Source: an optimization exercise on an open RTL-to-GDS flow (aim: small area). Production flows keep margins and buffers that such runs may drop. RTL that was checked went through simulation tests only; none was proved equivalent to the original. The series may have gaps, and a smaller design here may also do less where the tests do not look. Function not checked in runs 5 and 6: the RTL went through the layout flow alone.

`design/flow/constraint.sdc`:
```
create_clock -name core_clock -period 8.0 [get_ports {clk}]
set_input_delay 1.6000 -clock core_clock [delete_from_list [all_inputs] [get_ports {clk}]]
set_output_delay 1.6000 -clock core_clock [all_outputs]
set_load 0.01 [all_outputs]
```
`design/flow/config.mk`:
```
export PLATFORM = sky130hd
export DESIGN_NAME = snake_game
export DESIGN_NICKNAME = snake_game
export VERILOG_FILES = /design/flow/design.v
export SDC_FILE = /design/flow/constraint.sdc
export NUM_CORES = 4
export LEC_CHECK = 0
export CAP_MARGIN = 20
export CORE_MARGIN = 2
export CORE_UTILIZATION = 40
export SLEW_MARGIN = 20
```
`design/flow/run.sh`:
```
#!/bin/bash
# synth_recipe.tcl (not shown) runs the flow's synth.tcl, then flattens the netlist and writes it again
# the make line also repeats each setting of config.mk as NAME=value (left out here)
make -C /OpenROAD-flow-scripts/flow DESIGN_CONFIG=/design/flow/config.mk WORK_HOME=/design/flow/orfs CLKGATE_MAP_FILE= SYNTH_SCRIPT=/design/flow/synth_recipe.tcl finish
```
`design/flow/design.v`:
```
`timescale 1ns / 1ps
module vga(clk,
			  rst,
			  h_sync,
			  v_sync,
			  r_pixel,
			  c_pixel,
			  video_on);
	input  clk,rst;
	output h_sync,  
			 v_sync,  
			 video_on; 
	output [9:0] r_pixel, 
			 c_pixel; 
	wire		 h_sync,
				 v_sync,
				 video_on;
	reg [9:0] r_pixel,c_pixel;
	parameter H_PIXEL = 640;
	parameter HSYNC_START = 659;
	parameter HSYNC_END = 755;
	parameter H_MAX = 799;
	parameter V_PIXEL = 480;
	parameter VSYNC_START = 493;
	parameter VSYNC_END = 494;
	parameter V_MAX = 524;
	always @(posedge clk) begin
		if (rst) begin
			r_pixel 	<= 0;
			c_pixel  <= 0;
		end
		else begin
			if(c_pixel == H_MAX) begin
				c_pixel <= 10'b0;
			end
			else begin
				c_pixel <= c_pixel+1;
			end
			if(r_pixel >= V_MAX && c_pixel >= H_MAX) begin
				r_pixel <= 10'b0;
			end
			else if(c_pixel == H_MAX) begin
				r_pixel <= r_pixel +1;
			end
		end
	end
	assign h_sync   = ~((c_pixel >= HSYNC_START)&&(c_pixel <= HSYNC_END));
	assign v_sync   = ~((r_pixel >= VSYNC_START)&&(r_pixel <= VSYNC_END));
	assign video_on = ((c_pixel < H_PIXEL)&&(r_pixel < V_PIXEL));
endmodule
`timescale 1ns / 1ps
module LevelDebounce(clk,
							rst,
							button,
							debounce);
	input  	  clk,
				  rst,
				  button;
	output 	  debounce;
	parameter DEBOUNCE_COUNT = 20'd7;
	reg [19:0] cntr;
	reg 		  debounce;
	reg 		  button_1;
	reg 		  button_sync;
	always @(posedge clk)
	begin
		button_1 <= button;
		button_sync <= button_1;
	end
	always @(posedge clk)
	begin
		if(rst)
		begin
			cntr <= 0;
			debounce <= 0;
		end
		else if (button_sync)
		begin
			if(cntr + 20'd1 == DEBOUNCE_COUNT)
			begin
				cntr <= 0 ;
				debounce <= 1;
			end
			else
			begin
				cntr <= cntr + 20'd1;
			end
		end
		else
		begin
			cntr <= 0;
			debounce <= 0;
		end
	end
endmodule
`timescale 1ns / 1ps
module movement(clk,
					 rst,
					 game_over,
					 btn_right,
					 btn_left,
					 btn_up,
					 btn_down,
					 Head_X,
					 Head_Y,
					 post_ticket);
	input  clk,
			 rst,
			 game_over,
			 btn_right,
			 btn_left,
			 btn_up,
			 btn_down;
	output [7:0] Head_X,
			 Head_Y;
	output post_ticket;
	parameter snake_speed = 25'd511;
	parameter move_right  = 4'b0001,
				 move_left 	 = 4'b0010,
				 move_up 	 = 4'b0100,
				 move_down 	 = 4'b1000;
	reg 		  post_ticket; 
	reg [3:0]  move,Head_position; 
	reg [7:0]  Head_X,Head_Y; 
	reg [24:0] speed_cnt; 
	always @(posedge clk) begin
		if(rst) begin
			post_ticket <= 0;
			speed_cnt 	<= 0;
		end
		else if(speed_cnt == snake_speed ) begin
			speed_cnt 	<= 0;
			post_ticket <= 1;
		end
		else begin
			post_ticket <= 0;
			speed_cnt 	<= speed_cnt + 1;
		end
	end
	always @(posedge clk) begin
		if(rst) begin
			move <= 0;
		end
		else if(btn_left  == 1 && !game_over) begin
			move <= move_left;
		end
		else if(btn_right == 1 && !game_over) begin
			move <= move_right;
		end
		else if(btn_up    == 1 && !game_over) begin
			move <= move_up;
		end
		else if(btn_down  == 1 && !game_over) begin
			move <= move_down;
		end
	end
	always @(posedge clk) begin
		if(rst)begin
			Head_position <= move_right;
		end
		else if(post_ticket) begin
			if(move == move_left  && Head_position != move_left  && Head_position != move_right)begin
				Head_position <= move_left;
			end
			else if(move == move_right && Head_position != move_right && Head_position != move_left) begin
				Head_position <= move_right;
			end
			else if(move == move_up    && Head_position != move_up    && Head_position != move_down) begin
				Head_position <= move_up;
			end
			else if(move == move_down  && Head_position != move_down  && Head_position != move_up)   begin
				Head_position <= move_down;
			end
		end
	end
	always @(posedge clk) begin
		if(rst) begin
			Head_X <= 8'h40;
			Head_Y <= 8'h40;
		end
		else if(post_ticket) begin
			case(Head_position)
				move_left  : Head_X <= Head_X - 1;
				move_right : Head_X <= Head_X + 1;
				move_up 	  : Head_Y <= Head_Y - 1;
				move_down  : Head_Y <= Head_Y + 1;
				default    : ;
			endcase
		end
	end
endmodule
`timescale 1ns / 1ps
module food_gen(clk,
					 rst,
					 c_pixel,
					 r_pixel,
					 gen_food,
					 game_over,
					 food_X,
					 food_Y,
					 food_prnt,
					 bound_prnt );
	input [7:0] c_pixel,
					r_pixel;
	input 		clk,
					rst,
					gen_food,
					game_over;
	output 		food_prnt,
					bound_prnt;
	output [7:0]	food_X,
					food_Y;
	reg			food_prnt,
					bound_prnt;
	reg 	[7:0]	new_food_X,
					new_food_Y;
	reg 	[7:0] food_X,
					food_Y;
	always @(*)
	begin
		if(!game_over && !gen_food && c_pixel == food_X && r_pixel == food_Y) begin
			food_prnt = 1'b1;
		end
		else begin
			food_prnt = 1'b0;
		end
		if (c_pixel < 8'h10 || c_pixel >8'h90) begin
			 bound_prnt = 1'b1;
		end
		else if (r_pixel < 8'h0A || r_pixel >8'h6E) begin
			bound_prnt = 1'b1;
		end
		else begin
			bound_prnt = 1'b0;
		end
	end
	always @(posedge clk)
	begin
	  if (rst) begin
		new_food_X <= 8'h11;
		new_food_Y <= 8'hB;
	  end
	  else begin
		if(new_food_X >= 8'h89 )begin
			new_food_X <= 8'h11;
		end
		else begin
			new_food_X <= new_food_X + 1;
		end
		if(new_food_Y >= 8'h6d) begin
			new_food_Y <= 8'hB;
		end
		else begin
			new_food_Y <= new_food_Y + 1;
		end
	  end
	end
	always @(posedge clk)
	begin
	  if(rst) begin
			food_X <= 8'h50;
		   food_Y <= 8'h47;
	  end
	  else if(gen_food)begin
			food_X <= new_food_X;
		   food_Y <= new_food_Y;
	  end
	end
endmodule
`timescale 1ns / 1ps
module print_snake(clk,
						 rst,
						 post_ticket,
						 r_pixel,
						 c_pixel,
						 pos_X,
						 pos_Y,
						 food_X,
						 food_Y,
						 prnt,
						 make_food,
						 game_over);
	input 		 clk,
					 rst,
					 post_ticket;
	input [7:0]  r_pixel,
					 c_pixel,
					 pos_X,
					 pos_Y,
					 food_X,
					 food_Y;
	output 		 prnt;
	output 		 make_food,
					 game_over;
	reg [7:0]    snake_len;
	reg [15:0] 	 snake_body[0:100];
	reg 		 	 prnt,
					 make_food,
					 game_over;
	reg 			 go_keep,
					 hit;
	reg [7:0]    len_next;
	integer k;
	always @(*) begin
		prnt = 1'b0;
		for (k = 1; k <= 100; k = k + 1) begin
			if ({c_pixel,r_pixel} == snake_body[k]) begin
				prnt = 1'b1;
			end
		end
	end
	always @(*) begin
		go_keep = (snake_len >= 8'd100) ? game_over : 1'b0;
		if(!go_keep && snake_body[0] == {food_X,food_Y}) begin
			len_next = (snake_len >= 8'd100) ? 8'd100 : snake_len + 8'd1;
		end
		else begin
			len_next = snake_len;
		end
		hit = 1'b0;
		for (k = 2; k <= 100; k = k + 1) begin
			if ((snake_body[0] == snake_body[k]) && (len_next >= k)) begin
				hit = 1'b1;
			end
		end
		if ( ( snake_body[0][15:8] == 8'h91 )|| ( snake_body[0][15:8] == 8'h10 )|| ( snake_body[0][7:0] == 8'h6F )||( snake_body[0][7:0] == 8'h0A ) ) begin
			hit = 1'b1;
		end
	end
	always @(posedge clk)
	begin
		if(rst)begin
			game_over <= 0;
			make_food <= 0;
			snake_len <= 8'd10;
			snake_body[0]  <= {8'h40,8'h40};
			for (k = 1; k <= 18; k = k + 1) begin
				snake_body[k] <= {8'h40 - k[7:0], 8'h40};
			end
			for (k = 19; k <= 100; k = k + 1) begin
				snake_body[k] <= 16'd0;
			end
		end
		else if(post_ticket) begin
			for (k = 1; k <= 100; k = k + 1) begin
				if(snake_len >= k) begin
					snake_body[k] <= snake_body[k-1];
				end
				else begin
					snake_body[k] <= 16'h0;
				end
			end
			if(!go_keep) begin
				snake_body[0] <= {pos_X,pos_Y};
			end
			else begin
				snake_body[0] <= 0;
			end
			make_food <= !go_keep && (snake_body[0] == {food_X,food_Y});
			snake_len <= len_next;
			game_over <= go_keep | hit;
		end
	end
endmodule
`timescale 1ns / 1ps
module set_color(clk,
					  rst,
					  video_on,
					  food_prnt,
					  bound_prnt,
					  prnt,
					  game_over,
					  vgaRed,
					  vgaGreen,
					  vgaBlue);
	input		 	 clk,
					 rst,
					 video_on;
	input  	    food_prnt,
					 game_over,
					 bound_prnt,
					 prnt;
	output [2:0] vgaRed;
	output [2:0] vgaGreen;
	output [1:0] vgaBlue;
	reg 			 flag;
	reg    [2:0] vgaRed,
					 vgaGreen;
	reg	 [1:0] vgaBlue;
	always @(posedge clk)
	begin
	    if(rst) begin
			flag 		<= 0;
			vgaRed   <= 3'h7;
			vgaGreen <= 3'h0;
			vgaBlue  <= 2'h0;
	    end
	    else if(video_on)begin
			 if(flag) begin
				 vgaRed   <= 3'h0;
				 vgaGreen <= 3'h0;
				 vgaBlue  <= 2'h0;
			 end
			 else if(game_over)begin
				 flag <= 1;
			 end
			 else if(bound_prnt == 1'b1) begin
				 vgaRed   <= 3'h0;
				 vgaGreen <= 3'h0;
				 vgaBlue  <= 2'h3;
			 end
			 else if(prnt == 1'b1 )begin
				 vgaRed   <= 3'h7;
				 vgaGreen <= 3'h0;
				 vgaBlue  <= 2'h0;
			 end
			 else if(food_prnt == 1'b1)begin
				 vgaRed   <= 3'h0;
				 vgaGreen <= 3'h7;
				 vgaBlue  <= 2'h0;
			 end
			 else begin
				 vgaRed   <= 3'h0;
				 vgaGreen <= 3'h0;
				 vgaBlue  <= 2'h0;
			 end
		end
		else begin
			vgaRed   <= 3'h0;
			vgaGreen <= 3'h0;
			vgaBlue  <= 2'h0;
		end
	end
endmodule
`timescale 1ns / 1ps
module snake_game(clk,
						rst,
						btn_right,
						btn_left,
						btn_up,
						btn_down,
						h_sync,
						v_sync,
						vgaRed,
						vgaGreen,
						vgaBlue);
	input 		 clk,
					 rst,
					 btn_right,
					 btn_left,
					 btn_up,
					 btn_down;
	output 		 h_sync,
					 v_sync;
	output [2:0] vgaRed,
					 vgaGreen;
	output [1:0] vgaBlue;
	wire 		  	 post_ticket,
					 btn_right_db,
					 btn_left_db,
					 btn_up_db,
					 btn_down_db,
					 prnt,
					 video_on,
					 game_over,
					 gen_food,
					 food_prnt,
					 bound_prnt;
	wire 	 [9:0] r_pixel,c_pixel;
	wire 	 [7:0] food_X,
					 food_Y,
					 Head_loc_X,
					 Head_loc_Y;
	 vga	 SV( .clk(clk),
				  .rst(rst),
				  .h_sync(h_sync),
				  .v_sync(v_sync),
				  .r_pixel(r_pixel),
				  .c_pixel(c_pixel),
				  .video_on(video_on));
	 movement SM(.clk(clk),
					 .rst(rst),
					 .game_over(game_over),
					 .btn_right(btn_right_db),
					 .btn_left(btn_left_db),
					 .btn_up(btn_up_db),
					 .btn_down(btn_down_db),
					 .Head_X(Head_loc_X),
					 .Head_Y(Head_loc_Y),
				 	 .post_ticket(post_ticket));
	 print_snake PS(.clk(clk),
						 .rst(rst),
						 .post_ticket(post_ticket),
						 .r_pixel(r_pixel[9:2]),
						 .c_pixel(c_pixel[9:2]),
						 .pos_X(Head_loc_X),
						 .pos_Y(Head_loc_Y),
						 .food_X(food_X),
						 .food_Y(food_Y),
						 .prnt(prnt),
						 .make_food(gen_food),
						 .game_over(game_over));
	 food_gen FG(.clk(clk),
					 .rst(rst),
					 .c_pixel(c_pixel[9:2]),
					 .r_pixel(r_pixel[9:2]),
					 .gen_food(gen_food),
					 .game_over(game_over),
					 .food_X(food_X),
					 .food_Y(food_Y),
					 .food_prnt(food_prnt),
					 .bound_prnt(bound_prnt) );
	 set_color SC(.clk(clk),
					  .rst(rst),
					  .video_on(video_on),
					  .food_prnt(food_prnt),
					  .bound_prnt(bound_prnt),
					  .prnt(prnt),
					  .game_over(game_over),
					  .vgaRed(vgaRed),
					  .vgaGreen(vgaGreen),
					  .vgaBlue(vgaBlue));
	 LevelDebounce BTN_Right(.clk(clk),
									 .rst(rst),
									 .button(btn_right),
									 .debounce(btn_right_db));
	 LevelDebounce BTN_Left( .clk(clk),
									 .rst(rst),
									 .button(btn_left),
									 .debounce(btn_left_db));
	 LevelDebounce BTN_Up(	 .clk(clk),
									 .rst(rst),
									 .button(btn_up),
									 .debounce(btn_up_db));
	 LevelDebounce BTN_Down( .clk(clk),
									 .rst(rst),
									 .button(btn_down),
									 .debounce(btn_down_db));
endmodule
```
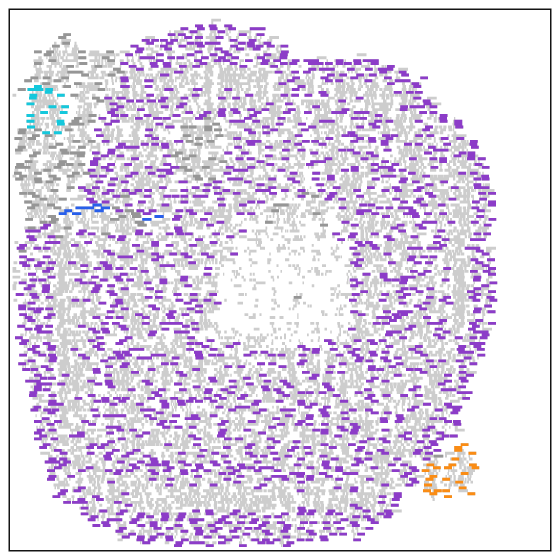
(run_1/flops_by_reg.png)
Other sequential cells in the stronger gray, the rest of the logic in the fainter gray.
legend:
  `PS.snake_body`:
    color: purple
    placed_flops: 1,616
    where: spread over the die
  `BTN_Right.cntr`:
    color: cyan
    placed_flops: 20
    where: north-west
  `SM.speed_cnt`:
    color: orange
    placed_flops: 25
    where: south-east
  `SV.r_pixel`:
    color: blue
    placed_flops: 10
not colored: 153

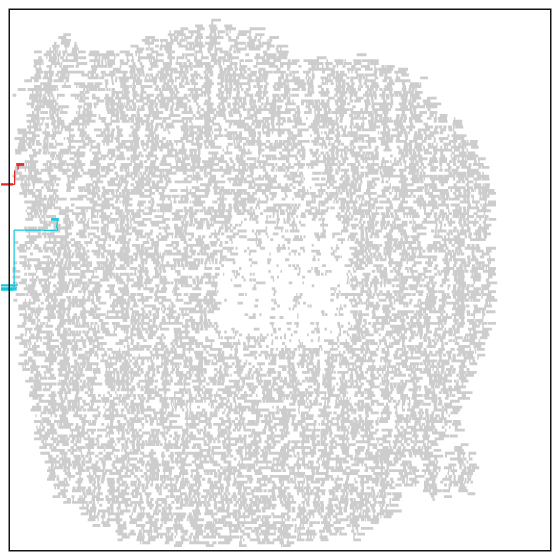
(run_1/io_fan.png)
legend:
  `btn_right`:
    color: red
    bits: 1
    direction: input
    end_cells: 1
    buffers: 1
    wire: 21.1 um
  `vgaRed`:
    color: cyan
    bits: 3
    direction: output
    end_cells: 1
    buffers: 3
    wire: 132 um
number of top-level pins: 16
Port Buffers: 15

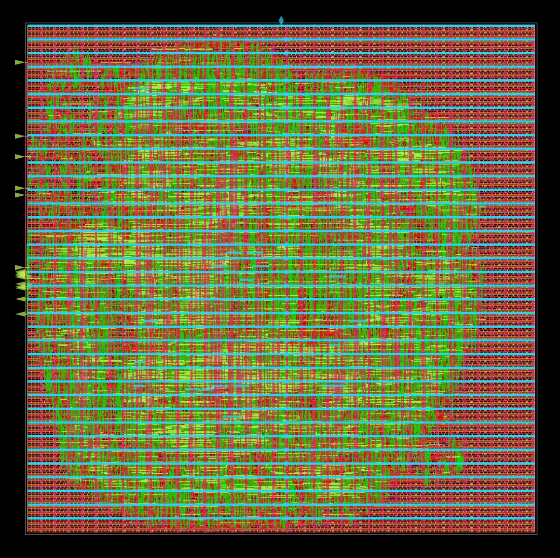
(run_1/layout.png)
number of cell rows: 185
fin util: 44.0%
Die ar.: 0.259 mm2

==> results.sh, run 1 <==
export IMPL_setup_viol=0
export IMPL_dpl_cell_count=14400
export IMPL_finish_instance_area_mm2=0.112
export IMPL_skew_ns=0.0527
export IMPL_arrival_ns=3.55
export IMPL_min_period_ns=5.15
export IMPL_whs_path_depth=0
export IMPL_synth_most_common_cell="xor2_1"
export IMPL_drc=0
export IMPL_track_usage_pct=30.4
export IMPL_antenna_found_initial=22
export IMPL_place_gp_congestion=0.969
export IMPL_setup_ws_ns=2.85
export IMPL_post_cts_resized=0
export IMPL_avgSynthCellArea_um2=8.68
export IMPL_ant_nets=0
export IMPL_dr_pass1_iters=7
export IMPL_hold_viol=0
export IMPL_hold_start="BTN_Up.button_1$_DFF_P_"
export IMPL_synth_compound_area_share_pct=14.0
export IMPL_multi_input_area_mm2=0.0615
export IMPL_postCtsSetupBuffers=0
export IMPL_num_vias=91000
export IMPL_crit_chain="buf_12, nand2_1, nor2_1, nand3_1, clkdlybuf4s50_1"
export IMPL_yosysWarnings=7
export IMPL_critPathLaunchType="flip-flop"
export IMPL_synth_top_family_by_area="XOR/XNOR gates"
export IMPL_hold_path_class="flip-flop to flip-flop"
export IMPL_status="complete, no violations"
export IMPL_die_h_um=509
export IMPL_synth_edf_count=0
export IMPL_final_common_cell="xor2_1"
export IMPL_syn_nets=11800
export IMPL_ys_ff_latch=1824
export IMPL_areaGrowthSynthToFinish_pct=9.54
export IMPL_yosys_area_share_simple_pct=16.5
export IMPL_syn_inst=11700
export IMPL_max_slew_margin_rel_pct=14.5
export IMPL_slew_violations=0
export IMPL_cpPeakStageDelay_ns=0.80
export IMPL_die_width_um=509
export IMPL_synth_area_mm2=0.102
export IMPL_critPathLaunch="SV.r_pixel[8]$_SDFFE_PP0P_"
export IMPL_rsz0062_at_grt="no"
export IMPL_reg2regPathDepth=11
export IMPL_synthAdderAreaFrac_pct=0.494
export IMPL_fin_setup_tns_ns=0
export IMPL_clk_latency_ns=0.91
export IMPL_cts_hold_buf=0
export IMPL_worst_pin_slew_ns=1.27
export IMPL_wire_per_inst_um=27.8
export IMPL_cts_buffer_depth=3
export IMPL_synth_cell_types=85
export IMPL_yosysTopAreaCellShare_pct=35.8
export IMPL_cp_top_family="buffers and inverters"
export IMPL_post_dp_hpwl_mm=265
export IMPL_fill_cells=24700
export IMPL_wirelength_mm=410
export IMPL_vias_per_cell=6.17
export IMPL_path_depth=5
export IMPL_path_max_fanout=58
export IMPL_final_cells=14800
export IMPL_grt_pass1_vias=86400
export IMPL_crit_end="v_sync"
export IMPL_clockRootBuffer="clkbuf_16"
export IMPL_drtIter0Drc=12000
export IMPL_gr_total_overflow=0
export IMPL_grt_pass1_wl_mm=597
export IMPL_cts_sink_count=1824
export IMPL_r2r_slack_ns=3.09
export IMPL_critPathKind="flip-flop to output port"
export IMPL_core_area_mm2=0.254
export IMPL_ff_latch_area_mm2=0.0366
export IMPL_cp_num_buf_inv=2
export IMPL_final_cell_mix="xor2_1 (1,885), dfxtp_1 (1,791), nor2_1 (1,740), xnor2_1 (1,473), a22oi_1 (1,387)"
export IMPL_nets=11300
export IMPL_synthXorXnorAreaFrac_pct=28.9
export IMPL_crit_required_ns=6.40
export IMPL_htreeDepth=4
export IMPL_holdWs_ns=0.334
export IMPL_worstReg2RegEnd="PS.game_over$_SDFFE_PP0P_"
export IMPL_yosys_most_used_dff="dfxtp_1"
export IMPL_drive_above_1_share_pct=6.21
export IMPL_async_flop_share_pct=0
export IMPL_place_ws_ns=3.20
export IMPL_fmax_mhz=194
export IMPL_place_area_mm2=0.105
export IMPL_drv_cap=0
export IMPL_synth_seq_area_share_pct=35.8
export IMPL_worstSetupEndpointType="output port"
export IMPL_synth_area_leaders="dfxtp_1 (36%), xor2_1 (16%), xnor2_1 (13%)"
export IMPL_muxShareOfSynthArea_pct=0.174
export IMPL_path_clk_slew_ns=0.06
export IMPL_min_to="BTN_Up.button_sync$_DFF_P_"
export IMPL_start_util_pct=40.2
export IMPL_grt_max_degree=206
export IMPL_fin_crit_sh_pct=64.3
export IMPL_cts_tree="yes"
export IMPL_cts_buffers=200
export IMPL_yosysTopAreaCell="dfxtp_1"
export IMPL_r2r_start="PS.snake_body[0][6]$_SDFFE_PP1P_"
export IMPL_critPathSlowestCell="dfxtp_4"
export IMPL_synth_common_cells="xor2_1 (1,885), dfxtp_1 (1,824), nor2_1 (1,761)"
[run 1: layer usage]
layer / vias up / GRT usage (%) / routed length, um
met5: - / 0 / 232
met2: 5253 / 46.0 / 177000
met4: 36 / 16.8 / 25900
met1: 44300 / 39.8 / 166000
met3: 1373 / 6.78 / 42100
li1: 40000 / - / -
[run 1: final cells by class]
type / instances / area share (%)
diodes: 7 / 0.0157
well taps: 3366 / 3.77
clock inverters: 76 / 0.798
inverters: 39 / 0.138
multi-input cells: 8904 / 55.1
repair buffers: 256 / 2.16
clock buffers: 288 / 5.19
flip-flops and latches: 1824 / 32.8
[run 1: registers in the layout, summed over array words and instances (netlist names), 10 cells and up]
signal	cells
BTN_Up.cntr	20
SV.c_pixel	10
PS.snake_body	1616
SM.speed_cnt	25
BTN_Down.cntr	20
BTN_Left.cntr	20
BTN_Right.cntr	20
SV.r_pixel	10
--- run 2 (changed files replaced; the others as in run 1) ---
==> design/flow/design.v <==
`timescale 1ns / 1ps
module vga(clk,
			  rst,
			  h_sync,
			  v_sync,
			  r_pixel,
			  c_pixel,
			  video_on);
	input  clk,rst;
	output h_sync,  
			 v_sync,  
			 video_on; 
	output [9:0] r_pixel, 
			 c_pixel; 
	wire		 h_sync,
				 v_sync,
				 video_on;
	reg [9:0] r_pixel,c_pixel;
	parameter H_PIXEL = 640;
	parameter HSYNC_START = 659;
	parameter HSYNC_END = 755;
	parameter H_MAX = 799;
	parameter V_PIXEL = 480;
	parameter VSYNC_START = 493;
	parameter VSYNC_END = 494;
	parameter V_MAX = 524;
	always @(posedge clk) begin
		if (rst) begin
			r_pixel 	<= 0;
			c_pixel  <= 0;
		end
		else begin
			if(c_pixel == H_MAX) begin
				c_pixel <= 10'b0;
			end
			else begin
				c_pixel <= c_pixel+1;
			end
			if(r_pixel >= V_MAX && c_pixel >= H_MAX) begin
				r_pixel <= 10'b0;
			end
			else if(c_pixel == H_MAX) begin
				r_pixel <= r_pixel +1;
			end
		end
	end
	assign h_sync   = ~((c_pixel >= HSYNC_START)&&(c_pixel <= HSYNC_END));
	assign v_sync   = ~((r_pixel >= VSYNC_START)&&(r_pixel <= VSYNC_END));
	assign video_on = ((c_pixel < H_PIXEL)&&(r_pixel < V_PIXEL));
endmodule
`timescale 1ns / 1ps
module LevelDebounce(clk,
							rst,
							button,
							debounce);
	input  	  clk,
				  rst,
				  button;
	output 	  debounce;
	reg [2:0]  cntr;
	reg 		  debounce;
	reg 		  button_1;
	reg 		  button_sync;
	always @(posedge clk)
	begin
		button_1 <= button;
		button_sync <= button_1;
	end
	always @(posedge clk)
	begin
		if(rst)
		begin
			cntr <= 0;
			debounce <= 0;
		end
		else if (button_sync)
		begin
			if(cntr == 3'd6)
			begin
				cntr <= 0 ;
				debounce <= 1;
			end
			else
			begin
				cntr <= cntr + 3'd1;
			end
		end
		else
		begin
			cntr <= 0;
			debounce <= 0;
		end
	end
endmodule
`timescale 1ns / 1ps
module food_gen(clk,
					 rst,
					 c_pixel,
					 r_pixel,
					 gen_food,
					 game_over,
					 food_X,
					 food_Y,
					 food_prnt,
					 bound_prnt );
	input [7:0] c_pixel,
					r_pixel;
	input 		clk,
					rst,
					gen_food,
					game_over;
	output 		food_prnt,
					bound_prnt;
	output [7:0]	food_X,
					food_Y;
	reg			food_prnt,
					bound_prnt;
	reg 	[7:0]	new_food_X,
					new_food_Y;
	reg 	[7:0] food_X,
					food_Y;
	always @(*)
	begin
		if(!game_over && !gen_food && c_pixel == food_X && r_pixel == food_Y) begin
			food_prnt = 1'b1;
		end
		else begin
			food_prnt = 1'b0;
		end
		if (c_pixel < 8'h10 || c_pixel >8'h90) begin
			 bound_prnt = 1'b1;
		end
		else if (r_pixel < 8'h0A || r_pixel >8'h6E) begin
			bound_prnt = 1'b1;
		end
		else begin
			bound_prnt = 1'b0;
		end
	end
	always @(posedge clk)
	begin
	  if (rst) begin
		new_food_X <= 8'h11;
		new_food_Y <= 8'hB;
	  end
	  else begin
		if(new_food_X >= 8'h89 )begin
			new_food_X <= 8'h11;
		end
		else begin
			new_food_X <= new_food_X + 1;
		end
		if(new_food_Y >= 8'h6d) begin
			new_food_Y <= 8'hB;
		end
		else begin
			new_food_Y <= new_food_Y + 1;
		end
	  end
	end
	always @(posedge clk)
	begin
	  if(rst) begin
			food_X <= 8'h50;
		   food_Y <= 8'h47;
	  end
	  else if(gen_food)begin
			food_X <= new_food_X;
		   food_Y <= new_food_Y;
	  end
	end
endmodule
`timescale 1ns / 1ps
module print_snake(clk,
						 rst,
						 btn_right,
						 btn_left,
						 btn_up,
						 btn_down,
						 r_pixel,
						 c_pixel,
						 food_X,
						 food_Y,
						 prnt,
						 make_food,
						 game_over);
	input 		 clk,
					 rst,
					 btn_right,
					 btn_left,
					 btn_up,
					 btn_down;
	input [9:0]  r_pixel,
					 c_pixel;
	input [7:0]  food_X,
					 food_Y;
	output 		 prnt;
	output reg	 make_food,
					 game_over;
	localparam [1:0] DR = 2'd0, DL = 2'd1, DU = 2'd2, DD = 2'd3;
	integer i;
	reg [8:0] spd;
	reg       post_ticket;
	always @(posedge clk) begin
		if (rst) begin
			spd <= 0;
			post_ticket <= 0;
		end
		else begin
			spd <= spd + 9'd1;
			post_ticket <= (spd == 9'd511);
		end
	end
	reg       mv_v;
	reg [1:0] mv_d;
	always @(posedge clk) begin
		if (rst)
			mv_v <= 0;
		else if (!game_over) begin
			if (btn_left)       begin mv_v <= 1; mv_d <= DL; end
			else if (btn_right) begin mv_v <= 1; mv_d <= DR; end
			else if (btn_up)    begin mv_v <= 1; mv_d <= DU; end
			else if (btn_down)  begin mv_v <= 1; mv_d <= DD; end
		end
	end
	reg [1:0]  HP;       
	reg [1:0]  LD;       
	reg [6:0]  z;        
	reg [15:0] body0;    
	reg [6:0]  len;      
	reg [6:0]  E;        
	reg        hit_r, dup_r;
	reg [15:0] tail;     
	wire [7:0] b0x = body0[15:8];
	wire [7:0] b0y = body0[7:0];
	wire       zf  = |z;
	reg [7:0] hx, hy;
	always @(*) begin
		hx = b0x;
		hy = b0y;
		if (zf)
			case (LD)
				DR: hx = b0x + 8'd1;
				DL: hx = b0x - 8'd1;
				DU: hy = b0y - 8'd1;
				DD: hy = b0y + 8'd1;
			endcase
	end
	wire go_keep = (len == 7'd100) & game_over;
	wire eat     = !go_keep && (body0 == {food_X, food_Y});
	wire wall    = (b0x == 8'h91) || (b0x == 8'h10) || (b0y == 8'h6F) || (b0y == 8'h0A);
	always @(posedge clk) begin
		if (rst) begin
			game_over <= 0;
			make_food <= 0;
			len       <= 7'd10;
			E         <= 7'd10;
			body0     <= 16'h4040;
			HP        <= DR;
			LD        <= DR;
			z         <= 0;
		end
		else if (post_ticket) begin
			make_food <= eat;
			len       <= (eat && len != 7'd100) ? len + 7'd1 : len;
			E         <= len;
			game_over <= go_keep | hit_r | wall;
			body0     <= go_keep ? 16'h0 : {hx, hy};
			LD        <= HP;
			if (mv_v && (mv_d[1] != HP[1]))
				HP <= mv_d;
			if (z != 7'd127)
				z <= z + 7'd1;
		end
	end
	reg [1:0] ring [0:99];
	reg [6:0] c100;
	reg       pending, fill, dirty;
	reg [1:0] ins_dir;
	wire       c99     = (c100 == 7'd99);
	wire       ins_now = c99 && (pending || post_ticket);
	wire       start   = ins_now || (c100 == 7'd0);
	wire [1:0] cur_dir = ins_now ? (pending ? ins_dir : LD) : (fill ? DR : ring[0]);
	always @(posedge clk) begin
		for (i = 0; i < 99; i = i + 1)
			ring[i] <= ring[i+1];
		ring[99] <= cur_dir;
	end
	always @(posedge clk) begin
		if (rst) begin
			c100    <= 0;
			pending <= 0;
			fill    <= 1;
			dirty   <= 0;
		end
		else begin
			c100    <= ins_now ? 7'd1 : (c99 ? 7'd0 : c100 + 7'd1);
			if (c99)
				fill <= 0;
			pending <= post_ticket ? !ins_now : (ins_now ? 1'b0 : pending);
			dirty   <= start ? (post_ticket && !ins_now) : (dirty | post_ticket);
		end
	end
	always @(posedge clk)
		if (post_ticket)
			ins_dir <= LD;
	reg [15:0] wpos;
	wire [6:0] zk     = (dirty && !start) ? z - 7'd1 : z;
	wire [6:0] kcur   = ins_now ? 7'd1 : c100 + 7'd1;
	wire       nostep = (kcur == zk) || (ins_now && !pending);
	wire [15:0] base  = start ? body0 : wpos;
	reg  [15:0] wnext;
	always @(*) begin
		wnext = base;
		if (!nostep)
			case (cur_dir)
				DR: wnext[15:8] = base[15:8] - 8'd1;
				DL: wnext[15:8] = base[15:8] + 8'd1;
				DU: wnext[7:0]  = base[7:0]  + 8'd1;
				DD: wnext[7:0]  = base[7:0]  - 8'd1;
			endcase
	end
	always @(posedge clk)
		wpos <= wnext;
	wire [6:0] wk  = (c100 == 7'd0) ? 7'd100 : c100;
	wire       eq0 = (wpos == body0);
	wire       eqt = (wpos == tail);
	reg        hacc, dacc;
	always @(posedge clk) begin
		if (wk == 7'd1) begin
			hacc <= 0;
			dacc <= eqt;
		end
		else begin
			hacc <= hacc | eq0;
			dacc <= dacc | eqt;
		end
		if (wk == E) begin
			hit_r <= hacc | eq0;
			dup_r <= dacc | eq0;
			tail  <= wpos;
		end
	end
	wire       lastline = (r_pixel[1:0] == 2'b11);
	wire       clr_all  = lastline && (c_pixel == 10'd579);
	wire [7:0] rowB     = r_pixel[9:2] + {7'd0, lastline && (c_pixel >= 10'd580)};
	reg  breq, bact, bext;
	wire bstart = start && breq;
	wire [6:0] limit = post_ticket ? len - 7'd1 : (dirty ? E - 7'd1 : E);
	wire       wset = ((bact && (wk <= limit)) || bext) && (wpos[7:0] == rowB);
	wire       tadd = post_ticket && (b0y == rowB);
	wire       sen  = wset | tadd;
	wire [7:0] sx   = wset ? wpos[15:8] : b0x;
	wire       trem = post_ticket && (len == E) && !dup_r && (tail[7:0] == rowB);
	always @(posedge clk) begin
		if (rst) begin
			breq <= 0;
			bact <= 0;
			bext <= 0;
		end
		else begin
			if (clr_all)
				breq <= 1;
			else if (bstart)
				breq <= 0;
			bact <= bstart ? 1'b1 : (start ? 1'b0 : bact);
			bext <= start && bact && (dirty || (post_ticket && ins_now));
		end
	end
	reg [144:16] bm;
	always @(posedge clk)
		for (i = 16; i <= 144; i = i + 1)
			bm[i] <= !clr_all && ((bm[i] && !(trem && tail[15:8] == i)) || (sen && sx == i));
	assign prnt = bm[c_pixel[9:2]];
endmodule
`timescale 1ns / 1ps
module set_color(clk,
					  rst,
					  video_on,
					  food_prnt,
					  bound_prnt,
					  prnt,
					  game_over,
					  vgaRed,
					  vgaGreen,
					  vgaBlue);
	input		 	 clk,
					 rst,
					 video_on;
	input  	    food_prnt,
					 game_over,
					 bound_prnt,
					 prnt;
	output [2:0] vgaRed;
	output [2:0] vgaGreen;
	output [1:0] vgaBlue;
	reg 			 flag;
	reg    [2:0] vgaRed,
					 vgaGreen;
	reg	 [1:0] vgaBlue;
	always @(posedge clk)
	begin
	    if(rst) begin
			flag 		<= 0;
			vgaRed   <= 3'h7;
			vgaGreen <= 3'h0;
			vgaBlue  <= 2'h0;
	    end
	    else if(video_on)begin
			 if(flag) begin
				 vgaRed   <= 3'h0;
				 vgaGreen <= 3'h0;
				 vgaBlue  <= 2'h0;
			 end
			 else if(game_over)begin
				 flag <= 1;
			 end
			 else if(bound_prnt == 1'b1) begin
				 vgaRed   <= 3'h0;
				 vgaGreen <= 3'h0;
				 vgaBlue  <= 2'h3;
			 end
			 else if(prnt == 1'b1 )begin
				 vgaRed   <= 3'h7;
				 vgaGreen <= 3'h0;
				 vgaBlue  <= 2'h0;
			 end
			 else if(food_prnt == 1'b1)begin
				 vgaRed   <= 3'h0;
				 vgaGreen <= 3'h7;
				 vgaBlue  <= 2'h0;
			 end
			 else begin
				 vgaRed   <= 3'h0;
				 vgaGreen <= 3'h0;
				 vgaBlue  <= 2'h0;
			 end
		end
		else begin
			vgaRed   <= 3'h0;
			vgaGreen <= 3'h0;
			vgaBlue  <= 2'h0;
		end
	end
endmodule
`timescale 1ns / 1ps
module snake_game(clk,
						rst,
						btn_right,
						btn_left,
						btn_up,
						btn_down,
						h_sync,
						v_sync,
						vgaRed,
						vgaGreen,
						vgaBlue);
	input 		 clk,
					 rst,
					 btn_right,
					 btn_left,
					 btn_up,
					 btn_down;
	output 		 h_sync,
					 v_sync;
	output [2:0] vgaRed,
					 vgaGreen;
	output [1:0] vgaBlue;
	wire 		  	 btn_right_db,
					 btn_left_db,
					 btn_up_db,
					 btn_down_db,
					 prnt,
					 video_on,
					 game_over,
					 gen_food,
					 food_prnt,
					 bound_prnt;
	wire 	 [9:0] r_pixel,c_pixel;
	wire 	 [7:0] food_X,
					 food_Y;
	 vga	 SV( .clk(clk),
				  .rst(rst),
				  .h_sync(h_sync),
				  .v_sync(v_sync),
				  .r_pixel(r_pixel),
				  .c_pixel(c_pixel),
				  .video_on(video_on));
	 print_snake PS(.clk(clk),
						 .rst(rst),
						 .btn_right(btn_right_db),
						 .btn_left(btn_left_db),
						 .btn_up(btn_up_db),
						 .btn_down(btn_down_db),
						 .r_pixel(r_pixel),
						 .c_pixel(c_pixel),
						 .food_X(food_X),
						 .food_Y(food_Y),
						 .prnt(prnt),
						 .make_food(gen_food),
						 .game_over(game_over));
	 food_gen FG(.clk(clk),
					 .rst(rst),
					 .c_pixel(c_pixel[9:2]),
					 .r_pixel(r_pixel[9:2]),
					 .gen_food(gen_food),
					 .game_over(game_over),
					 .food_X(food_X),
					 .food_Y(food_Y),
					 .food_prnt(food_prnt),
					 .bound_prnt(bound_prnt) );
	 set_color SC(.clk(clk),
					  .rst(rst),
					  .video_on(video_on),
					  .food_prnt(food_prnt),
					  .bound_prnt(bound_prnt),
					  .prnt(prnt),
					  .game_over(game_over),
					  .vgaRed(vgaRed),
					  .vgaGreen(vgaGreen),
					  .vgaBlue(vgaBlue));
	 LevelDebounce BTN_Right(.clk(clk),
									 .rst(rst),
									 .button(btn_right),
									 .debounce(btn_right_db));
	 LevelDebounce BTN_Left( .clk(clk),
									 .rst(rst),
									 .button(btn_left),
									 .debounce(btn_left_db));
	 LevelDebounce BTN_Up(	 .clk(clk),
									 .rst(rst),
									 .button(btn_up),
									 .debounce(btn_up_db));
	 LevelDebounce BTN_Down( .clk(clk),
									 .rst(rst),
									 .button(btn_down),
									 .debounce(btn_down_db));
endmodule
==> design/flow/config.mk <==
export PLATFORM = sky130hd
export DESIGN_NAME = snake_game
export DESIGN_NICKNAME = snake_game
export VERILOG_FILES = /design/flow/design.v
export SDC_FILE = /design/flow/constraint.sdc
export NUM_CORES = 4
export LEC_CHECK = 0
export CAP_MARGIN = 20
export CORE_MARGIN = 2
export CORE_UTILIZATION = 60
export CTS_BUF_LIST = sky130_fd_sc_hd__clkbuf_8
export CTS_CLUSTER_SIZE = 20
export SLEW_MARGIN = 20
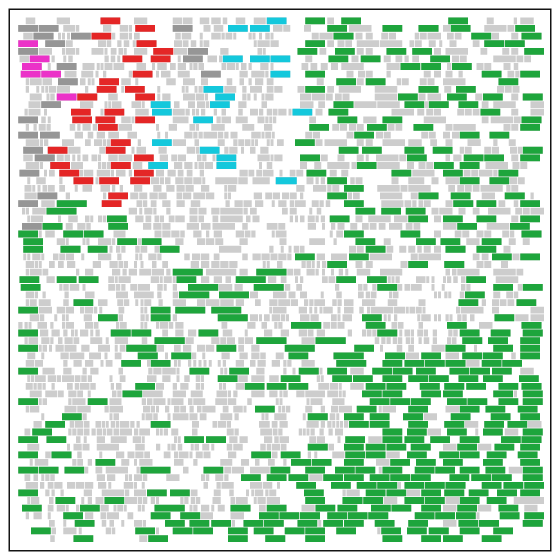
(run_2/by_instance.png)
Other sequential cells in the stronger gray, the rest of the logic in the fainter gray.
legend:
  `FG`:
    color: red
    placed_flops: 32
    where: north-west
  `PS`:
    color: green
    placed_flops: 436
    where: spread over the die
  `SV`:
    color: cyan
    placed_flops: 20
    where: north
  `BTN_Up`:
    color: magenta
    placed_flops: 6
    where: north-west
not colored: 22
Post-Layout Cell Count: 2,593
Die ar.: 0.0372 mm2
fin util: 66.1%

==> results.sh, run 2 <==
export IMPL_cp_num_buf_inv=1
export IMPL_drtIter0Drc=1158
export IMPL_post_cts_resized=0
export IMPL_cp_top_family="simple AND/OR/NAND/NOR gates"
export IMPL_synth_most_common_cell="dfxtp_1"
export IMPL_async_flop_share_pct=0
export IMPL_max_slew_margin_rel_pct=34.8
export IMPL_dpl_cell_count=2445
export IMPL_io_buffers=15
export IMPL_regMostFlops="PS.ring"
export IMPL_drc=0
export IMPL_crit_chain="nor4_1, nor2b_1, o311a_1, ha_1, ha_1, nand3_2, xor2_1, xnor2_1, nor4_1, nand4_1, a21oi_2, buf_4, nor4b_1, a21oi_4, o31ai_1"
export IMPL_core_rowCount=69
export IMPL_critPathLaunch="SV.c_pixel[4]$_SDFF_PP0_"
export IMPL_wire_per_inst_um=19.2
export IMPL_ios=16
export IMPL_wirelength_mm=49.8
export IMPL_rsz0062_at_grt="no"
export IMPL_areaGrowthSynthToFinish_pct=9.19
export IMPL_fmax_mhz=193
export IMPL_setup_viol=0
export IMPL_place_ws_ns=2.95
export IMPL_syn_inst=2103
export IMPL_yosysTopAreaCellShare_pct=46.2
export IMPL_worstReg2RegEnd="PS.bm[122]$_DFF_P_"
export IMPL_hold_start="PS.ring[76][1]$_DFF_P_"
export IMPL_largest_reg_flops=200
export IMPL_synth_seq_area_share_pct=49.3
export IMPL_setup_ws_ns=2.81
export IMPL_crit_end="PS.bm[122]$_DFF_P_"
export IMPL_synth_area_mm2=0.0214
export IMPL_yosysWarnings=6
export IMPL_critPathSlowestCell="nor4_1"
export IMPL_track_usage_pct=27.1
export IMPL_avgSynthCellArea_um2=10.2
export IMPL_synth_edf_count=22
export IMPL_cts_buffer_depth=3
export IMPL_cpPeakStageDelay_ns=0.88
export IMPL_nets=2144
export IMPL_status="complete, no violations"
export IMPL_num_antenna_cells=0
export IMPL_r2r_start="SV.c_pixel[4]$_SDFF_PP0_"
export IMPL_reg2regPathDepth=15
export IMPL_path_clk_slew_ns=0.06
export IMPL_post_dp_hpwl_mm=32.7
export IMPL_synth_area_leaders="dfxtp_1 (46%), mux4_2 (4.3%), xor2_1 (4.3%)"
export IMPL_path_depth=15
export IMPL_cts_buffers=80
export IMPL_synth_common_cells="dfxtp_1 (494), nand2_1 (161), nor2_1 (157)"
export IMPL_cts_hold_buf=0
export IMPL_worstSetupEndpointType="flip-flop"
export IMPL_crit_required_ns=8.51
export IMPL_cts_tree="yes"
export IMPL_gr_total_overflow=0
export IMPL_whs_path_depth=0
export IMPL_r2r_slack_ns=2.81
export IMPL_grt_pass1_vias=14900
export IMPL_min_to="PS.ring[75][1]$_DFF_P_"
export IMPL_min_period_ns=5.19
export IMPL_die_width_um=193
export IMPL_grt_pass1_wl_mm=79.8
export IMPL_num_vias=15400
export IMPL_path_max_fanout=31
export IMPL_drv_cap=0
export IMPL_critPathLaunchType="flip-flop"
export IMPL_synth_cell_types=70
export IMPL_place_area_mm2=0.0217
export IMPL_met1_usage_pct=36.6
export IMPL_finish_instance_area_mm2=0.0234
export IMPL_yosysTopAreaCell="dfxtp_1"
export IMPL_postCtsSetupBuffers=0
export IMPL_place_gp_congestion=0.847
export IMPL_ys_ff_latch=516
export IMPL_final_common_cell="dfxtp_1"
export IMPL_die_h_um=193
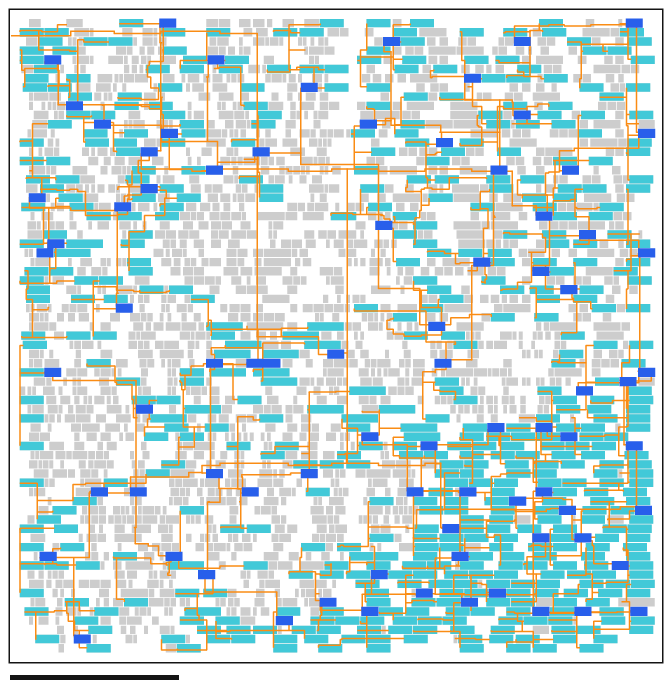
(run_2/clk_routes.png)
The bar under the picture is 50 um long.
legend:
  clock drivers:
    color: blue
    count: 80
  clock wires:
    color: orange
    length: 6,240 um
  flip-flops:
    color: cyan
    count: 516
routed clock nets: 81
Setup Skew: 0.0397 ns
clock latency on the worst-skew pair: 0.67 ns

## run 2: cell types whose count changed after synthesis, moves of 204 or more
| cell | before | now |
|---|---|---|
| xor2_1 | 1885 | 105 |
| a21oi_1 | 281 | 77 |
| nor2_1 | 1761 | 157 |
| nor4_1 | 569 | 24 |
| dfxtp_1 | 1824 | 494 |
| nand4_1 | 508 | 22 |
| a22oi_1 | 1387 | 2 |
| clkbuf_1 | 589 | 100 |
| xnor2_1 | 1473 | 87 |
## run 2: final cells by class
cell class,instances,area (um2),share of cell area [%]
well taps,461,577,2.47
clock buffers,103,1420,6.06
repair buffers,31,269,1.15
inverters,45,169,0.722
flip-flops and latches,516,10600,45.1
clock inverters,45,295,1.26
multi-input cells,1392,10100,43.2
## run 2: layer usage
layer / up-vias / wire length (um)
li1: 7416 / -
met1: 7435 / 22900
met2: 458 / 23100
met3: 92 / 2630
met4: 0 / 1180
met5: - / 0
## run 2: kinds of logic (layout without fill, tap and decap cells)
kind of cell	count (synthesis)	after routing	synth area share, %
compound gates	432	432	13.5
simple gates	587	587	13.3
fa+ha+maj	72	72	4.35
flops	516	516	49.3
xor+xnor	200	200	8.69
buf+inv	195	224	3.73
other cells	1	1	0.0175
mux	100	100	7.13
==> run 2 -> run 3 <==
--- a/design/flow/config.mk
+++ b/design/flow/config.mk
@@ -10,4 +10,4 @@
 export CORE_UTILIZATION = 60
-export CTS_BUF_LIST = sky130_fd_sc_hd__clkbuf_8
-export CTS_CLUSTER_SIZE = 20
+export CTS_BUF_LIST = sky130_fd_sc_hd__clkbuf_4
+export CTS_CLUSTER_SIZE = 30
 export SLEW_MARGIN = 20
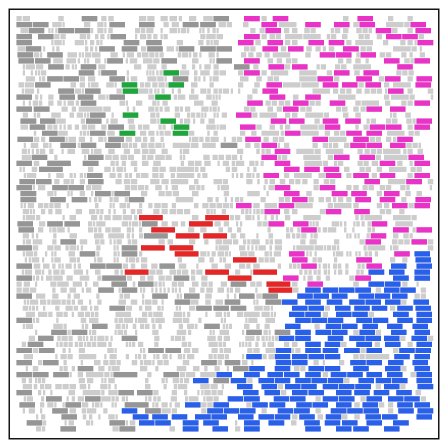
(run_3/flops_by_reg.png)
Other sequential cells in the stronger gray, the rest of the logic in the fainter gray.
legend:
  `PS.bm`:
    color: magenta
    placed_flops: 129
  `PS.tail`:
    color: red
    placed_flops: 16
    where: center
  `PS.ring`:
    color: blue
    placed_flops: 200
  `SV.r_pixel`:
    color: green
    placed_flops: 10
not colored: 161
fraction of area in registers: 45.2%
Seq. cell area: 0.0106 mm2

==> results.sh, run 3 <==
export IMPL_critPathKind="flip-flop to flip-flop"
export IMPL_fmax_mhz=193
export IMPL_cts_hold_buf=0
export IMPL_synth_edf_count=22
export IMPL_dpl_cell_count=2445
export IMPL_wire_per_inst_um=18.8
export IMPL_critPathLaunchType="flip-flop"
export IMPL_path_max_fanout=31
export IMPL_max_slew_margin_rel_pct=34.9
export IMPL_areaGrowthSynthToFinish_pct=9.03
export IMPL_crit_required_ns=8.65
export IMPL_clk_latency_ns=0.86
export IMPL_critPathLaunch="SV.c_pixel[4]$_SDFF_PP0_"
export IMPL_place_area_mm2=0.0217
export IMPL_met2WireLength_mm=23.7
export IMPL_num_vias=15800
export IMPL_syn_inst=2103
export IMPL_fin_setup_tns_ns=0
export IMPL_r2r_start="SV.c_pixel[4]$_SDFF_PP0_"
export IMPL_fill_cells=2988
export IMPL_grt_pass1_wl_mm=80.7
export IMPL_grt_met2_usage_pct=45.1
export IMPL_largest_reg_flops=200
export IMPL_start_util_pct=60.5
export IMPL_critPathSlowestCell="nor4_1"
export IMPL_post_dp_hpwl_mm=32.7
export IMPL_die_h_um=193
export IMPL_htreeDepth=4
export IMPL_synth_most_common_cell="dfxtp_1"
export IMPL_die_width_um=193
export IMPL_wl_met3_mm=2.99
export IMPL_synthAdderAreaFrac_pct=4.35
export IMPL_ios=16
export IMPL_synth_seq_area_share_pct=49.3
export IMPL_wl_met1_mm=22.5
export IMPL_skew_ns=0.0751
export IMPL_fin_crit_sh_pct=64.7
export IMPL_cts_buffer_depth=3
export IMPL_ys_ff_latch=516
export IMPL_arrival_ns=5.82
export IMPL_drc=0
export IMPL_synth_area_mm2=0.0214
export IMPL_die_area_mm2=0.0372
export IMPL_vias_per_cell=5.91
export IMPL_place_gp_congestion=0.847
export IMPL_cts_sink_count=516
export IMPL_slew_violations=0
export IMPL_synthXorXnorAreaFrac_pct=8.69
export IMPL_cts_buffers=133
export IMPL_hold_viol=0
export IMPL_hold_start="PS.ring[5][1]$_DFF_P_"
export IMPL_synth_area_leaders="dfxtp_1 (46%), mux4_2 (4.3%), xor2_1 (4.3%)"
export IMPL_synth_top_family_by_area="compound AO/OA/AOI/OAI gates"
export IMPL_cpPeakStageDelay_ns=0.88
export IMPL_yosysWarnings=6
export IMPL_muxShareOfSynthArea_pct=7.13
export IMPL_avgSynthCellArea_um2=10.2
export IMPL_grtUsageMet3_pct=5.78
export IMPL_grt_busiest_layer="met2"
export IMPL_cts_tree="yes"
export IMPL_dr_pass1_iters=7
export IMPL_crit_chain="nor4_1, nor2b_1, o311a_1, ha_1, ha_1, nand3_2, xor2_1, xnor2_1, nor4_1, nand4_1, a21oi_2, buf_4, nor4b_1, a21oi_4, o31ai_1"
export IMPL_rsz0062_at_grt="no"
export IMPL_track_usage_pct=27.5
export IMPL_holdWs_ns=0.296
export IMPL_met1_usage_pct=35.9
export IMPL_worst_pin_slew_ns=0.974
export IMPL_setup_ws_ns=2.82
export IMPL_path_clk_slew_ns=0.06
export IMPL_postCtsSetupBuffers=0
export IMPL_largestRegisters="PS.ring: 200 flops, PS.bm: 129 flops"
export IMPL_yosysTopAreaCell="dfxtp_1"
export IMPL_worstSetupEndpointType="flip-flop"
export IMPL_drive_above_1_share_pct=13.2
export IMPL_syn_nets=2181
export IMPL_drv_cap=0
export IMPL_yosys_area_share_simple_pct=13.3
export IMPL_cp_top_family="simple AND/OR/NAND/NOR gates"
export IMPL_yosys_most_used_dff="dfxtp_1"
export IMPL_top_layer="met4"
export IMPL_final_common_cell="dfxtp_1"
export IMPL_nets=2197
export IMPL_place_ws_ns=2.95
export IMPL_status="complete, no violations"
export IMPL_gr_total_overflow=0
export IMPL_antenna_found_initial=2
export IMPL_synth_compound_area_share_pct=13.5
export IMPL_hold_path_class="flip-flop to flip-flop"
export IMPL_grt_pass1_vias=15400
export IMPL_setup_viol=0
export IMPL_regMostFlops="PS.ring"
export IMPL_final_cell_mix="dfxtp_1 (493), clkbuf_4 (182), nand2_1 (161), nor2_1 (157), o211ai_1 (115)"
export IMPL_core_area_mm2=0.0354
export IMPL_grt_max_degree=116
export IMPL_ant_nets=0
export IMPL_post_cts_resized=0
export IMPL_drtIter0Drc=1130
export IMPL_synth_cell_types=70
export IMPL_yosysTopAreaCellShare_pct=46.2
export IMPL_cp_num_buf_inv=1
export IMPL_async_flop_share_pct=0
export IMPL_synth_common_cells="dfxtp_1 (494), nand2_1 (161), nor2_1 (157)"
export IMPL_clockRootBuffer="clkbuf_4"
export IMPL_io_buffers=15
export IMPL_min_period_ns=5.18
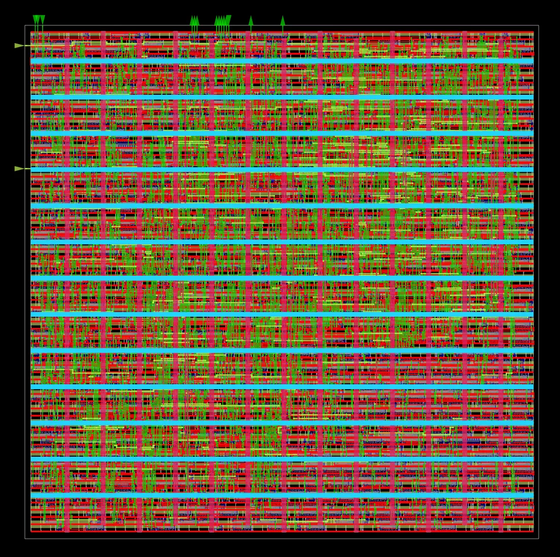
(run_3/layout.png)
Design Area, Final: 0.0233 mm2
number of cell rows: 69
Post-Layout Cell Count: 2,675
Routed WL: 50.3 mm
fin util: 66.0%

==> run 3: cell counts after synthesis <==
Identical to the previous run, type by type.
==> run 3: worst paths after layout <==
check,endpoint,cells past startpoint,slack (ns)
setup / recovery,PS.bm[114]$_DFF_P_,15,2.82
hold / removal,PS.ring[4][1]$_DFF_P_,0,0.30
setup reg to reg,PS.bm[114]$_DFF_P_,15,2.82
hold reg to reg,PS.ring[4][1]$_DFF_P_,0,0.30
==> run 3: cell type report <==
class / instances / area, um2 / share of cell area (%)
multi-input combinational: 1392 / 10100 / 43.3
timing repair buffer: 31 / 269 / 1.15
clock inverter: 46 / 308 / 1.32
sequential: 516 / 10600 / 45.2
clock buffer: 182 / 1370 / 5.85
tap: 461 / 577 / 2.47
antenna: 2 / 5.00 / 0.0214
inverter: 45 / 169 / 0.723
==> run 3 -> run 4 <==
--- a/design/flow/config.mk
+++ b/design/flow/config.mk
@@ -9,5 +9,3 @@
 export CORE_MARGIN = 2
-export CORE_UTILIZATION = 60
-export CTS_BUF_LIST = sky130_fd_sc_hd__clkbuf_4
-export CTS_CLUSTER_SIZE = 30
+export CORE_UTILIZATION = 40
 export SLEW_MARGIN = 20
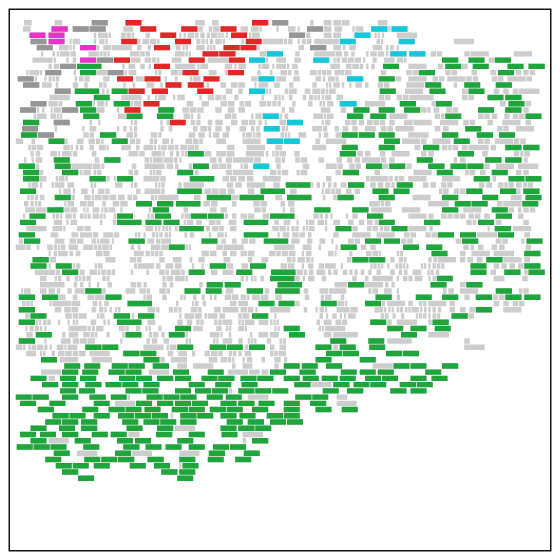
(run_4/by_instance.png)
Other sequential cells in the stronger gray, the rest of the logic in the fainter gray.
legend:
  `BTN_Up`:
    color: magenta
    placed_flops: 6
    where: north-west
  `FG`:
    color: red
    placed_flops: 32
  `PS`:
    color: green
    placed_flops: 436
  `SV`:
    color: cyan
    placed_flops: 20
    where: north
not colored: 22

==> results.sh, run 4 <==
export IMPL_antenna_found_initial=1
export IMPL_synth_area_mm2=0.0214
export IMPL_grt_pass1_vias=14900
export IMPL_final_cell_mix="dfxtp_1 (493), nand2_1 (161), nor2_1 (157), o211ai_1 (115), xor2_1 (105)"
export IMPL_synth_seq_area_share_pct=49.3
export IMPL_worst_pin_slew_ns=1.11
export IMPL_rsz0062_at_grt="no"
export IMPL_synth_cell_types=70
export IMPL_critPathLaunchType="flip-flop"
export IMPL_critPathKind="flip-flop to flip-flop"
export IMPL_r2r_start="SV.c_pixel[3]$_SDFF_PP0_"
export IMPL_num_antenna_cells=0
export IMPL_cts_tree="yes"
export IMPL_synthAdderAreaFrac_pct=4.35
export IMPL_cts_sink_count=516
export IMPL_die_width_um=235
export IMPL_cts_buffer_depth=3
export IMPL_final_cells=2765
export IMPL_drv_cap=0
export IMPL_slew_violations=0
export IMPL_drc=0
export IMPL_synthXorXnorAreaFrac_pct=8.69
export IMPL_synth_area_leaders="dfxtp_1 (46%), mux4_2 (4.3%), xor2_1 (4.3%)"
export IMPL_fin_setup_tns_ns=0
export IMPL_ios=16
export IMPL_grt_pass1_wl_mm=82.8
export IMPL_crit_required_ns=8.44
export IMPL_critPathLaunch="SV.c_pixel[3]$_SDFF_PP0_"
export IMPL_async_flop_share_pct=0
export IMPL_setup_viol=0
export IMPL_muxShareOfSynthArea_pct=7.13
export IMPL_ant_nets=0
export IMPL_place_ws_ns=2.49
export IMPL_io_buffers=15
export IMPL_avgSynthCellArea_um2=10.2
export IMPL_post_cts_resized=0
export IMPL_hold_start="PS.ring[86][0]$_DFF_P_"
export IMPL_crit_end="PS.bm[80]$_DFF_P_"
export IMPL_worstSetupEndpointType="flip-flop"
export IMPL_vias_per_cell=5.54
export IMPL_die_area_mm2=0.0554
export IMPL_gr_total_overflow=0
export IMPL_wirelength_mm=50.9
export IMPL_die_h_um=235
export IMPL_fill_cells=4976
export IMPL_r2r_slack_ns=2.38
export IMPL_path_max_fanout=39
export IMPL_drtIter0Drc=1068
export IMPL_yosys_most_used_dff="dfxtp_1"
export IMPL_path_clk_slew_ns=0.06
export IMPL_fin_crit_sh_pct=70.2
export IMPL_synth_common_cells="dfxtp_1 (494), nand2_1 (161), nor2_1 (157)"
export IMPL_skew_ns=0.0415
export IMPL_postCtsSetupBuffers=0
export IMPL_largest_reg_flops=200
export IMPL_wire_per_inst_um=18.4
export IMPL_min_period_ns=5.62
export IMPL_track_usage_pct=18.3
export IMPL_htreeDepth=2
export IMPL_synth_top_family_by_area="compound AO/OA/AOI/OAI gates"
export IMPL_grt_max_degree=106
export IMPL_reg2regPathDepth=17
export IMPL_yosys_area_share_simple_pct=13.3
export IMPL_min_to="PS.ring[85][0]$_DFF_P_"
export IMPL_place_area_mm2=0.0219
export IMPL_synth_compound_area_share_pct=13.5
export IMPL_final_common_cell="dfxtp_1"
export IMPL_yosysWarnings=6
export IMPL_nets=2116
export IMPL_max_slew_margin_rel_pct=25.7
export IMPL_finish_instance_area_mm2=0.0237
export IMPL_core_rowCount=84
export IMPL_largestRegisters="PS.ring: 200 flops, PS.bm: 129 flops"
export IMPL_holdWs_ns=0.318
export IMPL_syn_nets=2181
export IMPL_dpl_cell_count=2671
export IMPL_status="complete, no violations"
export IMPL_ys_ff_latch=516
export IMPL_start_util_pct=40.6
export IMPL_regMostFlops="PS.ring"
export IMPL_whs_path_depth=0
export IMPL_fmax_mhz=178
export IMPL_final_core_util_pct=45.0
export IMPL_clockRootBuffer="clkbuf_16"
export IMPL_hold_viol=0
export IMPL_drive_above_1_share_pct=8.38
export IMPL_synth_edf_count=22
export IMPL_clk_latency_ns=0.62
export IMPL_setup_ws_ns=2.38
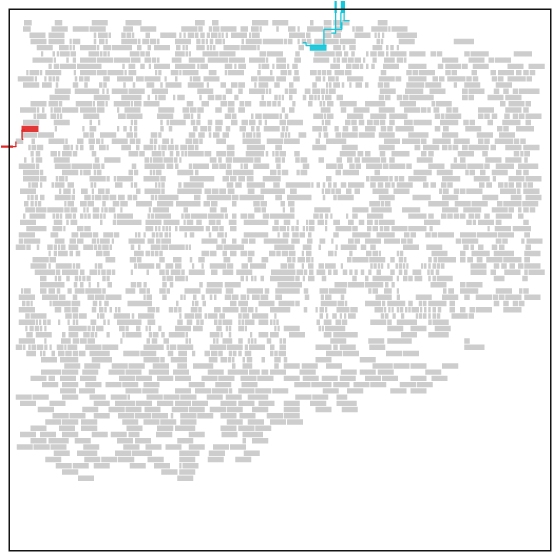
(run_4/io_fan.png)
legend:
  `vgaRed`:
    color: cyan
    bits: 3
    direction: output
    end_cells: 1
    buffers: 3
    wire: 55.8 um
  `btn_right`:
    color: red
    bits: 1
    direction: input
    end_cells: 1
    buffers: 1
    wire: 10.0 um

run 4: final cells by class:
type                    count  area [um2]  share of cell area, %
clock inverters            19         249                   1.05
well taps                 688         861                   3.62
multi-input cells        1392       10100                   42.6
flip-flops and latches    516       10600                   44.4
inverters                  45         169                  0.711
repair buffers             30         258                   1.09
clock buffers              75        1550                   6.53
run 4: worst max-delay path, stage by stage, from the launching register on:
cell and delay, ns:
dfxtp_1 0.29, buf_4 0.31, nor4_1 0.78, nor2b_1 0.13, o311a_1 0.36, ha_1 0.24, ha_1 0.25, nand3_2 0.13
xor2_1 0.25, xnor2_1 0.10, nor4_1 0.35, nand4_1 0.20, a21oi_2 0.41, buf_4 0.41, mux2i_2 0.49, buf_4 0.32
nand2b_1 0.26, o21ai_0 0.14
run 4: routing by layer:
layer | vias to the layer above | track usage [%] | wire length [um] | part of all wire, %
met4 | 2 | 5.13 | 1040 | 2.0
met1 | 7429 | 25.4 | 23400 | 46
met2 | 478 | 29.3 | 23300 | 46
met3 | 77 | 2.99 | 3240 | 6.4
li1 | 7343 | - | - | -
met5 | - | 0 | 11 | 0.022
==> run 4 -> run 5 <==
--- a/design/flow/design.v
+++ b/design/flow/design.v
@@ -60,3 +60,3 @@
 	reg [2:0]  cntr;
-	reg 		  debounce;
+	wire 		  debounce = (cntr == 3'd7);
 	reg 		  button_1;
@@ -70,24 +70,6 @@
 	begin
-		if(rst)
-		begin
+		if (rst || !button_sync)
 			cntr <= 0;
-			debounce <= 0;
-		end
-		else if (button_sync)
-		begin
-			if(cntr == 3'd6)
-			begin
-				cntr <= 0 ;
-				debounce <= 1;
-			end
-			else
-			begin
-				cntr <= cntr + 3'd1;
-			end
-		end
-		else
-		begin
-			cntr <= 0;
-			debounce <= 0;
-		end
+		else if (cntr != 3'd7)
+			cntr <= cntr + 3'd1;
 	end
@@ -227,6 +209,7 @@
 	reg [1:0]  LD;       
-	reg [6:0]  z;        
+	reg        zf;       
 	reg [15:0] body0;    
 	reg [6:0]  len;      
-	reg [6:0]  E;        
+	reg        grew;     
+	wire [6:0] E = len - {6'd0, grew};   
 	reg        hit_r, dup_r;
@@ -235,3 +218,2 @@
 	wire [7:0] b0y = body0[7:0];
-	wire       zf  = |z;
 	reg [7:0] hx, hy;
@@ -256,3 +238,3 @@
 			len       <= 7'd10;
-			E         <= 7'd10;
+			grew      <= 0;
 			body0     <= 16'h4040;
@@ -260,3 +242,3 @@
 			LD        <= DR;
-			z         <= 0;
+			zf        <= 0;
 		end
@@ -265,3 +247,3 @@
 			len       <= (eat && len != 7'd100) ? len + 7'd1 : len;
-			E         <= len;
+			grew      <= eat && len != 7'd100;
 			game_over <= go_keep | hit_r | wall;
@@ -271,4 +253,3 @@
 				HP <= mv_d;
-			if (z != 7'd127)
-				z <= z + 7'd1;
+			zf        <= 1;
 		end
@@ -282,3 +263,4 @@
 	wire       start   = ins_now || (c100 == 7'd0);
-	wire [1:0] cur_dir = ins_now ? (pending ? ins_dir : LD) : (fill ? DR : ring[0]);
+	wire [1:0] new_dir = zf ? LD : DL;    
+	wire [1:0] cur_dir = ins_now ? (pending ? ins_dir : new_dir) : (fill ? DR : ring[0]);
 	always @(posedge clk) begin
@@ -305,7 +287,9 @@
 		if (post_ticket)
-			ins_dir <= LD;
+			ins_dir <= new_dir;
 	reg [15:0] wpos;
-	wire [6:0] zk     = (dirty && !start) ? z - 7'd1 : z;
-	wire [6:0] kcur   = ins_now ? 7'd1 : c100 + 7'd1;
-	wire       nostep = (kcur == zk) || (ins_now && !pending);
+	reg [1:0]  wprev;    
+	wire [1:0] prev   = start ? LD : wprev;
+	wire       nostep = (cur_dir == DL && prev == DR) || (ins_now && !pending);
+	always @(posedge clk)
+		wprev <= cur_dir;
 	wire [15:0] base  = start ? body0 : wpos;
@@ -343,8 +327,7 @@
 	end
-	wire       lastline = (r_pixel[1:0] == 2'b11);
-	wire       clr_all  = lastline && (c_pixel == 10'd579);
-	wire [7:0] rowB     = r_pixel[9:2] + {7'd0, lastline && (c_pixel >= 10'd580)};
+	wire       clr_all = (c_pixel == 10'd579);
+	wire [7:0] rowB    = r_pixel[9:2] + {7'd0, (r_pixel[1:0] == 2'b11) && (c_pixel >= 10'd580)};
 	reg  breq, bact, bext;
 	wire bstart = start && breq;
-	wire [6:0] limit = post_ticket ? len - 7'd1 : (dirty ? E - 7'd1 : E);
+	wire [6:0] limit = dirty ? E - 7'd1 : E;
 	wire       wset = ((bact && (wk <= limit)) || bext) && (wpos[7:0] == rowB);
@@ -369,7 +352,46 @@
 	end
-	reg [144:16] bm;
+	reg [15:0] dlo;
+	reg [9:1]  dhi;
+	always @(*) begin
+		dlo = 16'd0;
+		dlo[sx[3:0]] = 1'b1;
+		dhi = 9'd0;
+		for (i = 1; i <= 9; i = i + 1)
+			dhi[i] = sen && (sx[7:4] == i);
+	end
+	wire [144:16] bmn;
+	genvar g;
+	generate
+		for (g = 16; g <= 144; g = g + 1) begin : map
+			rowmap_bit mb(.clk(clk), .clr(clr_all), .h(dhi[g/16]), .l(dlo[g%16]), .qn(bmn[g]));
+		end
+	endgenerate
+	reg       m1v, m2v, tk1;
+	reg [7:0] m1x, m2x;
+	always @(posedge clk) begin
+		if (rst || clr_all) begin
+			m1v <= 0;
+			m2v <= 0;
+			tk1 <= 0;
+		end
+		else if (post_ticket) begin
+			tk1 <= 1;
+			if (!tk1) begin
+				m1v <= trem;
+				m1x <= tail[15:8];
+			end
+			else begin
+				m2v <= trem;
+				m2x <= tail[15:8];
+			end
+		end
+	end
+	wire [7:0] cx = c_pixel[9:2];
+	assign prnt = !bmn[cx] && !(m1v && m1x == cx) && !(m2v && m2x == cx);
+endmodule
+module rowmap_bit(clk, clr, h, l, qn);
+	input clk, clr, h, l;
+	output reg qn;
 	always @(posedge clk)
-		for (i = 16; i <= 144; i = i + 1)
-			bm[i] <= !clr_all && ((bm[i] && !(trem && tail[15:8] == i)) || (sen && sx == i));
-	assign prnt = bm[c_pixel[9:2]];
+		qn <= clr | (qn & ~(h & l));
 endmodule
--- a/design/flow/config.mk
+++ b/design/flow/config.mk
@@ -9,3 +9,5 @@
 export CORE_MARGIN = 2
-export CORE_UTILIZATION = 40
+export CORE_UTILIZATION = 60
+export CTS_CLUSTER_DIAMETER = 60
+export CTS_CLUSTER_SIZE = 30
 export SLEW_MARGIN = 20
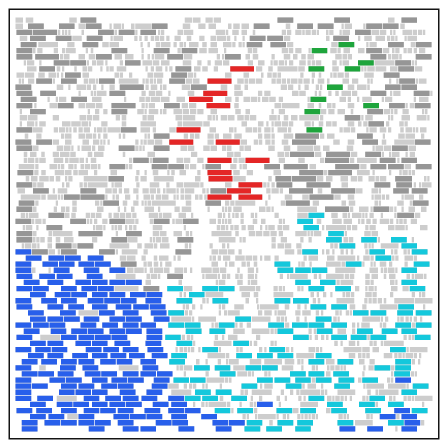
(run_5/flops_by_reg.png)
Other sequential cells in the stronger gray, the rest of the logic in the fainter gray.
legend:
  `PS.tail`:
    color: red
    placed_flops: 16
  `PS.ring`:
    color: blue
    placed_flops: 198
    where: south-west
  `SV.r_pixel`:
    color: green
    placed_flops: 10
    where: north-east
  `PS.map.mb.qn`:
    color: cyan
    placed_flops: 129
not colored: 166
fin util: 64.8%
Seq. cell area: 0.0108 mm2
fraction of area in registers: 48.3%

==> results.sh, run 5 <==
export IMPL_status="complete, no violations"
export IMPL_ios=16
export IMPL_final_cells=2476
export IMPL_grt_max_degree=66
export IMPL_multi_input_area_share_pct=42.3
export IMPL_crit_chain="or2_2, nor3_1, nor2b_1, o311a_1, ha_1, ha_1, nand3b_1, a21oi_1, nor4_1, or2_0, nor2_1, mux2i_1, ha_1, nand2_1, a2bb2oi_1, o21ai_2, nor2b_1, a21oi_1"
export IMPL_synth_compound_area_share_pct=9.48
export IMPL_dpl_cell_count=2422
export IMPL_r2r_start="SV.c_pixel[4]$_SDFF_PP0_"
export IMPL_inverters=45
export IMPL_r2r_slack_ns=1.23
export IMPL_avgSynthCellArea_um2=10.1
export IMPL_synth_seq_area_share_pct=51.4
export IMPL_synth_area_leaders="dfxtp_1 (46%), edfxtp_1 (5.4%), nor2_1 (5.2%)"
export IMPL_final_cell_mix="dfxtp_1 (479), nor2_1 (287), a21oi_1 (177), xor2_1 (113)"
export IMPL_synth_edf_count=38
export IMPL_synth_most_common_cell="dfxtp_1"
export IMPL_drc=0
export IMPL_multi_input_gates=1374
export IMPL_core_area_mm2=0.0345
export IMPL_clk_latency_ns=0.60
export IMPL_start_util_pct=60.8
export IMPL_place_area_mm2=0.0212
export IMPL_path_depth=18
export IMPL_core_rowCount=68
export IMPL_hold_viol=0
export IMPL_cp_top_family="simple AND/OR/NAND/NOR gates"
export IMPL_num_antenna_cells=0
export IMPL_synth_cell_types=89
export IMPL_grt_pass1_vias=13600
export IMPL_clockRootBuffer="clkbuf_16"
export IMPL_worst_pin_slew_ns=1.13
export IMPL_place_gp_congestion=0.920
export IMPL_clkCellAreaFrac_pct=4.98
export IMPL_dr_pass1_iters=5
export IMPL_largestRegisters="PS.ring: 198 flops, PS.map.mb.qn: 129 flops"
export IMPL_num_vias=14400
export IMPL_critPathLaunchType="flip-flop"
export IMPL_die_h_um=191
export IMPL_worstReg2RegEnd="PS.map[108].mb.qn$_DFF_P_"
export IMPL_postCtsSetupBuffers=0
export IMPL_synth_common_cells="dfxtp_1 (481), nor2_1 (288), a21oi_1 (178)"
export IMPL_async_flop_share_pct=0
export IMPL_drv_cap=0
export IMPL_drtIter0Drc=1238
export IMPL_drive_above_1_share_pct=8.36
export IMPL_crit_required_ns=8.43
export IMPL_cts_tree="yes"
export IMPL_die_width_um=191
export IMPL_fmax_mhz=148
export IMPL_reg2regPathDepth=18
export IMPL_holdWs_ns=0.325
export IMPL_vias_per_cell=5.83
export IMPL_cp_num_buf_inv=0
export IMPL_setup_ws_ns=1.23
export IMPL_n_all_buffers=29
export IMPL_critPathLaunch="SV.c_pixel[4]$_SDFF_PP0_"
export IMPL_tapCellCount=455
export IMPL_cpMostUsedCell="ha_1"
export IMPL_worstSetupEndpointType="flip-flop"
export IMPL_io_buffers=15
export IMPL_htreeDepth=1
export IMPL_final_common_cell="dfxtp_1"
export IMPL_ys_ff_latch=519
export IMPL_regMostFlops="PS.ring"
export IMPL_areaGrowthSynthToFinish_pct=6.54
export IMPL_yosys_area_share_simple_pct=16.5
export IMPL_critPathSlowestCell="or2_0"
export IMPL_nClkBuffers=37
export IMPL_slew_violations=0
export IMPL_syn_nets=2144
export IMPL_cts_sink_count=519
export IMPL_place_ws_ns=1.35
export IMPL_muxShareOfSynthArea_pct=6.02
export IMPL_min_period_ns=6.77
export IMPL_fill_cells=2817
export IMPL_gr_total_overflow=0
export IMPL_wire_per_inst_um=18.9
export IMPL_crit_end="PS.map[108].mb.qn$_DFF_P_"
export IMPL_critPathKind="flip-flop to flip-flop"
export IMPL_cpPeakStageDelay_ns=0.75
export IMPL_max_slew_margin_rel_pct=23.4
export IMPL_setup_viol=0
export IMPL_ant_nets=0
export IMPL_multi_input_area_mm2=0.00944
export IMPL_largest_class="flip-flops and latches"
export IMPL_post_cts_resized=0
export IMPL_nets=2079
export IMPL_buf_share_pct=1.12
export IMPL_track_usage_pct=25.9
export IMPL_synthAdderAreaFrac_pct=4.50
export IMPL_largest_reg_flops=198
export IMPL_path_clk_slew_ns=0.10
export IMPL_cts_buffer_depth=3
export IMPL_finish_instance_area_mm2=0.0223
export IMPL_rsz0062_at_grt="no"
export IMPL_synth_area_mm2=0.0209
export IMPL_grt_pass1_wl_mm=74.4
export IMPL_skew_ns=0.0269
export IMPL_fin_setup_tns_ns=0
export IMPL_fin_crit_sh_pct=84.6
export IMPL_synthXorXnorAreaFrac_pct=8.43
export IMPL_wirelength_mm=46.7
export IMPL_die_area_mm2=0.0364
export IMPL_yosysWarnings=7
export IMPL_yosys_most_used_dff="dfxtp_1"
export IMPL_path_max_fanout=24
export IMPL_design_seq_count=519
export IMPL_antenna_found_initial=1
export IMPL_synth_top_family_by_area="simple AND/OR/NAND/NOR gates"
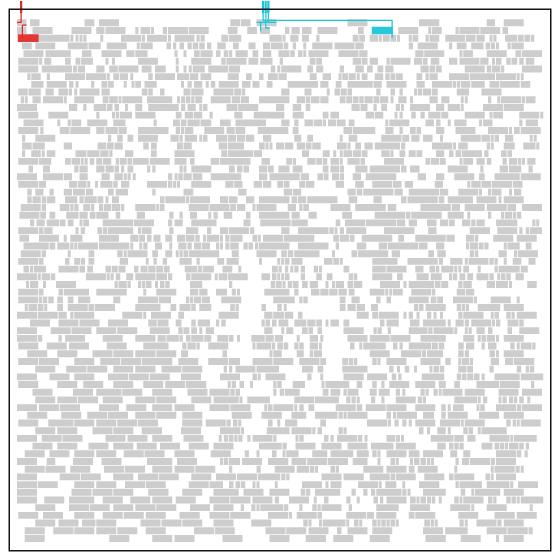
(run_5/io_fan.png)
legend:
  `vgaRed`:
    color: cyan
    bits: 3
    direction: output
    end_cells: 1
    buffers: 3
    wire: 76.4 um
  `btn_right`:
    color: red
    bits: 1
    direction: input
    end_cells: 1
    buffers: 1
    wire: 11.3 um

==> run 5: metal layers <==
metal	vias to the layer above	track usage, %	part of all wire (%)
met1	6977	38.2	48
met2	372	39.7	44
met5	-	0	0
met3	89	3.39	5.3
met4	0	7.42	2.8
li1	7007	-	-
==> run 5: how the worst min path moves through the flow <==
stage                                         start                           end  slack, ns  cells after the start
after CTS                    PS.ring[13][1]$_DFF_P_        PS.ring[12][1]$_DFF_P_       0.33                      0
after global placement       PS.ring[60][0]$_DFF_P_        PS.ring[59][0]$_DFF_P_       0.31                      0
after detailed placement     PS.ring[20][0]$_DFF_P_        PS.ring[19][0]$_DFF_P_       0.31                      0
after global routing         PS.ring[13][1]$_DFF_P_        PS.ring[12][1]$_DFF_P_       0.33                      0
final                        PS.ring[13][1]$_DFF_P_        PS.ring[12][1]$_DFF_P_       0.33                      0
after floorplan           BTN_Down.button_1$_DFF_P_  BTN_Down.button_sync$_DFF_P_       0.31                      0
==> run 5 -> run 6 <==
--- a/design/flow/config.mk
+++ b/design/flow/config.mk
@@ -10,4 +10,4 @@
 export CORE_UTILIZATION = 60
-export CTS_CLUSTER_DIAMETER = 60
-export CTS_CLUSTER_SIZE = 30
+export CTS_CLUSTER_DIAMETER = 100
+export CTS_CLUSTER_SIZE = 25
 export SLEW_MARGIN = 20
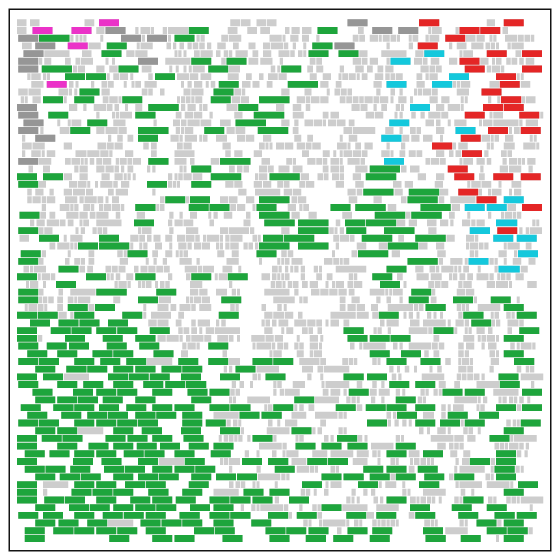
(run_6/by_instance.png)
Other sequential cells in the stronger gray, the rest of the logic in the fainter gray.
legend:
  `SV`:
    color: cyan
    placed_flops: 20
  `BTN_Up`:
    color: magenta
    placed_flops: 5
    where: north-west
  `FG`:
    color: red
    placed_flops: 32
    where: north-east
  `PS`:
    color: green
    placed_flops: 443
    where: spread over the die
not colored: 19
Post-Layout Cell Count: 2,456
fin util: 63.4%

==> results.sh, run 6 <==
export IMPL_synth_compound_area_share_pct=9.48
export IMPL_rsz0062_at_grt="no"
export IMPL_io_buffers=15
export IMPL_cp_top_family="simple AND/OR/NAND/NOR gates"
export IMPL_setup_ws_ns=1.24
export IMPL_synth_most_common_cell="dfxtp_1"
export IMPL_hold_viol=0
export IMPL_holdWs_ns=0.324
export IMPL_status="complete, no violations"
export IMPL_core_area_mm2=0.0345
export IMPL_start_util_pct=60.8
export IMPL_synth_area_leaders="dfxtp_1 (46%), edfxtp_1 (5.4%), nor2_1 (5.2%)"
export IMPL_grt_pass1_wl_mm=73.9
export IMPL_whs_path_depth=0
export IMPL_reg2regPathDepth=18
export IMPL_cts_tree="yes"
export IMPL_crit_end="PS.map[108].mb.qn$_DFF_P_"
export IMPL_synthXorXnorAreaFrac_pct=8.43
export IMPL_gr_total_overflow=0
export IMPL_post_cts_resized=0
export IMPL_synth_cell_types=89
export IMPL_path_clk_slew_ns=0.10
export IMPL_r2r_slack_ns=1.24
export IMPL_fin_setup_tns_ns=0
export IMPL_die_width_um=191
export IMPL_slew_violations=0
export IMPL_critPathLaunch="SV.c_pixel[4]$_SDFF_PP0_"
export IMPL_htreeDepth=1
export IMPL_r2r_start="SV.c_pixel[4]$_SDFF_PP0_"
export IMPL_setup_viol=0
export IMPL_ys_ff_latch=519
export IMPL_final_common_cell="dfxtp_1"
export IMPL_areaGrowthSynthToFinish_pct=4.38
export IMPL_crit_chain="or2_2, nor3_1, nor2b_1, o311a_1, ha_1, ha_1, nand3b_1, a21oi_1, nor4_1, or2_0, nor2_1, mux2i_1, ha_1, nand2_1, a2bb2oi_1, o21ai_2, nor2b_1, a21oi_1"
export IMPL_worstReg2RegEnd="PS.map[108].mb.qn$_DFF_P_"
export IMPL_drc=0
export IMPL_grt_pass1_vias=13500
export IMPL_regMostFlops="PS.ring"
export IMPL_synth_area_mm2=0.0209
export IMPL_path_depth=18
export IMPL_place_ws_ns=1.35
export IMPL_antenna_found_initial=1
export IMPL_max_slew_margin_rel_pct=22.7
export IMPL_avgSynthCellArea_um2=10.1
export IMPL_yosys_area_share_simple_pct=16.5
export IMPL_num_antenna_cells=0
export IMPL_critPathLaunchType="flip-flop"
export IMPL_syn_nets=2144
export IMPL_ant_nets=0
export IMPL_path_max_fanout=24
export IMPL_synth_common_cells="dfxtp_1 (481), nor2_1 (288), a21oi_1 (178)"
export IMPL_num_vias=14300
export IMPL_min_period_ns=6.76
export IMPL_drv_cap=0
export IMPL_largestRegisters="PS.ring: 198 flops, PS.map.mb.qn: 129 flops"
export IMPL_largest_reg_flops=198
export IMPL_yosysWarnings=7
export IMPL_track_usage_pct=25.7
export IMPL_async_flop_share_pct=0
export IMPL_ff_latch_area_mm2=0.0108
export IMPL_critPathSlowestCell="o21ai_2"
export IMPL_critPathKind="flip-flop to flip-flop"
export IMPL_fin_crit_sh_pct=84.5
export IMPL_yosys_most_used_dff="dfxtp_1"
export IMPL_worst_pin_slew_ns=1.14
export IMPL_hold_start="PS.ring[9][1]$_DFF_P_"
export IMPL_fmax_mhz=148
export IMPL_place_area_mm2=0.0212
export IMPL_drtIter0Drc=1158
export IMPL_fill_cells=2872
export IMPL_cpPeakStageDelay_ns=0.75
export IMPL_vias_per_cell=5.82
export IMPL_ios=16
export IMPL_cts_buffer_depth=3
export IMPL_muxShareOfSynthArea_pct=6.02
export IMPL_cpMostUsedCell="ha_1"
export IMPL_clockRootBuffer="clkbuf_16"
export IMPL_dpl_cell_count=2422
export IMPL_wire_per_inst_um=18.9
export IMPL_skew_ns=0.0261
export IMPL_place_gp_congestion=0.920
export IMPL_synthAdderAreaFrac_pct=4.50
export IMPL_synth_seq_area_share_pct=51.4
export IMPL_clk_latency_ns=0.58
export IMPL_cp_num_buf_inv=0
export IMPL_synth_top_family_by_area="simple AND/OR/NAND/NOR gates"
export IMPL_nets=2072
export IMPL_dr_pass1_iters=5
export IMPL_worstSetupEndpointType="flip-flop"
export IMPL_grt_max_degree=66
export IMPL_crit_required_ns=8.42
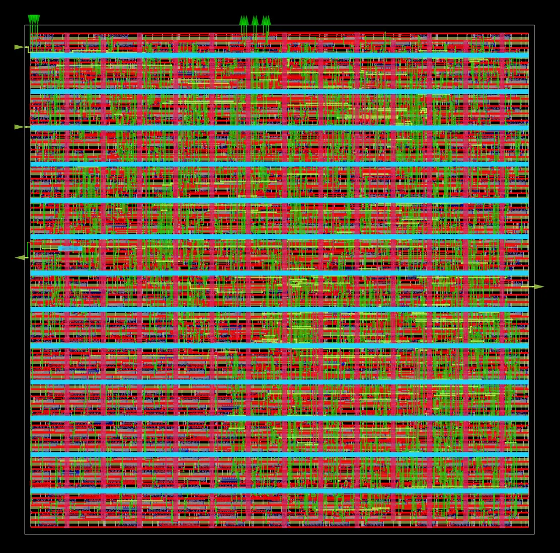
(run_6/layout.png)
Die ar.: 0.0364 mm2
number of cell rows: 68
Design Area, Final: 0.0219 mm2
DIE HEIGHT: 191 um
Routed WL: 46.4 mm

run 6: cell counts after synthesis:
Identical to the previous run, type by type.
run 6: kinds of logic (layout without fill, tap and decap cells):
family | after synthesis | after routing
AOI/OAI and AO/OA | 324 | 324
xor gates and xnor gates | 200 | 200
adders and majority gates | 73 | 73
buffers and inverters | 172 | 108
DFF | 519 | 519
muxes | 90 | 90
other | 1 | 1
and+or+nand+nor | 686 | 686
run 6: routing by layer:
| layer | wire length, um | part of all wire, % | track usage (%) | up-vias |
|---|---|---|---|---|
| li1 | - | - | - | 6987 |
| met1 | 22300 | 48 | 37.9 | 6917 |
| met2 | 20400 | 44 | 39.4 | 313 |
| met3 | 2170 | 4.7 | 3.04 | 83 |
| met4 | 1390 | 3.0 | 7.90 | 2 |
| met5 | 7 | 0.015 | 0 | - |
run 6: area by class of cell:
type / count / area share [%]
Sequential cell: 519 / 49.3
Multi-Input combinational cell: 1374 / 43.2
Clock buffer: 31 / 2.87
Tap cell: 455 / 2.60
Timing Repair Buffer: 29 / 1.14
Inverter: 45 / 0.773
Clock inverter: 3 / 0.183
==> run 6 -> run 7 <==
--- a/design/flow/design.v
+++ b/design/flow/design.v
@@ -361,3 +361,3 @@
 	end
-	wire [144:16] bmn;
+	wire [144:16] bm;
 	genvar g;
@@ -365,3 +365,3 @@
 		for (g = 16; g <= 144; g = g + 1) begin : map
-			rowmap_bit mb(.clk(clk), .clr(clr_all), .h(dhi[g/16]), .l(dlo[g%16]), .qn(bmn[g]));
+			rowmap_bit mb(.clk(clk), .clr(clr_all), .h(dhi[g/16]), .l(dlo[g%16]), .q(bm[g]));
 		end
@@ -389,9 +389,38 @@
 	wire [7:0] cx = c_pixel[9:2];
-	assign prnt = !bmn[cx] && !(m1v && m1x == cx) && !(m2v && m2x == cx);
+	wire bsel;
+	rowmap_read rr(.bm(bm), .cx(cx), .q(bsel));
+	assign prnt = bsel && !(m1v && m1x == cx) && !(m2v && m2x == cx);
 endmodule
-module rowmap_bit(clk, clr, h, l, qn);
+module rowmap_bit(clk, clr, h, l, q);
 	input clk, clr, h, l;
-	output reg qn;
+	output reg q;
 	always @(posedge clk)
-		qn <= clr | (qn & ~(h & l));
+		q <= ~clr & (q | (h & l));
+endmodule
+module rowmap_read(bm, cx, q);
+	input [144:16] bm;
+	input [7:0] cx;
+	output q;
+	wire [15:0] lo;
+	wire [9:1]  hi;
+	wire [9:1]  g;
+	genvar j;
+	generate
+		for (j = 0; j < 16; j = j + 1) begin : dl
+			assign lo[j] = (cx[3:0] == j);
+		end
+		for (j = 1; j <= 9; j = j + 1) begin : dh
+			assign hi[j] = (cx[7:4] == j);
+		end
+		for (j = 1; j <= 8; j = j + 1) begin : gr
+			rm_group16 gg(.b(bm[16*j+15:16*j]), .lo(lo), .y(g[j]));
+		end
+	endgenerate
+	assign g[9] = bm[144];
+	assign q = |(g & hi);
+endmodule
+module rm_group16(b, lo, y);
+	input [15:0] b, lo;
+	output y;
+	assign y = |(b & lo);
 endmodule
--- a/design/flow/config.mk
+++ b/design/flow/config.mk
@@ -13 +13,3 @@
 export SLEW_MARGIN = 20
+export SYNTH_HIERARCHICAL = 1
+export SYNTH_MINIMUM_KEEP_SIZE = 0
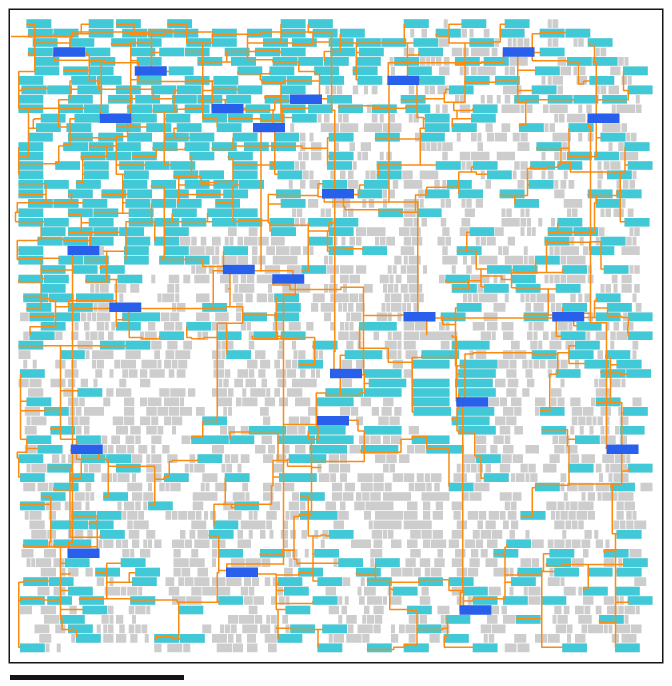
(run_7/clk_routes.png)
The bar under the picture is 50 um long.
legend:
  clock wires:
    color: orange
    length: 5,080 um
  flip-flops:
    color: cyan
    count: 519
  clock drivers:
    color: blue
    count: 24
routed clock nets: 25
flops lie: spread over the die

==> results.sh, run 7 <==
export IMPL_status="complete, no violations"
export IMPL_synth_most_common_cell="dfxtp_1"
export IMPL_largest_reg_flops=200
export IMPL_wl_met3_mm=1.88
export IMPL_final_common_cell="dfxtp_1"
export IMPL_grt_pass1_vias=13100
export IMPL_slew_violations=0
export IMPL_place_gp_congestion=0.843
export IMPL_cpPeakStageDelay_ns=0.90
export IMPL_ios=16
export IMPL_crit_required_ns=8.52
export IMPL_tapCellCount=448
export IMPL_drv_cap=0
export IMPL_r2r_slack_ns=1.60
export IMPL_hold_start="PS.ring[96][0]$_DFF_P_"
export IMPL_final_cells=2372
export IMPL_min_period_ns=6.40
export IMPL_fin_setup_tns_ns=0
export IMPL_setup_ws_ns=1.60
export IMPL_grt_max_degree=81
export IMPL_antenna_found_initial=0
export IMPL_core_rowCount=67
export IMPL_avgSynthCellArea_um2=10.5
export IMPL_clk_latency_ns=0.59
export IMPL_drtIter0Drc=1094
export IMPL_yosys_most_used_dff="dfxtp_1"
export IMPL_path_max_fanout=20
export IMPL_track_usage_pct=24.2
export IMPL_post_cts_resized=0
export IMPL_die_width_um=188
export IMPL_grt_pass1_wl_mm=69.8
export IMPL_fin_crit_sh_pct=80.0
export IMPL_cp_num_buf_inv=0
export IMPL_htreeDepth=1
export IMPL_dpl_cell_count=2342
export IMPL_cts_tree="yes"
export IMPL_place_ws_ns=1.58
export IMPL_grt_met2_usage_pct=38.9
export IMPL_num_antenna_cells=0
export IMPL_critPathKind="flip-flop to flip-flop"
export IMPL_yosysWarnings=13
export IMPL_path_clk_slew_ns=0.10
export IMPL_core_area_mm2=0.0334
export IMPL_cpMostUsedCell="nor2_1"
export IMPL_worstReg2RegEnd="PS.map[30].mb.q$_DFF_P_"
export IMPL_regMostFlops="PS.ring"
export IMPL_seq_cell_share_pct=50.2
export IMPL_largestRegisters="PS.ring: 200 flops, PS.map.mb.q: 129 flops"
export IMPL_areaGrowthSynthToFinish_pct=6.13
export IMPL_critPathLaunchType="flip-flop"
export IMPL_ys_ff_latch=519
export IMPL_r2r_start="SV.c_pixel[2]$_SDFF_PP0_"
export IMPL_drc=0
export IMPL_nets=1996
export IMPL_hold_viol=0
export IMPL_grtUsageMet3_pct=2.34
export IMPL_multi_input_area_share_pct=42.0
export IMPL_ant_nets=0
export IMPL_design_seq_count=519
export IMPL_buf_share_pct=1.59
export IMPL_async_flop_share_pct=0
export IMPL_fmax_mhz=156
export IMPL_io_buffers=15
export IMPL_critPathSlowestCell="nor3_1"
export IMPL_grt_busiest_layer="met2"
export IMPL_inverters=28
export IMPL_dr_pass1_iters=5
export IMPL_critPathLaunch="SV.c_pixel[2]$_SDFF_PP0_"
export IMPL_wire_per_inst_um=18.0
export IMPL_fill_cells=2803
export IMPL_place_area_mm2=0.0208
export IMPL_setup_viol=0
export IMPL_synth_area_mm2=0.0202
export IMPL_synth_area_leaders="dfxtp_1 (48%), edfxtp_1 (5.6%), nor2_1 (4.9%)"
export IMPL_syn_nets=2004
export IMPL_clockRootBuffer="clkbuf_16"
export IMPL_worstSetupEndpointType="flip-flop"
export IMPL_met2WireLength_mm=19.5
export IMPL_reg2regPathDepth=20
export IMPL_multi_input_gates=1306
export IMPL_gr_total_overflow=0
export IMPL_max_slew_margin_rel_pct=28.3
export IMPL_num_vias=13800
export IMPL_whs_path_depth=0
export IMPL_top_layer="met4"
export IMPL_cp_top_family="simple AND/OR/NAND/NOR gates"
export IMPL_wirelength_mm=42.7
export IMPL_synth_seq_area_share_pct=53.3
export IMPL_crit_end="PS.map[30].mb.q$_DFF_P_"
export IMPL_path_depth=20
export IMPL_start_util_pct=60.6
export IMPL_synth_common_cells="dfxtp_1 (481), nor2_1 (265), a21oi_1 (190)"
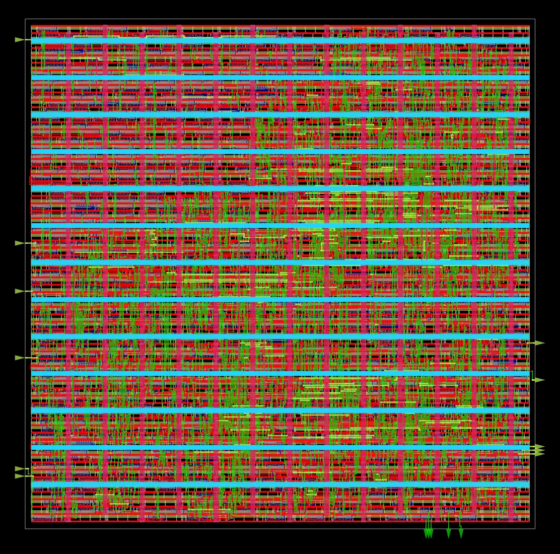
(run_7/layout.png)
Die ar.: 0.0352 mm2
Design Area, Final: 0.0214 mm2

[run 7: cell types whose count changed after synthesis, sizes merged, moves of 10 or more]
cell | before | now
a31oi | 23 | 10
nor2b | 31 | 21
mux4 | 26 | 0
nand2 | 87 | 63
a21oi | 180 | 190
a22o | 1 | 33
buf | 58 | 25
a221oi | 4 | 32
nor2 | 295 | 265
nor4 | 41 | 31
clkbuf | 69 | 50
inv | 44 | 28
nand2b | 17 | 29
nand3 | 56 | 41
[run 7: kinds of logic (layout without fill, tap and decap cells)]
group / Yosys count / after routing / synth area share, %
other cells: 1 / 1 / 0.0186
buf+inv: 103 / 99 / 2.38
fa+ha+maj: 70 / 70 / 4.48
mux: 65 / 65 / 3.36
flops: 519 / 519 / 53.3
simple gates: 610 / 610 / 14.9
xor+xnor: 201 / 201 / 9.16
compound gates: 359 / 359 / 12.4
==> run 7 -> run 8 <==
--- a/design/flow/design.v
+++ b/design/flow/design.v
@@ -7,2 +7,3 @@
 			  c_pixel,
+			  r_next,
 			  video_on);
@@ -13,3 +14,4 @@
 	output [9:0] r_pixel, 
-			 c_pixel; 
+			 c_pixel, 
+			 r_next; 
 	wire		 h_sync,
@@ -18,2 +20,3 @@
 	reg [9:0] r_pixel,c_pixel;
+	assign r_next = r_pixel + 10'd1;
 	parameter H_PIXEL = 640;
@@ -42,3 +45,3 @@
 			else if(c_pixel == H_MAX) begin
-				r_pixel <= r_pixel +1;
+				r_pixel <= r_next;
 			end
@@ -162,2 +165,3 @@
 						 r_pixel,
+						 r_next,
 						 c_pixel,
@@ -175,2 +179,3 @@
 	input [9:0]  r_pixel,
+					 r_next,
 					 c_pixel;
@@ -231,3 +236,3 @@
 	wire go_keep = (len == 7'd100) & game_over;
-	wire eat     = !go_keep && (body0 == {food_X, food_Y});
+	wire eat     = (body0 == {food_X, food_Y});
 	wire wall    = (b0x == 8'h91) || (b0x == 8'h10) || (b0y == 8'h6F) || (b0y == 8'h0A);
@@ -249,3 +254,3 @@
 			game_over <= go_keep | hit_r | wall;
-			body0     <= go_keep ? 16'h0 : {hx, hy};
+			body0     <= {hx, hy};    
 			LD        <= HP;
@@ -328,3 +333,3 @@
 	wire       clr_all = (c_pixel == 10'd579);
-	wire [7:0] rowB    = r_pixel[9:2] + {7'd0, (r_pixel[1:0] == 2'b11) && (c_pixel >= 10'd580)};
+	wire [7:0] rowB    = (c_pixel >= 10'd580) ? r_next[9:2] : r_pixel[9:2];
 	reg  breq, bact, bext;
@@ -529,3 +534,3 @@
 					 bound_prnt;
-	wire 	 [9:0] r_pixel,c_pixel;
+	wire 	 [9:0] r_pixel,c_pixel,r_next;
 	wire 	 [7:0] food_X,
@@ -538,2 +543,3 @@
 				  .c_pixel(c_pixel),
+				  .r_next(r_next),
 				  .video_on(video_on));
@@ -546,2 +552,3 @@
 						 .r_pixel(r_pixel),
+						 .r_next(r_next),
 						 .c_pixel(c_pixel),
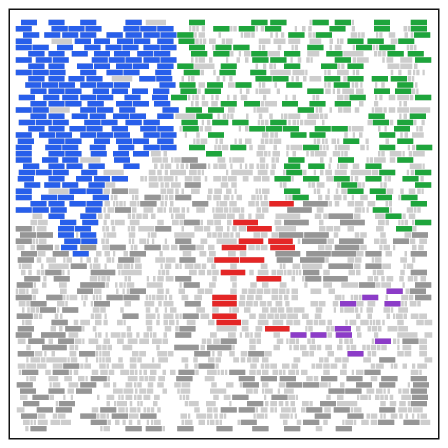
(run_8/flops_by_reg.png)
Other sequential cells in the stronger gray, the rest of the logic in the fainter gray.
legend:
  `PS.map.mb.q`:
    color: green
    placed_flops: 129
  `PS.ring`:
    color: blue
    placed_flops: 200
  `PS.tail`:
    color: red
    placed_flops: 16
    where: center
  `SV.r_pixel`:
    color: purple
    placed_flops: 10
    where: south-east
not colored: 164

==> results.sh, run 8 <==
export IMPL_drive_above_1_share_pct=7.03
export IMPL_yosysTopAreaCell="dfxtp_1"
export IMPL_grt_pass1_wl_mm=69.0
export IMPL_synth_most_common_cell="dfxtp_1"
export IMPL_drc=0
export IMPL_ant_nets=0
export IMPL_whs_path_depth=0
export IMPL_rsz0062_at_grt="no"
export IMPL_wire_per_inst_um=18.1
export IMPL_post_cts_resized=0
export IMPL_cp_num_buf_inv=2
export IMPL_synth_area_mm2=0.0199
export IMPL_hold_path_class="flip-flop to flip-flop"
export IMPL_num_antenna_cells=0
export IMPL_arrival_ns=6.24
export IMPL_setup_viol=0
export IMPL_yosys_area_share_simple_pct=14.1
export IMPL_crit_required_ns=8.50
export IMPL_synthXorXnorAreaFrac_pct=8.83
export IMPL_avgSynthCellArea_um2=10.4
export IMPL_ys_ff_latch=519
export IMPL_n_all_buffers=36
export IMPL_ios=16
export IMPL_multi_input_area_mm2=0.00884
export IMPL_synth_cell_types=76
export IMPL_inverters=31
export IMPL_tapCellCount=442
export IMPL_wirelength_mm=42.5
export IMPL_yosysTopAreaCellShare_pct=48.3
export IMPL_vias_per_cell=5.72
export IMPL_critPathSlowestCell="nor3_1"
export IMPL_drv_cap=0
export IMPL_reg2regPathDepth=20
export IMPL_r2r_start="PS.len[0]$_SDFFE_PP0P_"
export IMPL_largest_class="flip-flops and latches"
export IMPL_synth_seq_area_share_pct=54.0
export IMPL_worst_pin_slew_ns=1.14
export IMPL_slew_violations=0
export IMPL_cts_hold_buf=0
export IMPL_gr_total_overflow=0
export IMPL_syn_inst=1909
export IMPL_cts_buffers=24
export IMPL_worstReg2RegEnd="PS.map[86].mb.q$_DFF_P_"
export IMPL_buf_share_pct=1.43
export IMPL_dpl_cell_count=2318
export IMPL_die_area_mm2=0.0347
export IMPL_synth_compound_area_share_pct=12.2
export IMPL_path_clk_slew_ns=0.10
export IMPL_synth_common_cells="dfxtp_1 (481), nor2_1 (261), a21oi_1 (182)"
export IMPL_syn_nets=1984
export IMPL_num_vias=13400
export IMPL_worstSetupEndpointType="flip-flop"
export IMPL_grt_max_degree=108
export IMPL_synthAdderAreaFrac_pct=4.48
export IMPL_place_gp_congestion=0.880
export IMPL_core_area_mm2=0.0326
export IMPL_postCtsSetupBuffers=0
export IMPL_final_cells=2349
export IMPL_drtIter0Drc=975
export IMPL_final_cell_mix="dfxtp_1 (481), nor2_1 (261), a21oi_1 (181), xor2_1 (113), xnor2_1 (88)"
export IMPL_cpPeakStageDelay_ns=0.91
export IMPL_final_common_cell="dfxtp_1"
export IMPL_areaGrowthSynthToFinish_pct=6.50
export IMPL_hold_start="PS.ring[3][0]$_DFF_P_"
export IMPL_synth_edf_count=38
export IMPL_multi_input_gates=1290
export IMPL_min_to="PS.ring[2][0]$_DFF_P_"
export IMPL_fmax_mhz=174
export IMPL_muxShareOfSynthArea_pct=4.21
export IMPL_fin_crit_sh_pct=71.7
export IMPL_crit_chain="inv_1, ha_1, nand2_1, xor2_1, nand4_1, a211oi_1, xnor2_1, ha_1, nand3_1, nor2_1, a21oi_1, a21boi_0, o211ai_1, buf_4, mux2i_1, ha_1, mux4_1, nor3_1, a21oi_1, nor2_1"
export IMPL_io_buffers=15
export IMPL_status="complete, no violations"
export IMPL_largest_reg_flops=200
export IMPL_fill_cells=2656
export IMPL_cpMostUsedCell="ha_1"
export IMPL_synth_top_family_by_area="simple AND/OR/NAND/NOR gates"
export IMPL_ff_latch_area_mm2=0.0108
export IMPL_start_util_pct=61.1
export IMPL_critPathKind="flip-flop to flip-flop"
export IMPL_cts_buffer_depth=3
export IMPL_clk_latency_ns=0.58
export IMPL_min_period_ns=5.74
export IMPL_clockRootBuffer="clkbuf_16"
export IMPL_r2r_slack_ns=2.26
export IMPL_yosysWarnings=13
export IMPL_finish_instance_area_mm2=0.0212
export IMPL_post_dp_hpwl_mm=28.5
export IMPL_seq_cell_share_pct=50.7
export IMPL_hold_viol=0
export IMPL_nets=1977
export IMPL_htreeDepth=1
export IMPL_async_flop_share_pct=0
export IMPL_place_area_mm2=0.0206
export IMPL_skew_ns=0.0171
export IMPL_clkCellAreaFrac_pct=3.09
export IMPL_synth_area_leaders="dfxtp_1 (48%), edfxtp_1 (5.7%), xor2_1 (5.0%)"
export IMPL_setup_ws_ns=2.26
export IMPL_multi_input_area_share_pct=41.6
export IMPL_yosys_most_used_dff="dfxtp_1"
export IMPL_fin_setup_tns_ns=0
export IMPL_cts_sink_count=519
export IMPL_path_max_fanout=20
export IMPL_largestRegisters="PS.ring: 200 flops, PS.map.mb.q: 129 flops"
export IMPL_holdWs_ns=0.322
export IMPL_grt_pass1_vias=12900
export IMPL_critPathLaunchType="flip-flop"
export IMPL_design_seq_count=519
export IMPL_place_ws_ns=2.38
export IMPL_antenna_found_initial=0
export IMPL_track_usage_pct=24.2
export IMPL_nClkBuffers=29
export IMPL_regMostFlops="PS.ring"
export IMPL_dr_pass1_iters=5
export IMPL_cp_top_family="simple AND/OR/NAND/NOR gates"
export IMPL_final_core_util_pct=65.1
export IMPL_max_slew_margin_rel_pct=23.1
export IMPL_cts_tree="yes"
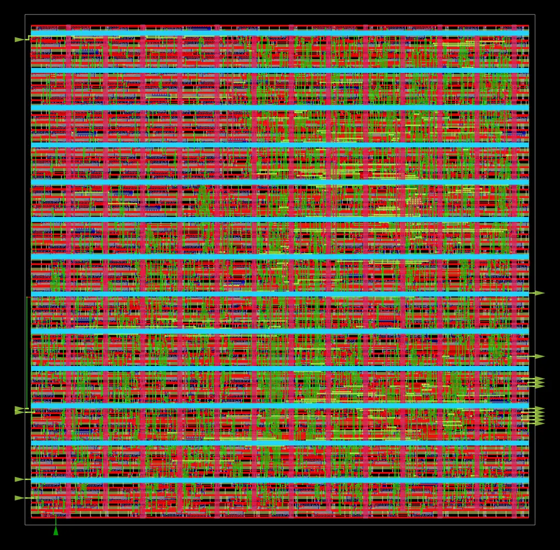
(run_8/layout.png)
number of cell rows: 66
Die Wd: 186 um

run 8: worst max path at each step:
| stage | endpoint | depth (start not counted) | startpoint | slack (ns) |
|---|---|---|---|---|
| 2_1_floorplan | PS.m1x[0]$_DFFE_PP_ | 4 | SV.c_pixel[3]$_SDFF_PP0_ | 0.63 |
| 3_5_place_dp | PS.map[86].mb.q$_DFF_P_ | 20 | PS.len[0]$_SDFFE_PP0P_ | 2.38 |
| 5_1_grt | PS.map[120].mb.q$_DFF_P_ | 20 | PS.len[0]$_SDFFE_PP0P_ | 1.79 |
| 3_3_place_gp | PS.map[61].mb.q$_DFF_P_ | 20 | PS.len[0]$_SDFFE_PP0P_ | 2.34 |
| 4_1_cts | PS.map[86].mb.q$_DFF_P_ | 20 | PS.len[0]$_SDFFE_PP0P_ | 2.33 |
| 6_report | PS.map[86].mb.q$_DFF_P_ | 20 | PS.len[0]$_SDFFE_PP0P_ | 2.26 |
run 8: per-layer routing:
layer | global-route usage [%] | wire [um]
met3 | 2.33 | 1940
met5 | 0 | 0
met2 | 38.3 | 18700
met1 | 35.7 | 20600
met4 | 6.65 | 1180
==> run 8 -> run 9 <==
--- a/design/flow/design.v
+++ b/design/flow/design.v
@@ -390,2 +390,4 @@
 				m2x <= tail[15:8];
+				if (tadd && m1x == b0x)
+					m1v <= 0;
 			end
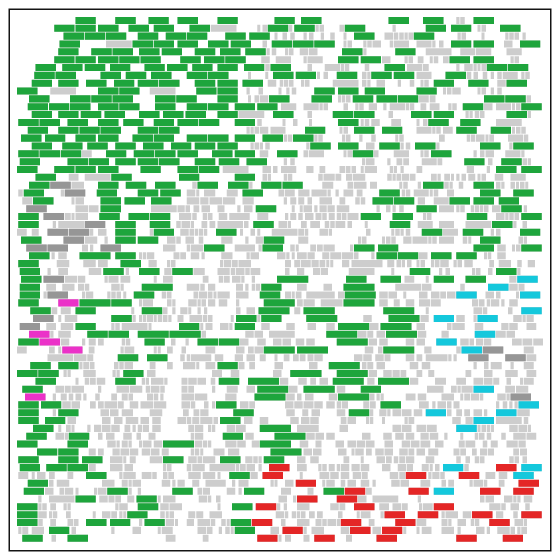
(run_9/by_instance.png)
Other sequential cells in the stronger gray, the rest of the logic in the fainter gray.
legend:
  `FG`:
    color: red
    placed_flops: 32
  `BTN_Up`:
    color: magenta
    placed_flops: 5
    where: west
  `PS`:
    color: green
    placed_flops: 443
    where: spread over the die
  `SV`:
    color: cyan
    placed_flops: 20
not colored: 19
Post-Layout Cell Count: 2,369
fin util: 64.3%
Die ar.: 0.0351 mm2

==> results.sh, run 9 <==
export IMPL_status="complete, no violations"
export IMPL_fin_setup_tns_ns=0
export IMPL_synth_edf_count=38
export IMPL_worstSetupEndpointType="flip-flop"
export IMPL_rsz0062_at_grt="no"
export IMPL_regMostFlops="PS.ring"
export IMPL_synth_cell_types=81
export IMPL_cts_buffer_depth=3
export IMPL_buf_share_pct=1.37
export IMPL_synth_most_common_cell="dfxtp_1"
export IMPL_yosysWarnings=13
export IMPL_path_depth=23
export IMPL_min_to="PS.ring[91][0]$_DFF_P_"
export IMPL_wl_met1_mm=20.3
export IMPL_cpMostUsedCell="ha_1"
export IMPL_largest_reg_flops=200
export IMPL_async_flop_share_pct=0
export IMPL_yosysTopAreaCell="dfxtp_1"
export IMPL_multi_input_area_mm2=0.00899
export IMPL_yosys_most_used_dff="dfxtp_1"
export IMPL_largest_class="flip-flops and latches"
export IMPL_fmax_mhz=153
export IMPL_clk_latency_ns=0.58
export IMPL_critPathSlowestCell="nor3_1"
export IMPL_max_slew_margin_rel_pct=25.9
export IMPL_largestRegisters="PS.ring: 200 flops, PS.map.mb.q: 129 flops"
export IMPL_final_cell_mix="dfxtp_1 (481), nor2_1 (250), a21oi_1 (175), xor2_1 (125), xnor2_1 (89)"
export IMPL_whs_path_depth=0
export IMPL_cts_sink_count=519
export IMPL_track_usage_pct=23.9
export IMPL_top_layer="met4"
export IMPL_cts_hold_buf=0
export IMPL_r2r_slack_ns=1.48
export IMPL_met2WireLength_mm=18.6
export IMPL_worst_pin_slew_ns=1.10
export IMPL_drtIter0Drc=908
export IMPL_grt_pass1_wl_mm=68.4
export IMPL_met1_usage_pct=34.9
export IMPL_fill_cells=2749
export IMPL_syn_nets=1993
export IMPL_crit_end="PS.map[142].mb.q$_DFF_P_"
export IMPL_multi_input_area_share_pct=42.0
export IMPL_synth_common_cells="dfxtp_1 (481), nor2_1 (250), a21oi_1 (175)"
export IMPL_multi_input_gates=1305
export IMPL_reg2regPathDepth=23
export IMPL_critPathLaunch="PS.len[0]$_SDFFE_PP0P_"
export IMPL_worstReg2RegEnd="PS.map[142].mb.q$_DFF_P_"
export IMPL_hold_path_class="flip-flop to flip-flop"
export IMPL_min_period_ns=6.52
export IMPL_cp_top_family="simple AND/OR/NAND/NOR gates"
export IMPL_avgSynthCellArea_um2=10.5
export IMPL_grt_busiest_layer="met2"
export IMPL_antenna_found_initial=0
export IMPL_wirelength_mm=42.0
export IMPL_clockRootBuffer="clkbuf_16"
export IMPL_setup_viol=0
export IMPL_synth_seq_area_share_pct=53.5
export IMPL_r2r_start="PS.len[0]$_SDFFE_PP0P_"
export IMPL_drc=0
export IMPL_cpPeakStageDelay_ns=0.69
export IMPL_post_cts_resized=0
export IMPL_design_seq_count=519
export IMPL_cts_buffers=24
export IMPL_seq_cell_share_pct=50.4
export IMPL_fin_crit_sh_pct=81.5
export IMPL_nClkBuffers=31
export IMPL_num_vias=13600
export IMPL_cts_tree="yes"
export IMPL_crit_chain="inv_1, ha_1, nor2b_1, xnor2_1, nand4_1, a211oi_1, xnor2_1, ha_1, nand4_1, a21oi_1, nor4b_1, o31a_1, and3_4, mux2_4, inv_4, ha_1, inv_1, nor3_1, o21ai_0, mux2_2, nor3_1, a21oi_1, nor2_1"
export IMPL_tapCellCount=448
export IMPL_nets=1988
export IMPL_inverters=28
export IMPL_n_all_buffers=35
export IMPL_ant_nets=0
export IMPL_clkCellAreaFrac_pct=3.12
export IMPL_gr_total_overflow=0
export IMPL_post_dp_hpwl_mm=28.4
export IMPL_vias_per_cell=5.74
export IMPL_final_common_cell="dfxtp_1"
export IMPL_drive_above_1_share_pct=7.08
export IMPL_ios=16
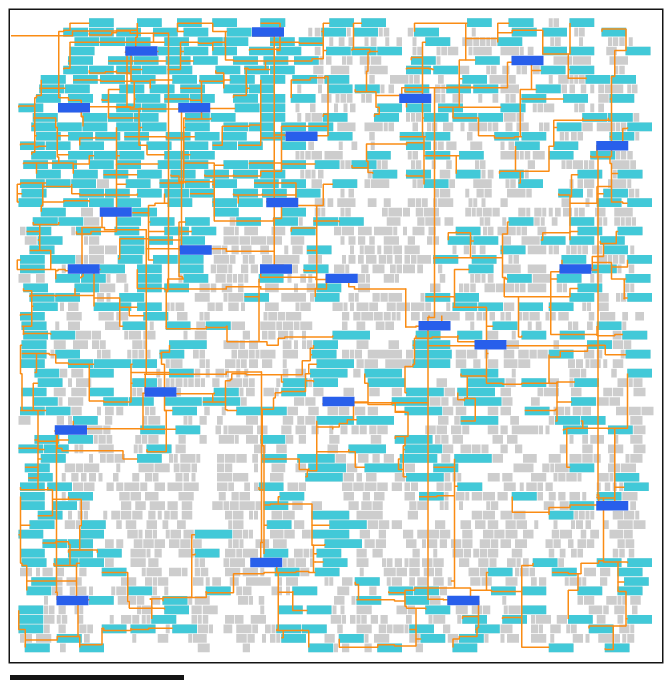
(run_9/clk_routes.png)
The bar under the picture is 50 um long.
legend:
  clock wires:
    color: orange
    length: 5,030 um
  clock drivers:
    color: blue
    count: 24
  flip-flops:
    color: cyan
    count: 519
flops lie: spread over the die

-- run 9: kinds of logic after synthesis --
logic type | synth area share (%)
buffers and inverters | 2.22
adders and majority gates | 4.44
muxes | 3.50
AOI/OAI and AO/OA | 12.3
DFF | 53.5
xor gates and xnor gates | 9.31
other | 0.0186
and+or+nand+nor | 14.7
-- run 9: through the flow --
| step | std cells | utilization (%) | area (um2) | setup WS, ns |
|---|---|---|---|---|
| floorplan | 1918 | - | 20100 | 0.446 |
| global placement | 2334 | 62.2 | 20700 | 2.04 |
| detailed placement | 2334 | 62.2 | 20700 | 1.67 |
| CTS | 2368 | 64.2 | 21400 | 1.64 |
| global route | 2369 | 64.3 | 21400 | 0.916 |
| finish | 2369 | 64.3 | 21400 | 1.48 |
==> run 9 -> run 10 <==
--- a/design/flow/design.v
+++ b/design/flow/design.v
@@ -332,41 +332,33 @@
 	end
-	wire       clr_all = (c_pixel == 10'd579);
-	wire [7:0] rowB    = (c_pixel >= 10'd580) ? r_next[9:2] : r_pixel[9:2];
-	reg  breq, bact, bext;
-	wire bstart = start && breq;
+	wire [9:0] c       = c_pixel;
+	wire       clr_all = (c == 10'd579);
+	wire       clrA    = clr_all || (c == 10'd127) || (c == 10'd383);
+	wire       clrB    = (c == 10'd255) || (c == 10'd511);
+	wire       blank   = (c >= 10'd580);
+	wire [7:0] rowB    = blank ? r_next[9:2] : r_pixel[9:2];
+	wire [2:0] tgt     = blank ? 3'd0 : {1'b0, c[8:7]} + 3'd1;
+	wire       tgt_ok  = blank || !c[9];
 	wire [6:0] limit = dirty ? E - 7'd1 : E;
-	wire       wset = ((bact && (wk <= limit)) || bext) && (wpos[7:0] == rowB);
-	wire       tadd = post_ticket && (b0y == rowB);
-	wire       sen  = wset | tadd;
-	wire [7:0] sx   = wset ? wpos[15:8] : b0x;
-	wire       trem = post_ticket && (len == E) && !dup_r && (tail[7:0] == rowB);
-	always @(posedge clk) begin
-		if (rst) begin
-			breq <= 0;
-			bact <= 0;
-			bext <= 0;
-		end
-		else begin
-			if (clr_all)
-				breq <= 1;
-			else if (bstart)
-				breq <= 0;
-			bact <= bstart ? 1'b1 : (start ? 1'b0 : bact);
-			bext <= start && bact && (dirty || (post_ticket && ins_now));
-		end
-	end
-	reg [15:0] dlo;
-	reg [9:1]  dhi;
-	always @(*) begin
-		dlo = 16'd0;
-		dlo[sx[3:0]] = 1'b1;
-		dhi = 9'd0;
-		for (i = 1; i <= 9; i = i + 1)
-			dhi[i] = sen && (sx[7:4] == i);
-	end
-	wire [144:16] bm;
+	wire       wset  = (wk <= limit) && (wpos[7:0] == rowB) && tgt_ok && (wpos[15:13] == tgt);
+	wire       trow  = post_ticket && (b0y == rowB);
+	wire       tadd  = trow && ((tgt_ok && b0x[7:5] == tgt) || (!blank && b0x[7:5] == c[9:7]));
+	wire       trem  = post_ticket && (len == E) && !dup_r && (tail[7:0] == rowB);
+	wire [15:0] lo1, lo2;
+	wire [3:0]  hi1, hi2;
 	genvar g;
 	generate
-		for (g = 16; g <= 144; g = g + 1) begin : map
-			rowmap_bit mb(.clk(clk), .clr(clr_all), .h(dhi[g/16]), .l(dlo[g%16]), .q(bm[g]));
+		for (g = 0; g < 16; g = g + 1) begin : dl
+			assign lo1[g] = (wpos[11:8] == g);
+			assign lo2[g] = (b0x[3:0] == g);
+		end
+		for (g = 0; g < 4; g = g + 1) begin : dh
+			assign hi1[g] = wset && (wpos[13:12] == g);
+			assign hi2[g] = tadd && (b0x[5:4] == g);
+		end
+	endgenerate
+	wire [63:0] bm;
+	generate
+		for (g = 0; g < 64; g = g + 1) begin : map
+			rowmap_bit mb(.clk(clk), .clr(g < 32 ? clrA : clrB),
+							  .h1(hi1[g/16]), .l1(lo1[g%16]), .h2(hi2[g/16]), .l2(lo2[g%16]), .q(bm[g]));
 		end
@@ -390,3 +382,3 @@
 				m2x <= tail[15:8];
-				if (tadd && m1x == b0x)
+				if (trow && m1x == b0x)
 					m1v <= 0;
@@ -397,18 +389,17 @@
 	wire bsel;
-	rowmap_read rr(.bm(bm), .cx(cx), .q(bsel));
+	rowmap_read rr(.bm(bm), .cx(cx[5:0]), .q(bsel));
 	assign prnt = bsel && !(m1v && m1x == cx) && !(m2v && m2x == cx);
 endmodule
-module rowmap_bit(clk, clr, h, l, q);
-	input clk, clr, h, l;
+module rowmap_bit(clk, clr, h1, l1, h2, l2, q);
+	input clk, clr, h1, l1, h2, l2;
 	output reg q;
 	always @(posedge clk)
-		q <= ~clr & (q | (h & l));
+		q <= ~clr & (q | (h1 & l1) | (h2 & l2));
 endmodule
 module rowmap_read(bm, cx, q);
-	input [144:16] bm;
-	input [7:0] cx;
+	input [63:0] bm;
+	input [5:0] cx;
 	output q;
 	wire [15:0] lo;
-	wire [9:1]  hi;
-	wire [9:1]  g;
+	wire [3:0]  g;
 	genvar j;
@@ -418,6 +409,3 @@
 		end
-		for (j = 1; j <= 9; j = j + 1) begin : dh
-			assign hi[j] = (cx[7:4] == j);
-		end
-		for (j = 1; j <= 8; j = j + 1) begin : gr
+		for (j = 0; j < 4; j = j + 1) begin : gr
 			rm_group16 gg(.b(bm[16*j+15:16*j]), .lo(lo), .y(g[j]));
@@ -425,4 +413,3 @@
 	endgenerate
-	assign g[9] = bm[144];
-	assign q = |(g & hi);
+	assign q = g[cx[5:4]];
 endmodule
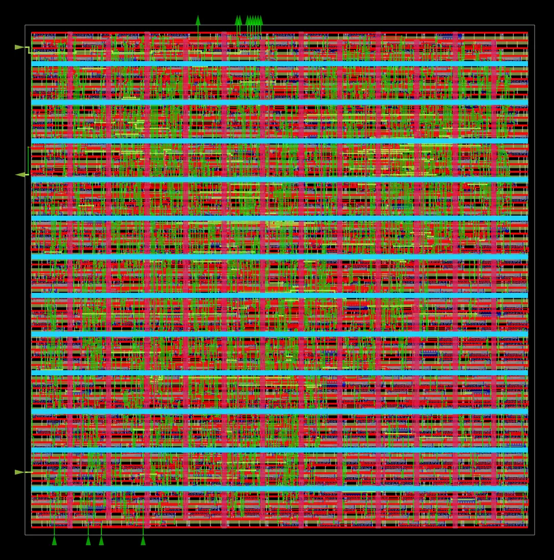
(run_10/layout.png)
Design Area, Final: 0.0196 mm2
Die ar.: 0.0322 mm2
Die Wd: 180 um

==> results.sh, run 10 <==
export IMPL_cts_sink_count=451
export IMPL_cp_top_family="simple AND/OR/NAND/NOR gates"
export IMPL_worst_pin_slew_ns=1.08
export IMPL_max_slew_margin_rel_pct=27.5
export IMPL_min_to="PS.ring[67][0]$_DFF_P_"
export IMPL_muxShareOfSynthArea_pct=3.25
export IMPL_met2WireLength_mm=18.0
export IMPL_yosys_area_share_simple_pct=15.6
export IMPL_place_area_mm2=0.0190
export IMPL_cts_buffer_depth=3
export IMPL_synthXorXnorAreaFrac_pct=9.86
export IMPL_cpMostUsedCell="buf_4"
export IMPL_grt_pass1_wl_mm=63.7
export IMPL_fin_setup_tns_ns=0
export IMPL_rsz0062_at_grt="no"
export IMPL_r2r_start="SV.c_pixel[3]$_SDFF_PP0_"
export IMPL_fill_cells=2529
export IMPL_crit_end="PS.map[0].mb.q$_DFF_P_"
export IMPL_async_flop_share_pct=0
export IMPL_final_cells=2078
export IMPL_num_vias=12300
export IMPL_ant_nets=0
export IMPL_critPathSlowestCell="nor3_2"
export IMPL_wirelength_mm=39.1
export IMPL_yosysTopAreaCell="dfxtp_1"
export IMPL_path_depth=12
export IMPL_regMostFlops="PS.ring"
export IMPL_synth_most_common_cell="dfxtp_1"
export IMPL_clockRootBuffer="clkbuf_16"
export IMPL_drtIter0Drc=773
export IMPL_final_common_cell="dfxtp_1"
export IMPL_worstReg2RegEnd="PS.map[0].mb.q$_DFF_P_"
export IMPL_nets=1751
export IMPL_met1_usage_pct=33.4
export IMPL_ios=16
export IMPL_synth_common_cells="dfxtp_1 (413), nor2_1 (193), xor2_1 (115)"
export IMPL_post_dp_hpwl_mm=26.4
export IMPL_status="complete, no violations"
export IMPL_synth_top_family_by_area="simple AND/OR/NAND/NOR gates"
export IMPL_largest_reg_flops=200
export IMPL_cts_buffers=22
export IMPL_synth_compound_area_share_pct=12.9
export IMPL_synthAdderAreaFrac_pct=4.83
export IMPL_wl_met1_mm=18.9
export IMPL_critPathLaunch="SV.c_pixel[3]$_SDFF_PP0_"
export IMPL_grt_busiest_layer="met2"
export IMPL_whs_path_depth=0
export IMPL_clk_latency_ns=0.56
export IMPL_synth_seq_area_share_pct=50.9
export IMPL_cpPeakStageDelay_ns=0.78
export IMPL_avgSynthCellArea_um2=10.9
export IMPL_cts_tree="yes"
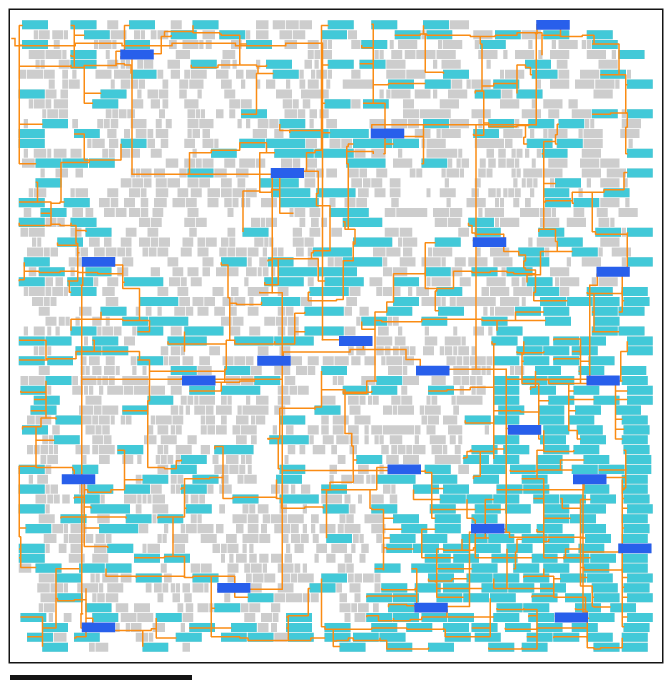
(run_10/clk_routes.png)
The bar under the picture is 50 um long.
legend:
  clock wires:
    color: orange
    length: 4,630 um
  clock drivers:
    color: blue
    count: 22
  flip-flops:
    color: cyan
    count: 451
routed clock nets: 23
flops lie: spread over the die

[run 10: cell count changes in the layout (fill, tap and decap cells not counted), moves of 15 or more]
| cell | change |
|---|---|
| nand2_1 | -15 |
| a22o_1 | -16 |
| a221oi_2 | +48 |
| a21oi_1 | -127 |
| dfxtp_1 | -68 |
| nor2_1 | -62 |
[run 10: layout make-up]
type / instances / share of cell area, %
clock buffers: 27 / 2.90
flip-flops and latches: 451 / 48.0
clock inverters: 3 / 0.223
well taps: 396 / 2.53
inverters: 35 / 0.670
repair buffers: 34 / 1.47
multi-input cells: 1132 / 44.2
[run 10: Yosys stat by module (local to each module, per instance), a selection]
module,flops+latches,area [um2],cells
rowmap_bit,1,38.8,3
print_snake,311,11700,1070
rm_group16,0,101,9
set_color,4,203,20
vga,20,1140,133
rowmap_read,0,299,21
food_gen,32,1510,157
[run 10: through the flow]
stage	worst slack, ns	util, %	hold slack (ns)
finish	3.64	64.4	0.325
detailed placement	3.57	62.3	0.312
CTS	3.54	64.3	0.328
global placement	3.75	62.3	0.310
global route	3.38	64.4	0.335
floorplan	3.25	-	0.310

## Gallery

Clock network drawn from the DEF.
picture 1
The bar under the picture is 50 um long.
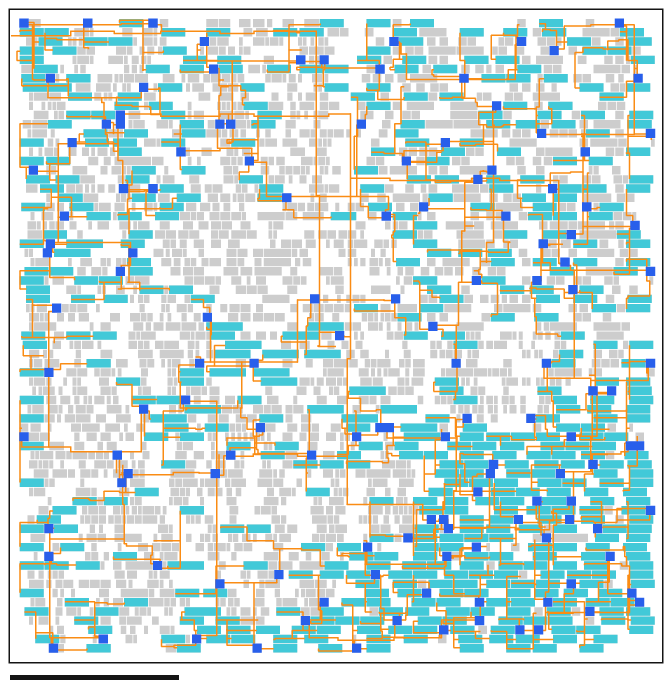
picture 2
The bar under the picture is 50 um long.
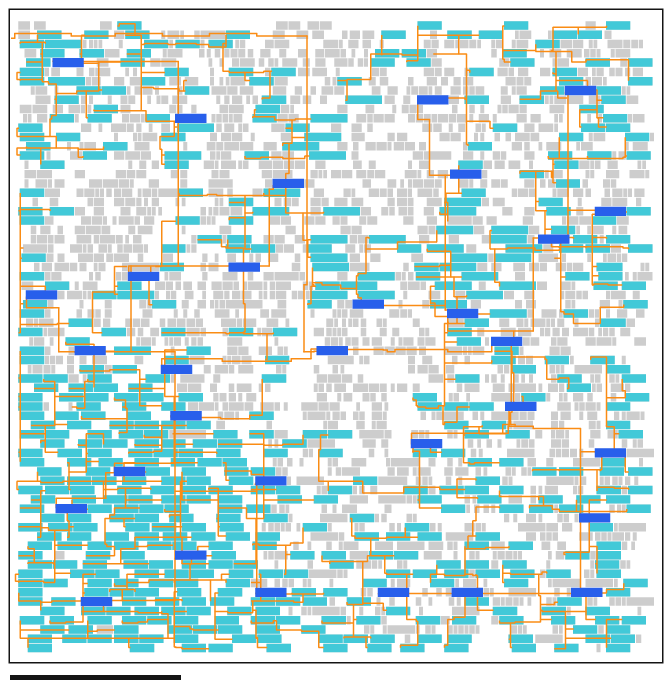
picture 3
The bar under the picture is 50 um long.
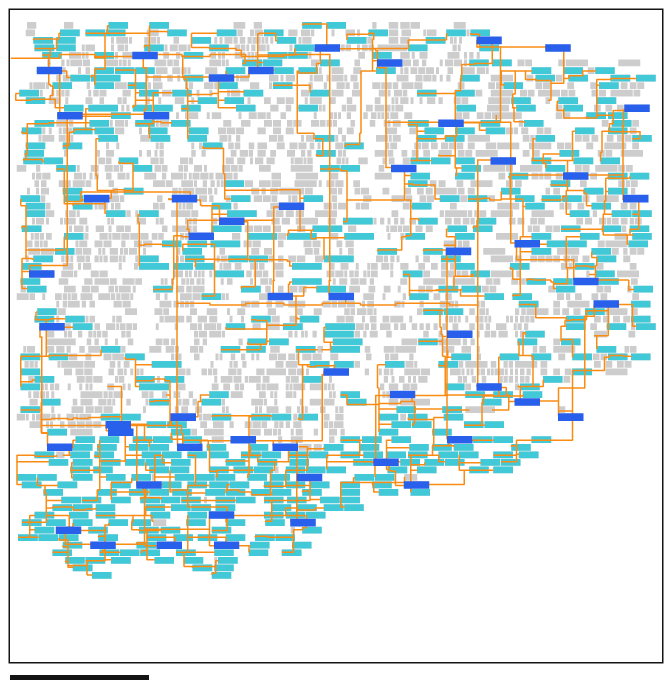
picture 4
The bar under the picture is 50 um long.
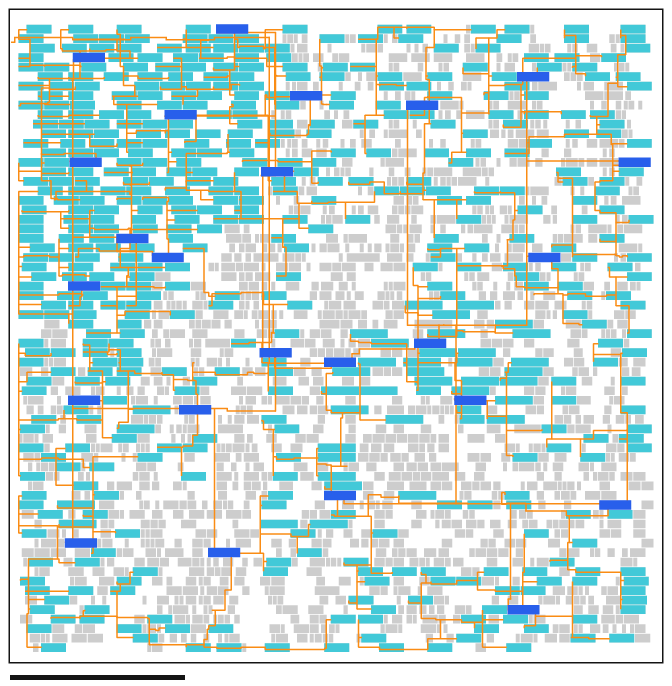
picture 5
The bar under the picture is 200 um long.
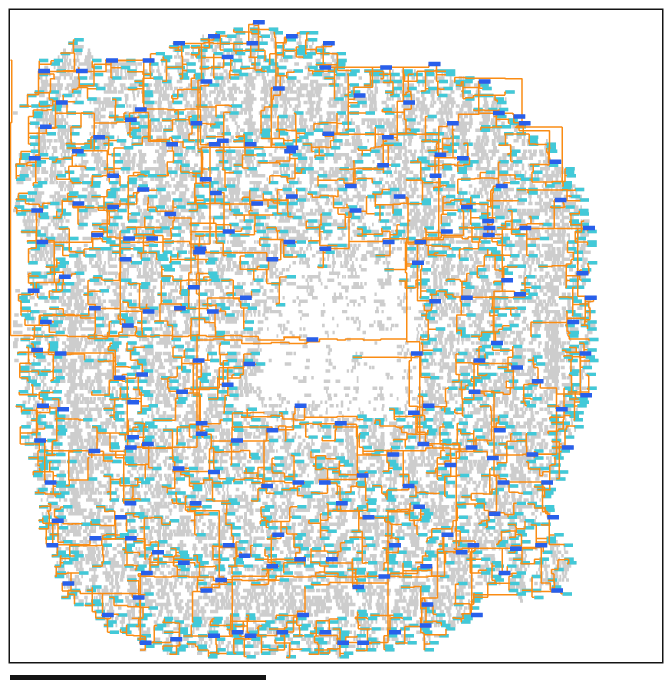
Picture 2 comes from run 5.
Picture 3 comes from run 4.
Picture 5 comes from run 1.
Picture 4 comes from run 8.
Picture 1 comes from run 3.

re-timing with driven ports:
The results above use ideal ports. As a check the final layouts listed here were re-extracted and re-timed, cells and wires unchanged.
Step 1 sets driving cells, clkbuf_16 on the clock port and buf_2 on the other inputs (assumed; they add their load-dependent delay and slew).
Step 2 moves the port delays by t, midway between the first and last clock arrival at a register: inputs arrive t later, outputs are due t later. That takes back most of the time a late clock gives input paths.
a / b / c = ideal / step 1 / step 2; a / b = the first two.
run | t, ns | setup WS [ns] | worst setup path after step 2 | slew at the worst register clock pin (ns)
run 1 | 0.975 | 2.855 / 2.761 / 3.089 | register to register | 0.07 / 0.07
run 2 | 0.703 | 2.815 / 2.815 / 2.815 | register to register | 0.07 / 0.07
run 3 | 0.871 | 2.824 / 2.824 / 2.824 | register to register | 0.07 / 0.07
run 4 | 0.660 | 2.385 / 2.385 / 2.385 | register to register | 0.06 / 0.06
run 5 | 0.638 | 1.235 / 1.235 / 1.235 | register to register | 0.10 / 0.10
run 6 | 0.628 | 1.240 / 1.240 / 1.240 | register to register | 0.10 / 0.10
run 7 | 0.633 | 1.602 / 1.602 / 1.602 | register to register | 0.11 / 0.11
run 8 | 0.623 | 2.264 / 2.264 / 2.264 | register to register | 0.11 / 0.11
run 9 | 0.619 | 1.484 / 1.484 / 1.484 | register to register | 0.10 / 0.10
run 10 | 0.605 | 3.640 / 3.640 / 3.640 | register to register | 0.10 / 0.10
After both steps setup and hold are still met in every run listed.
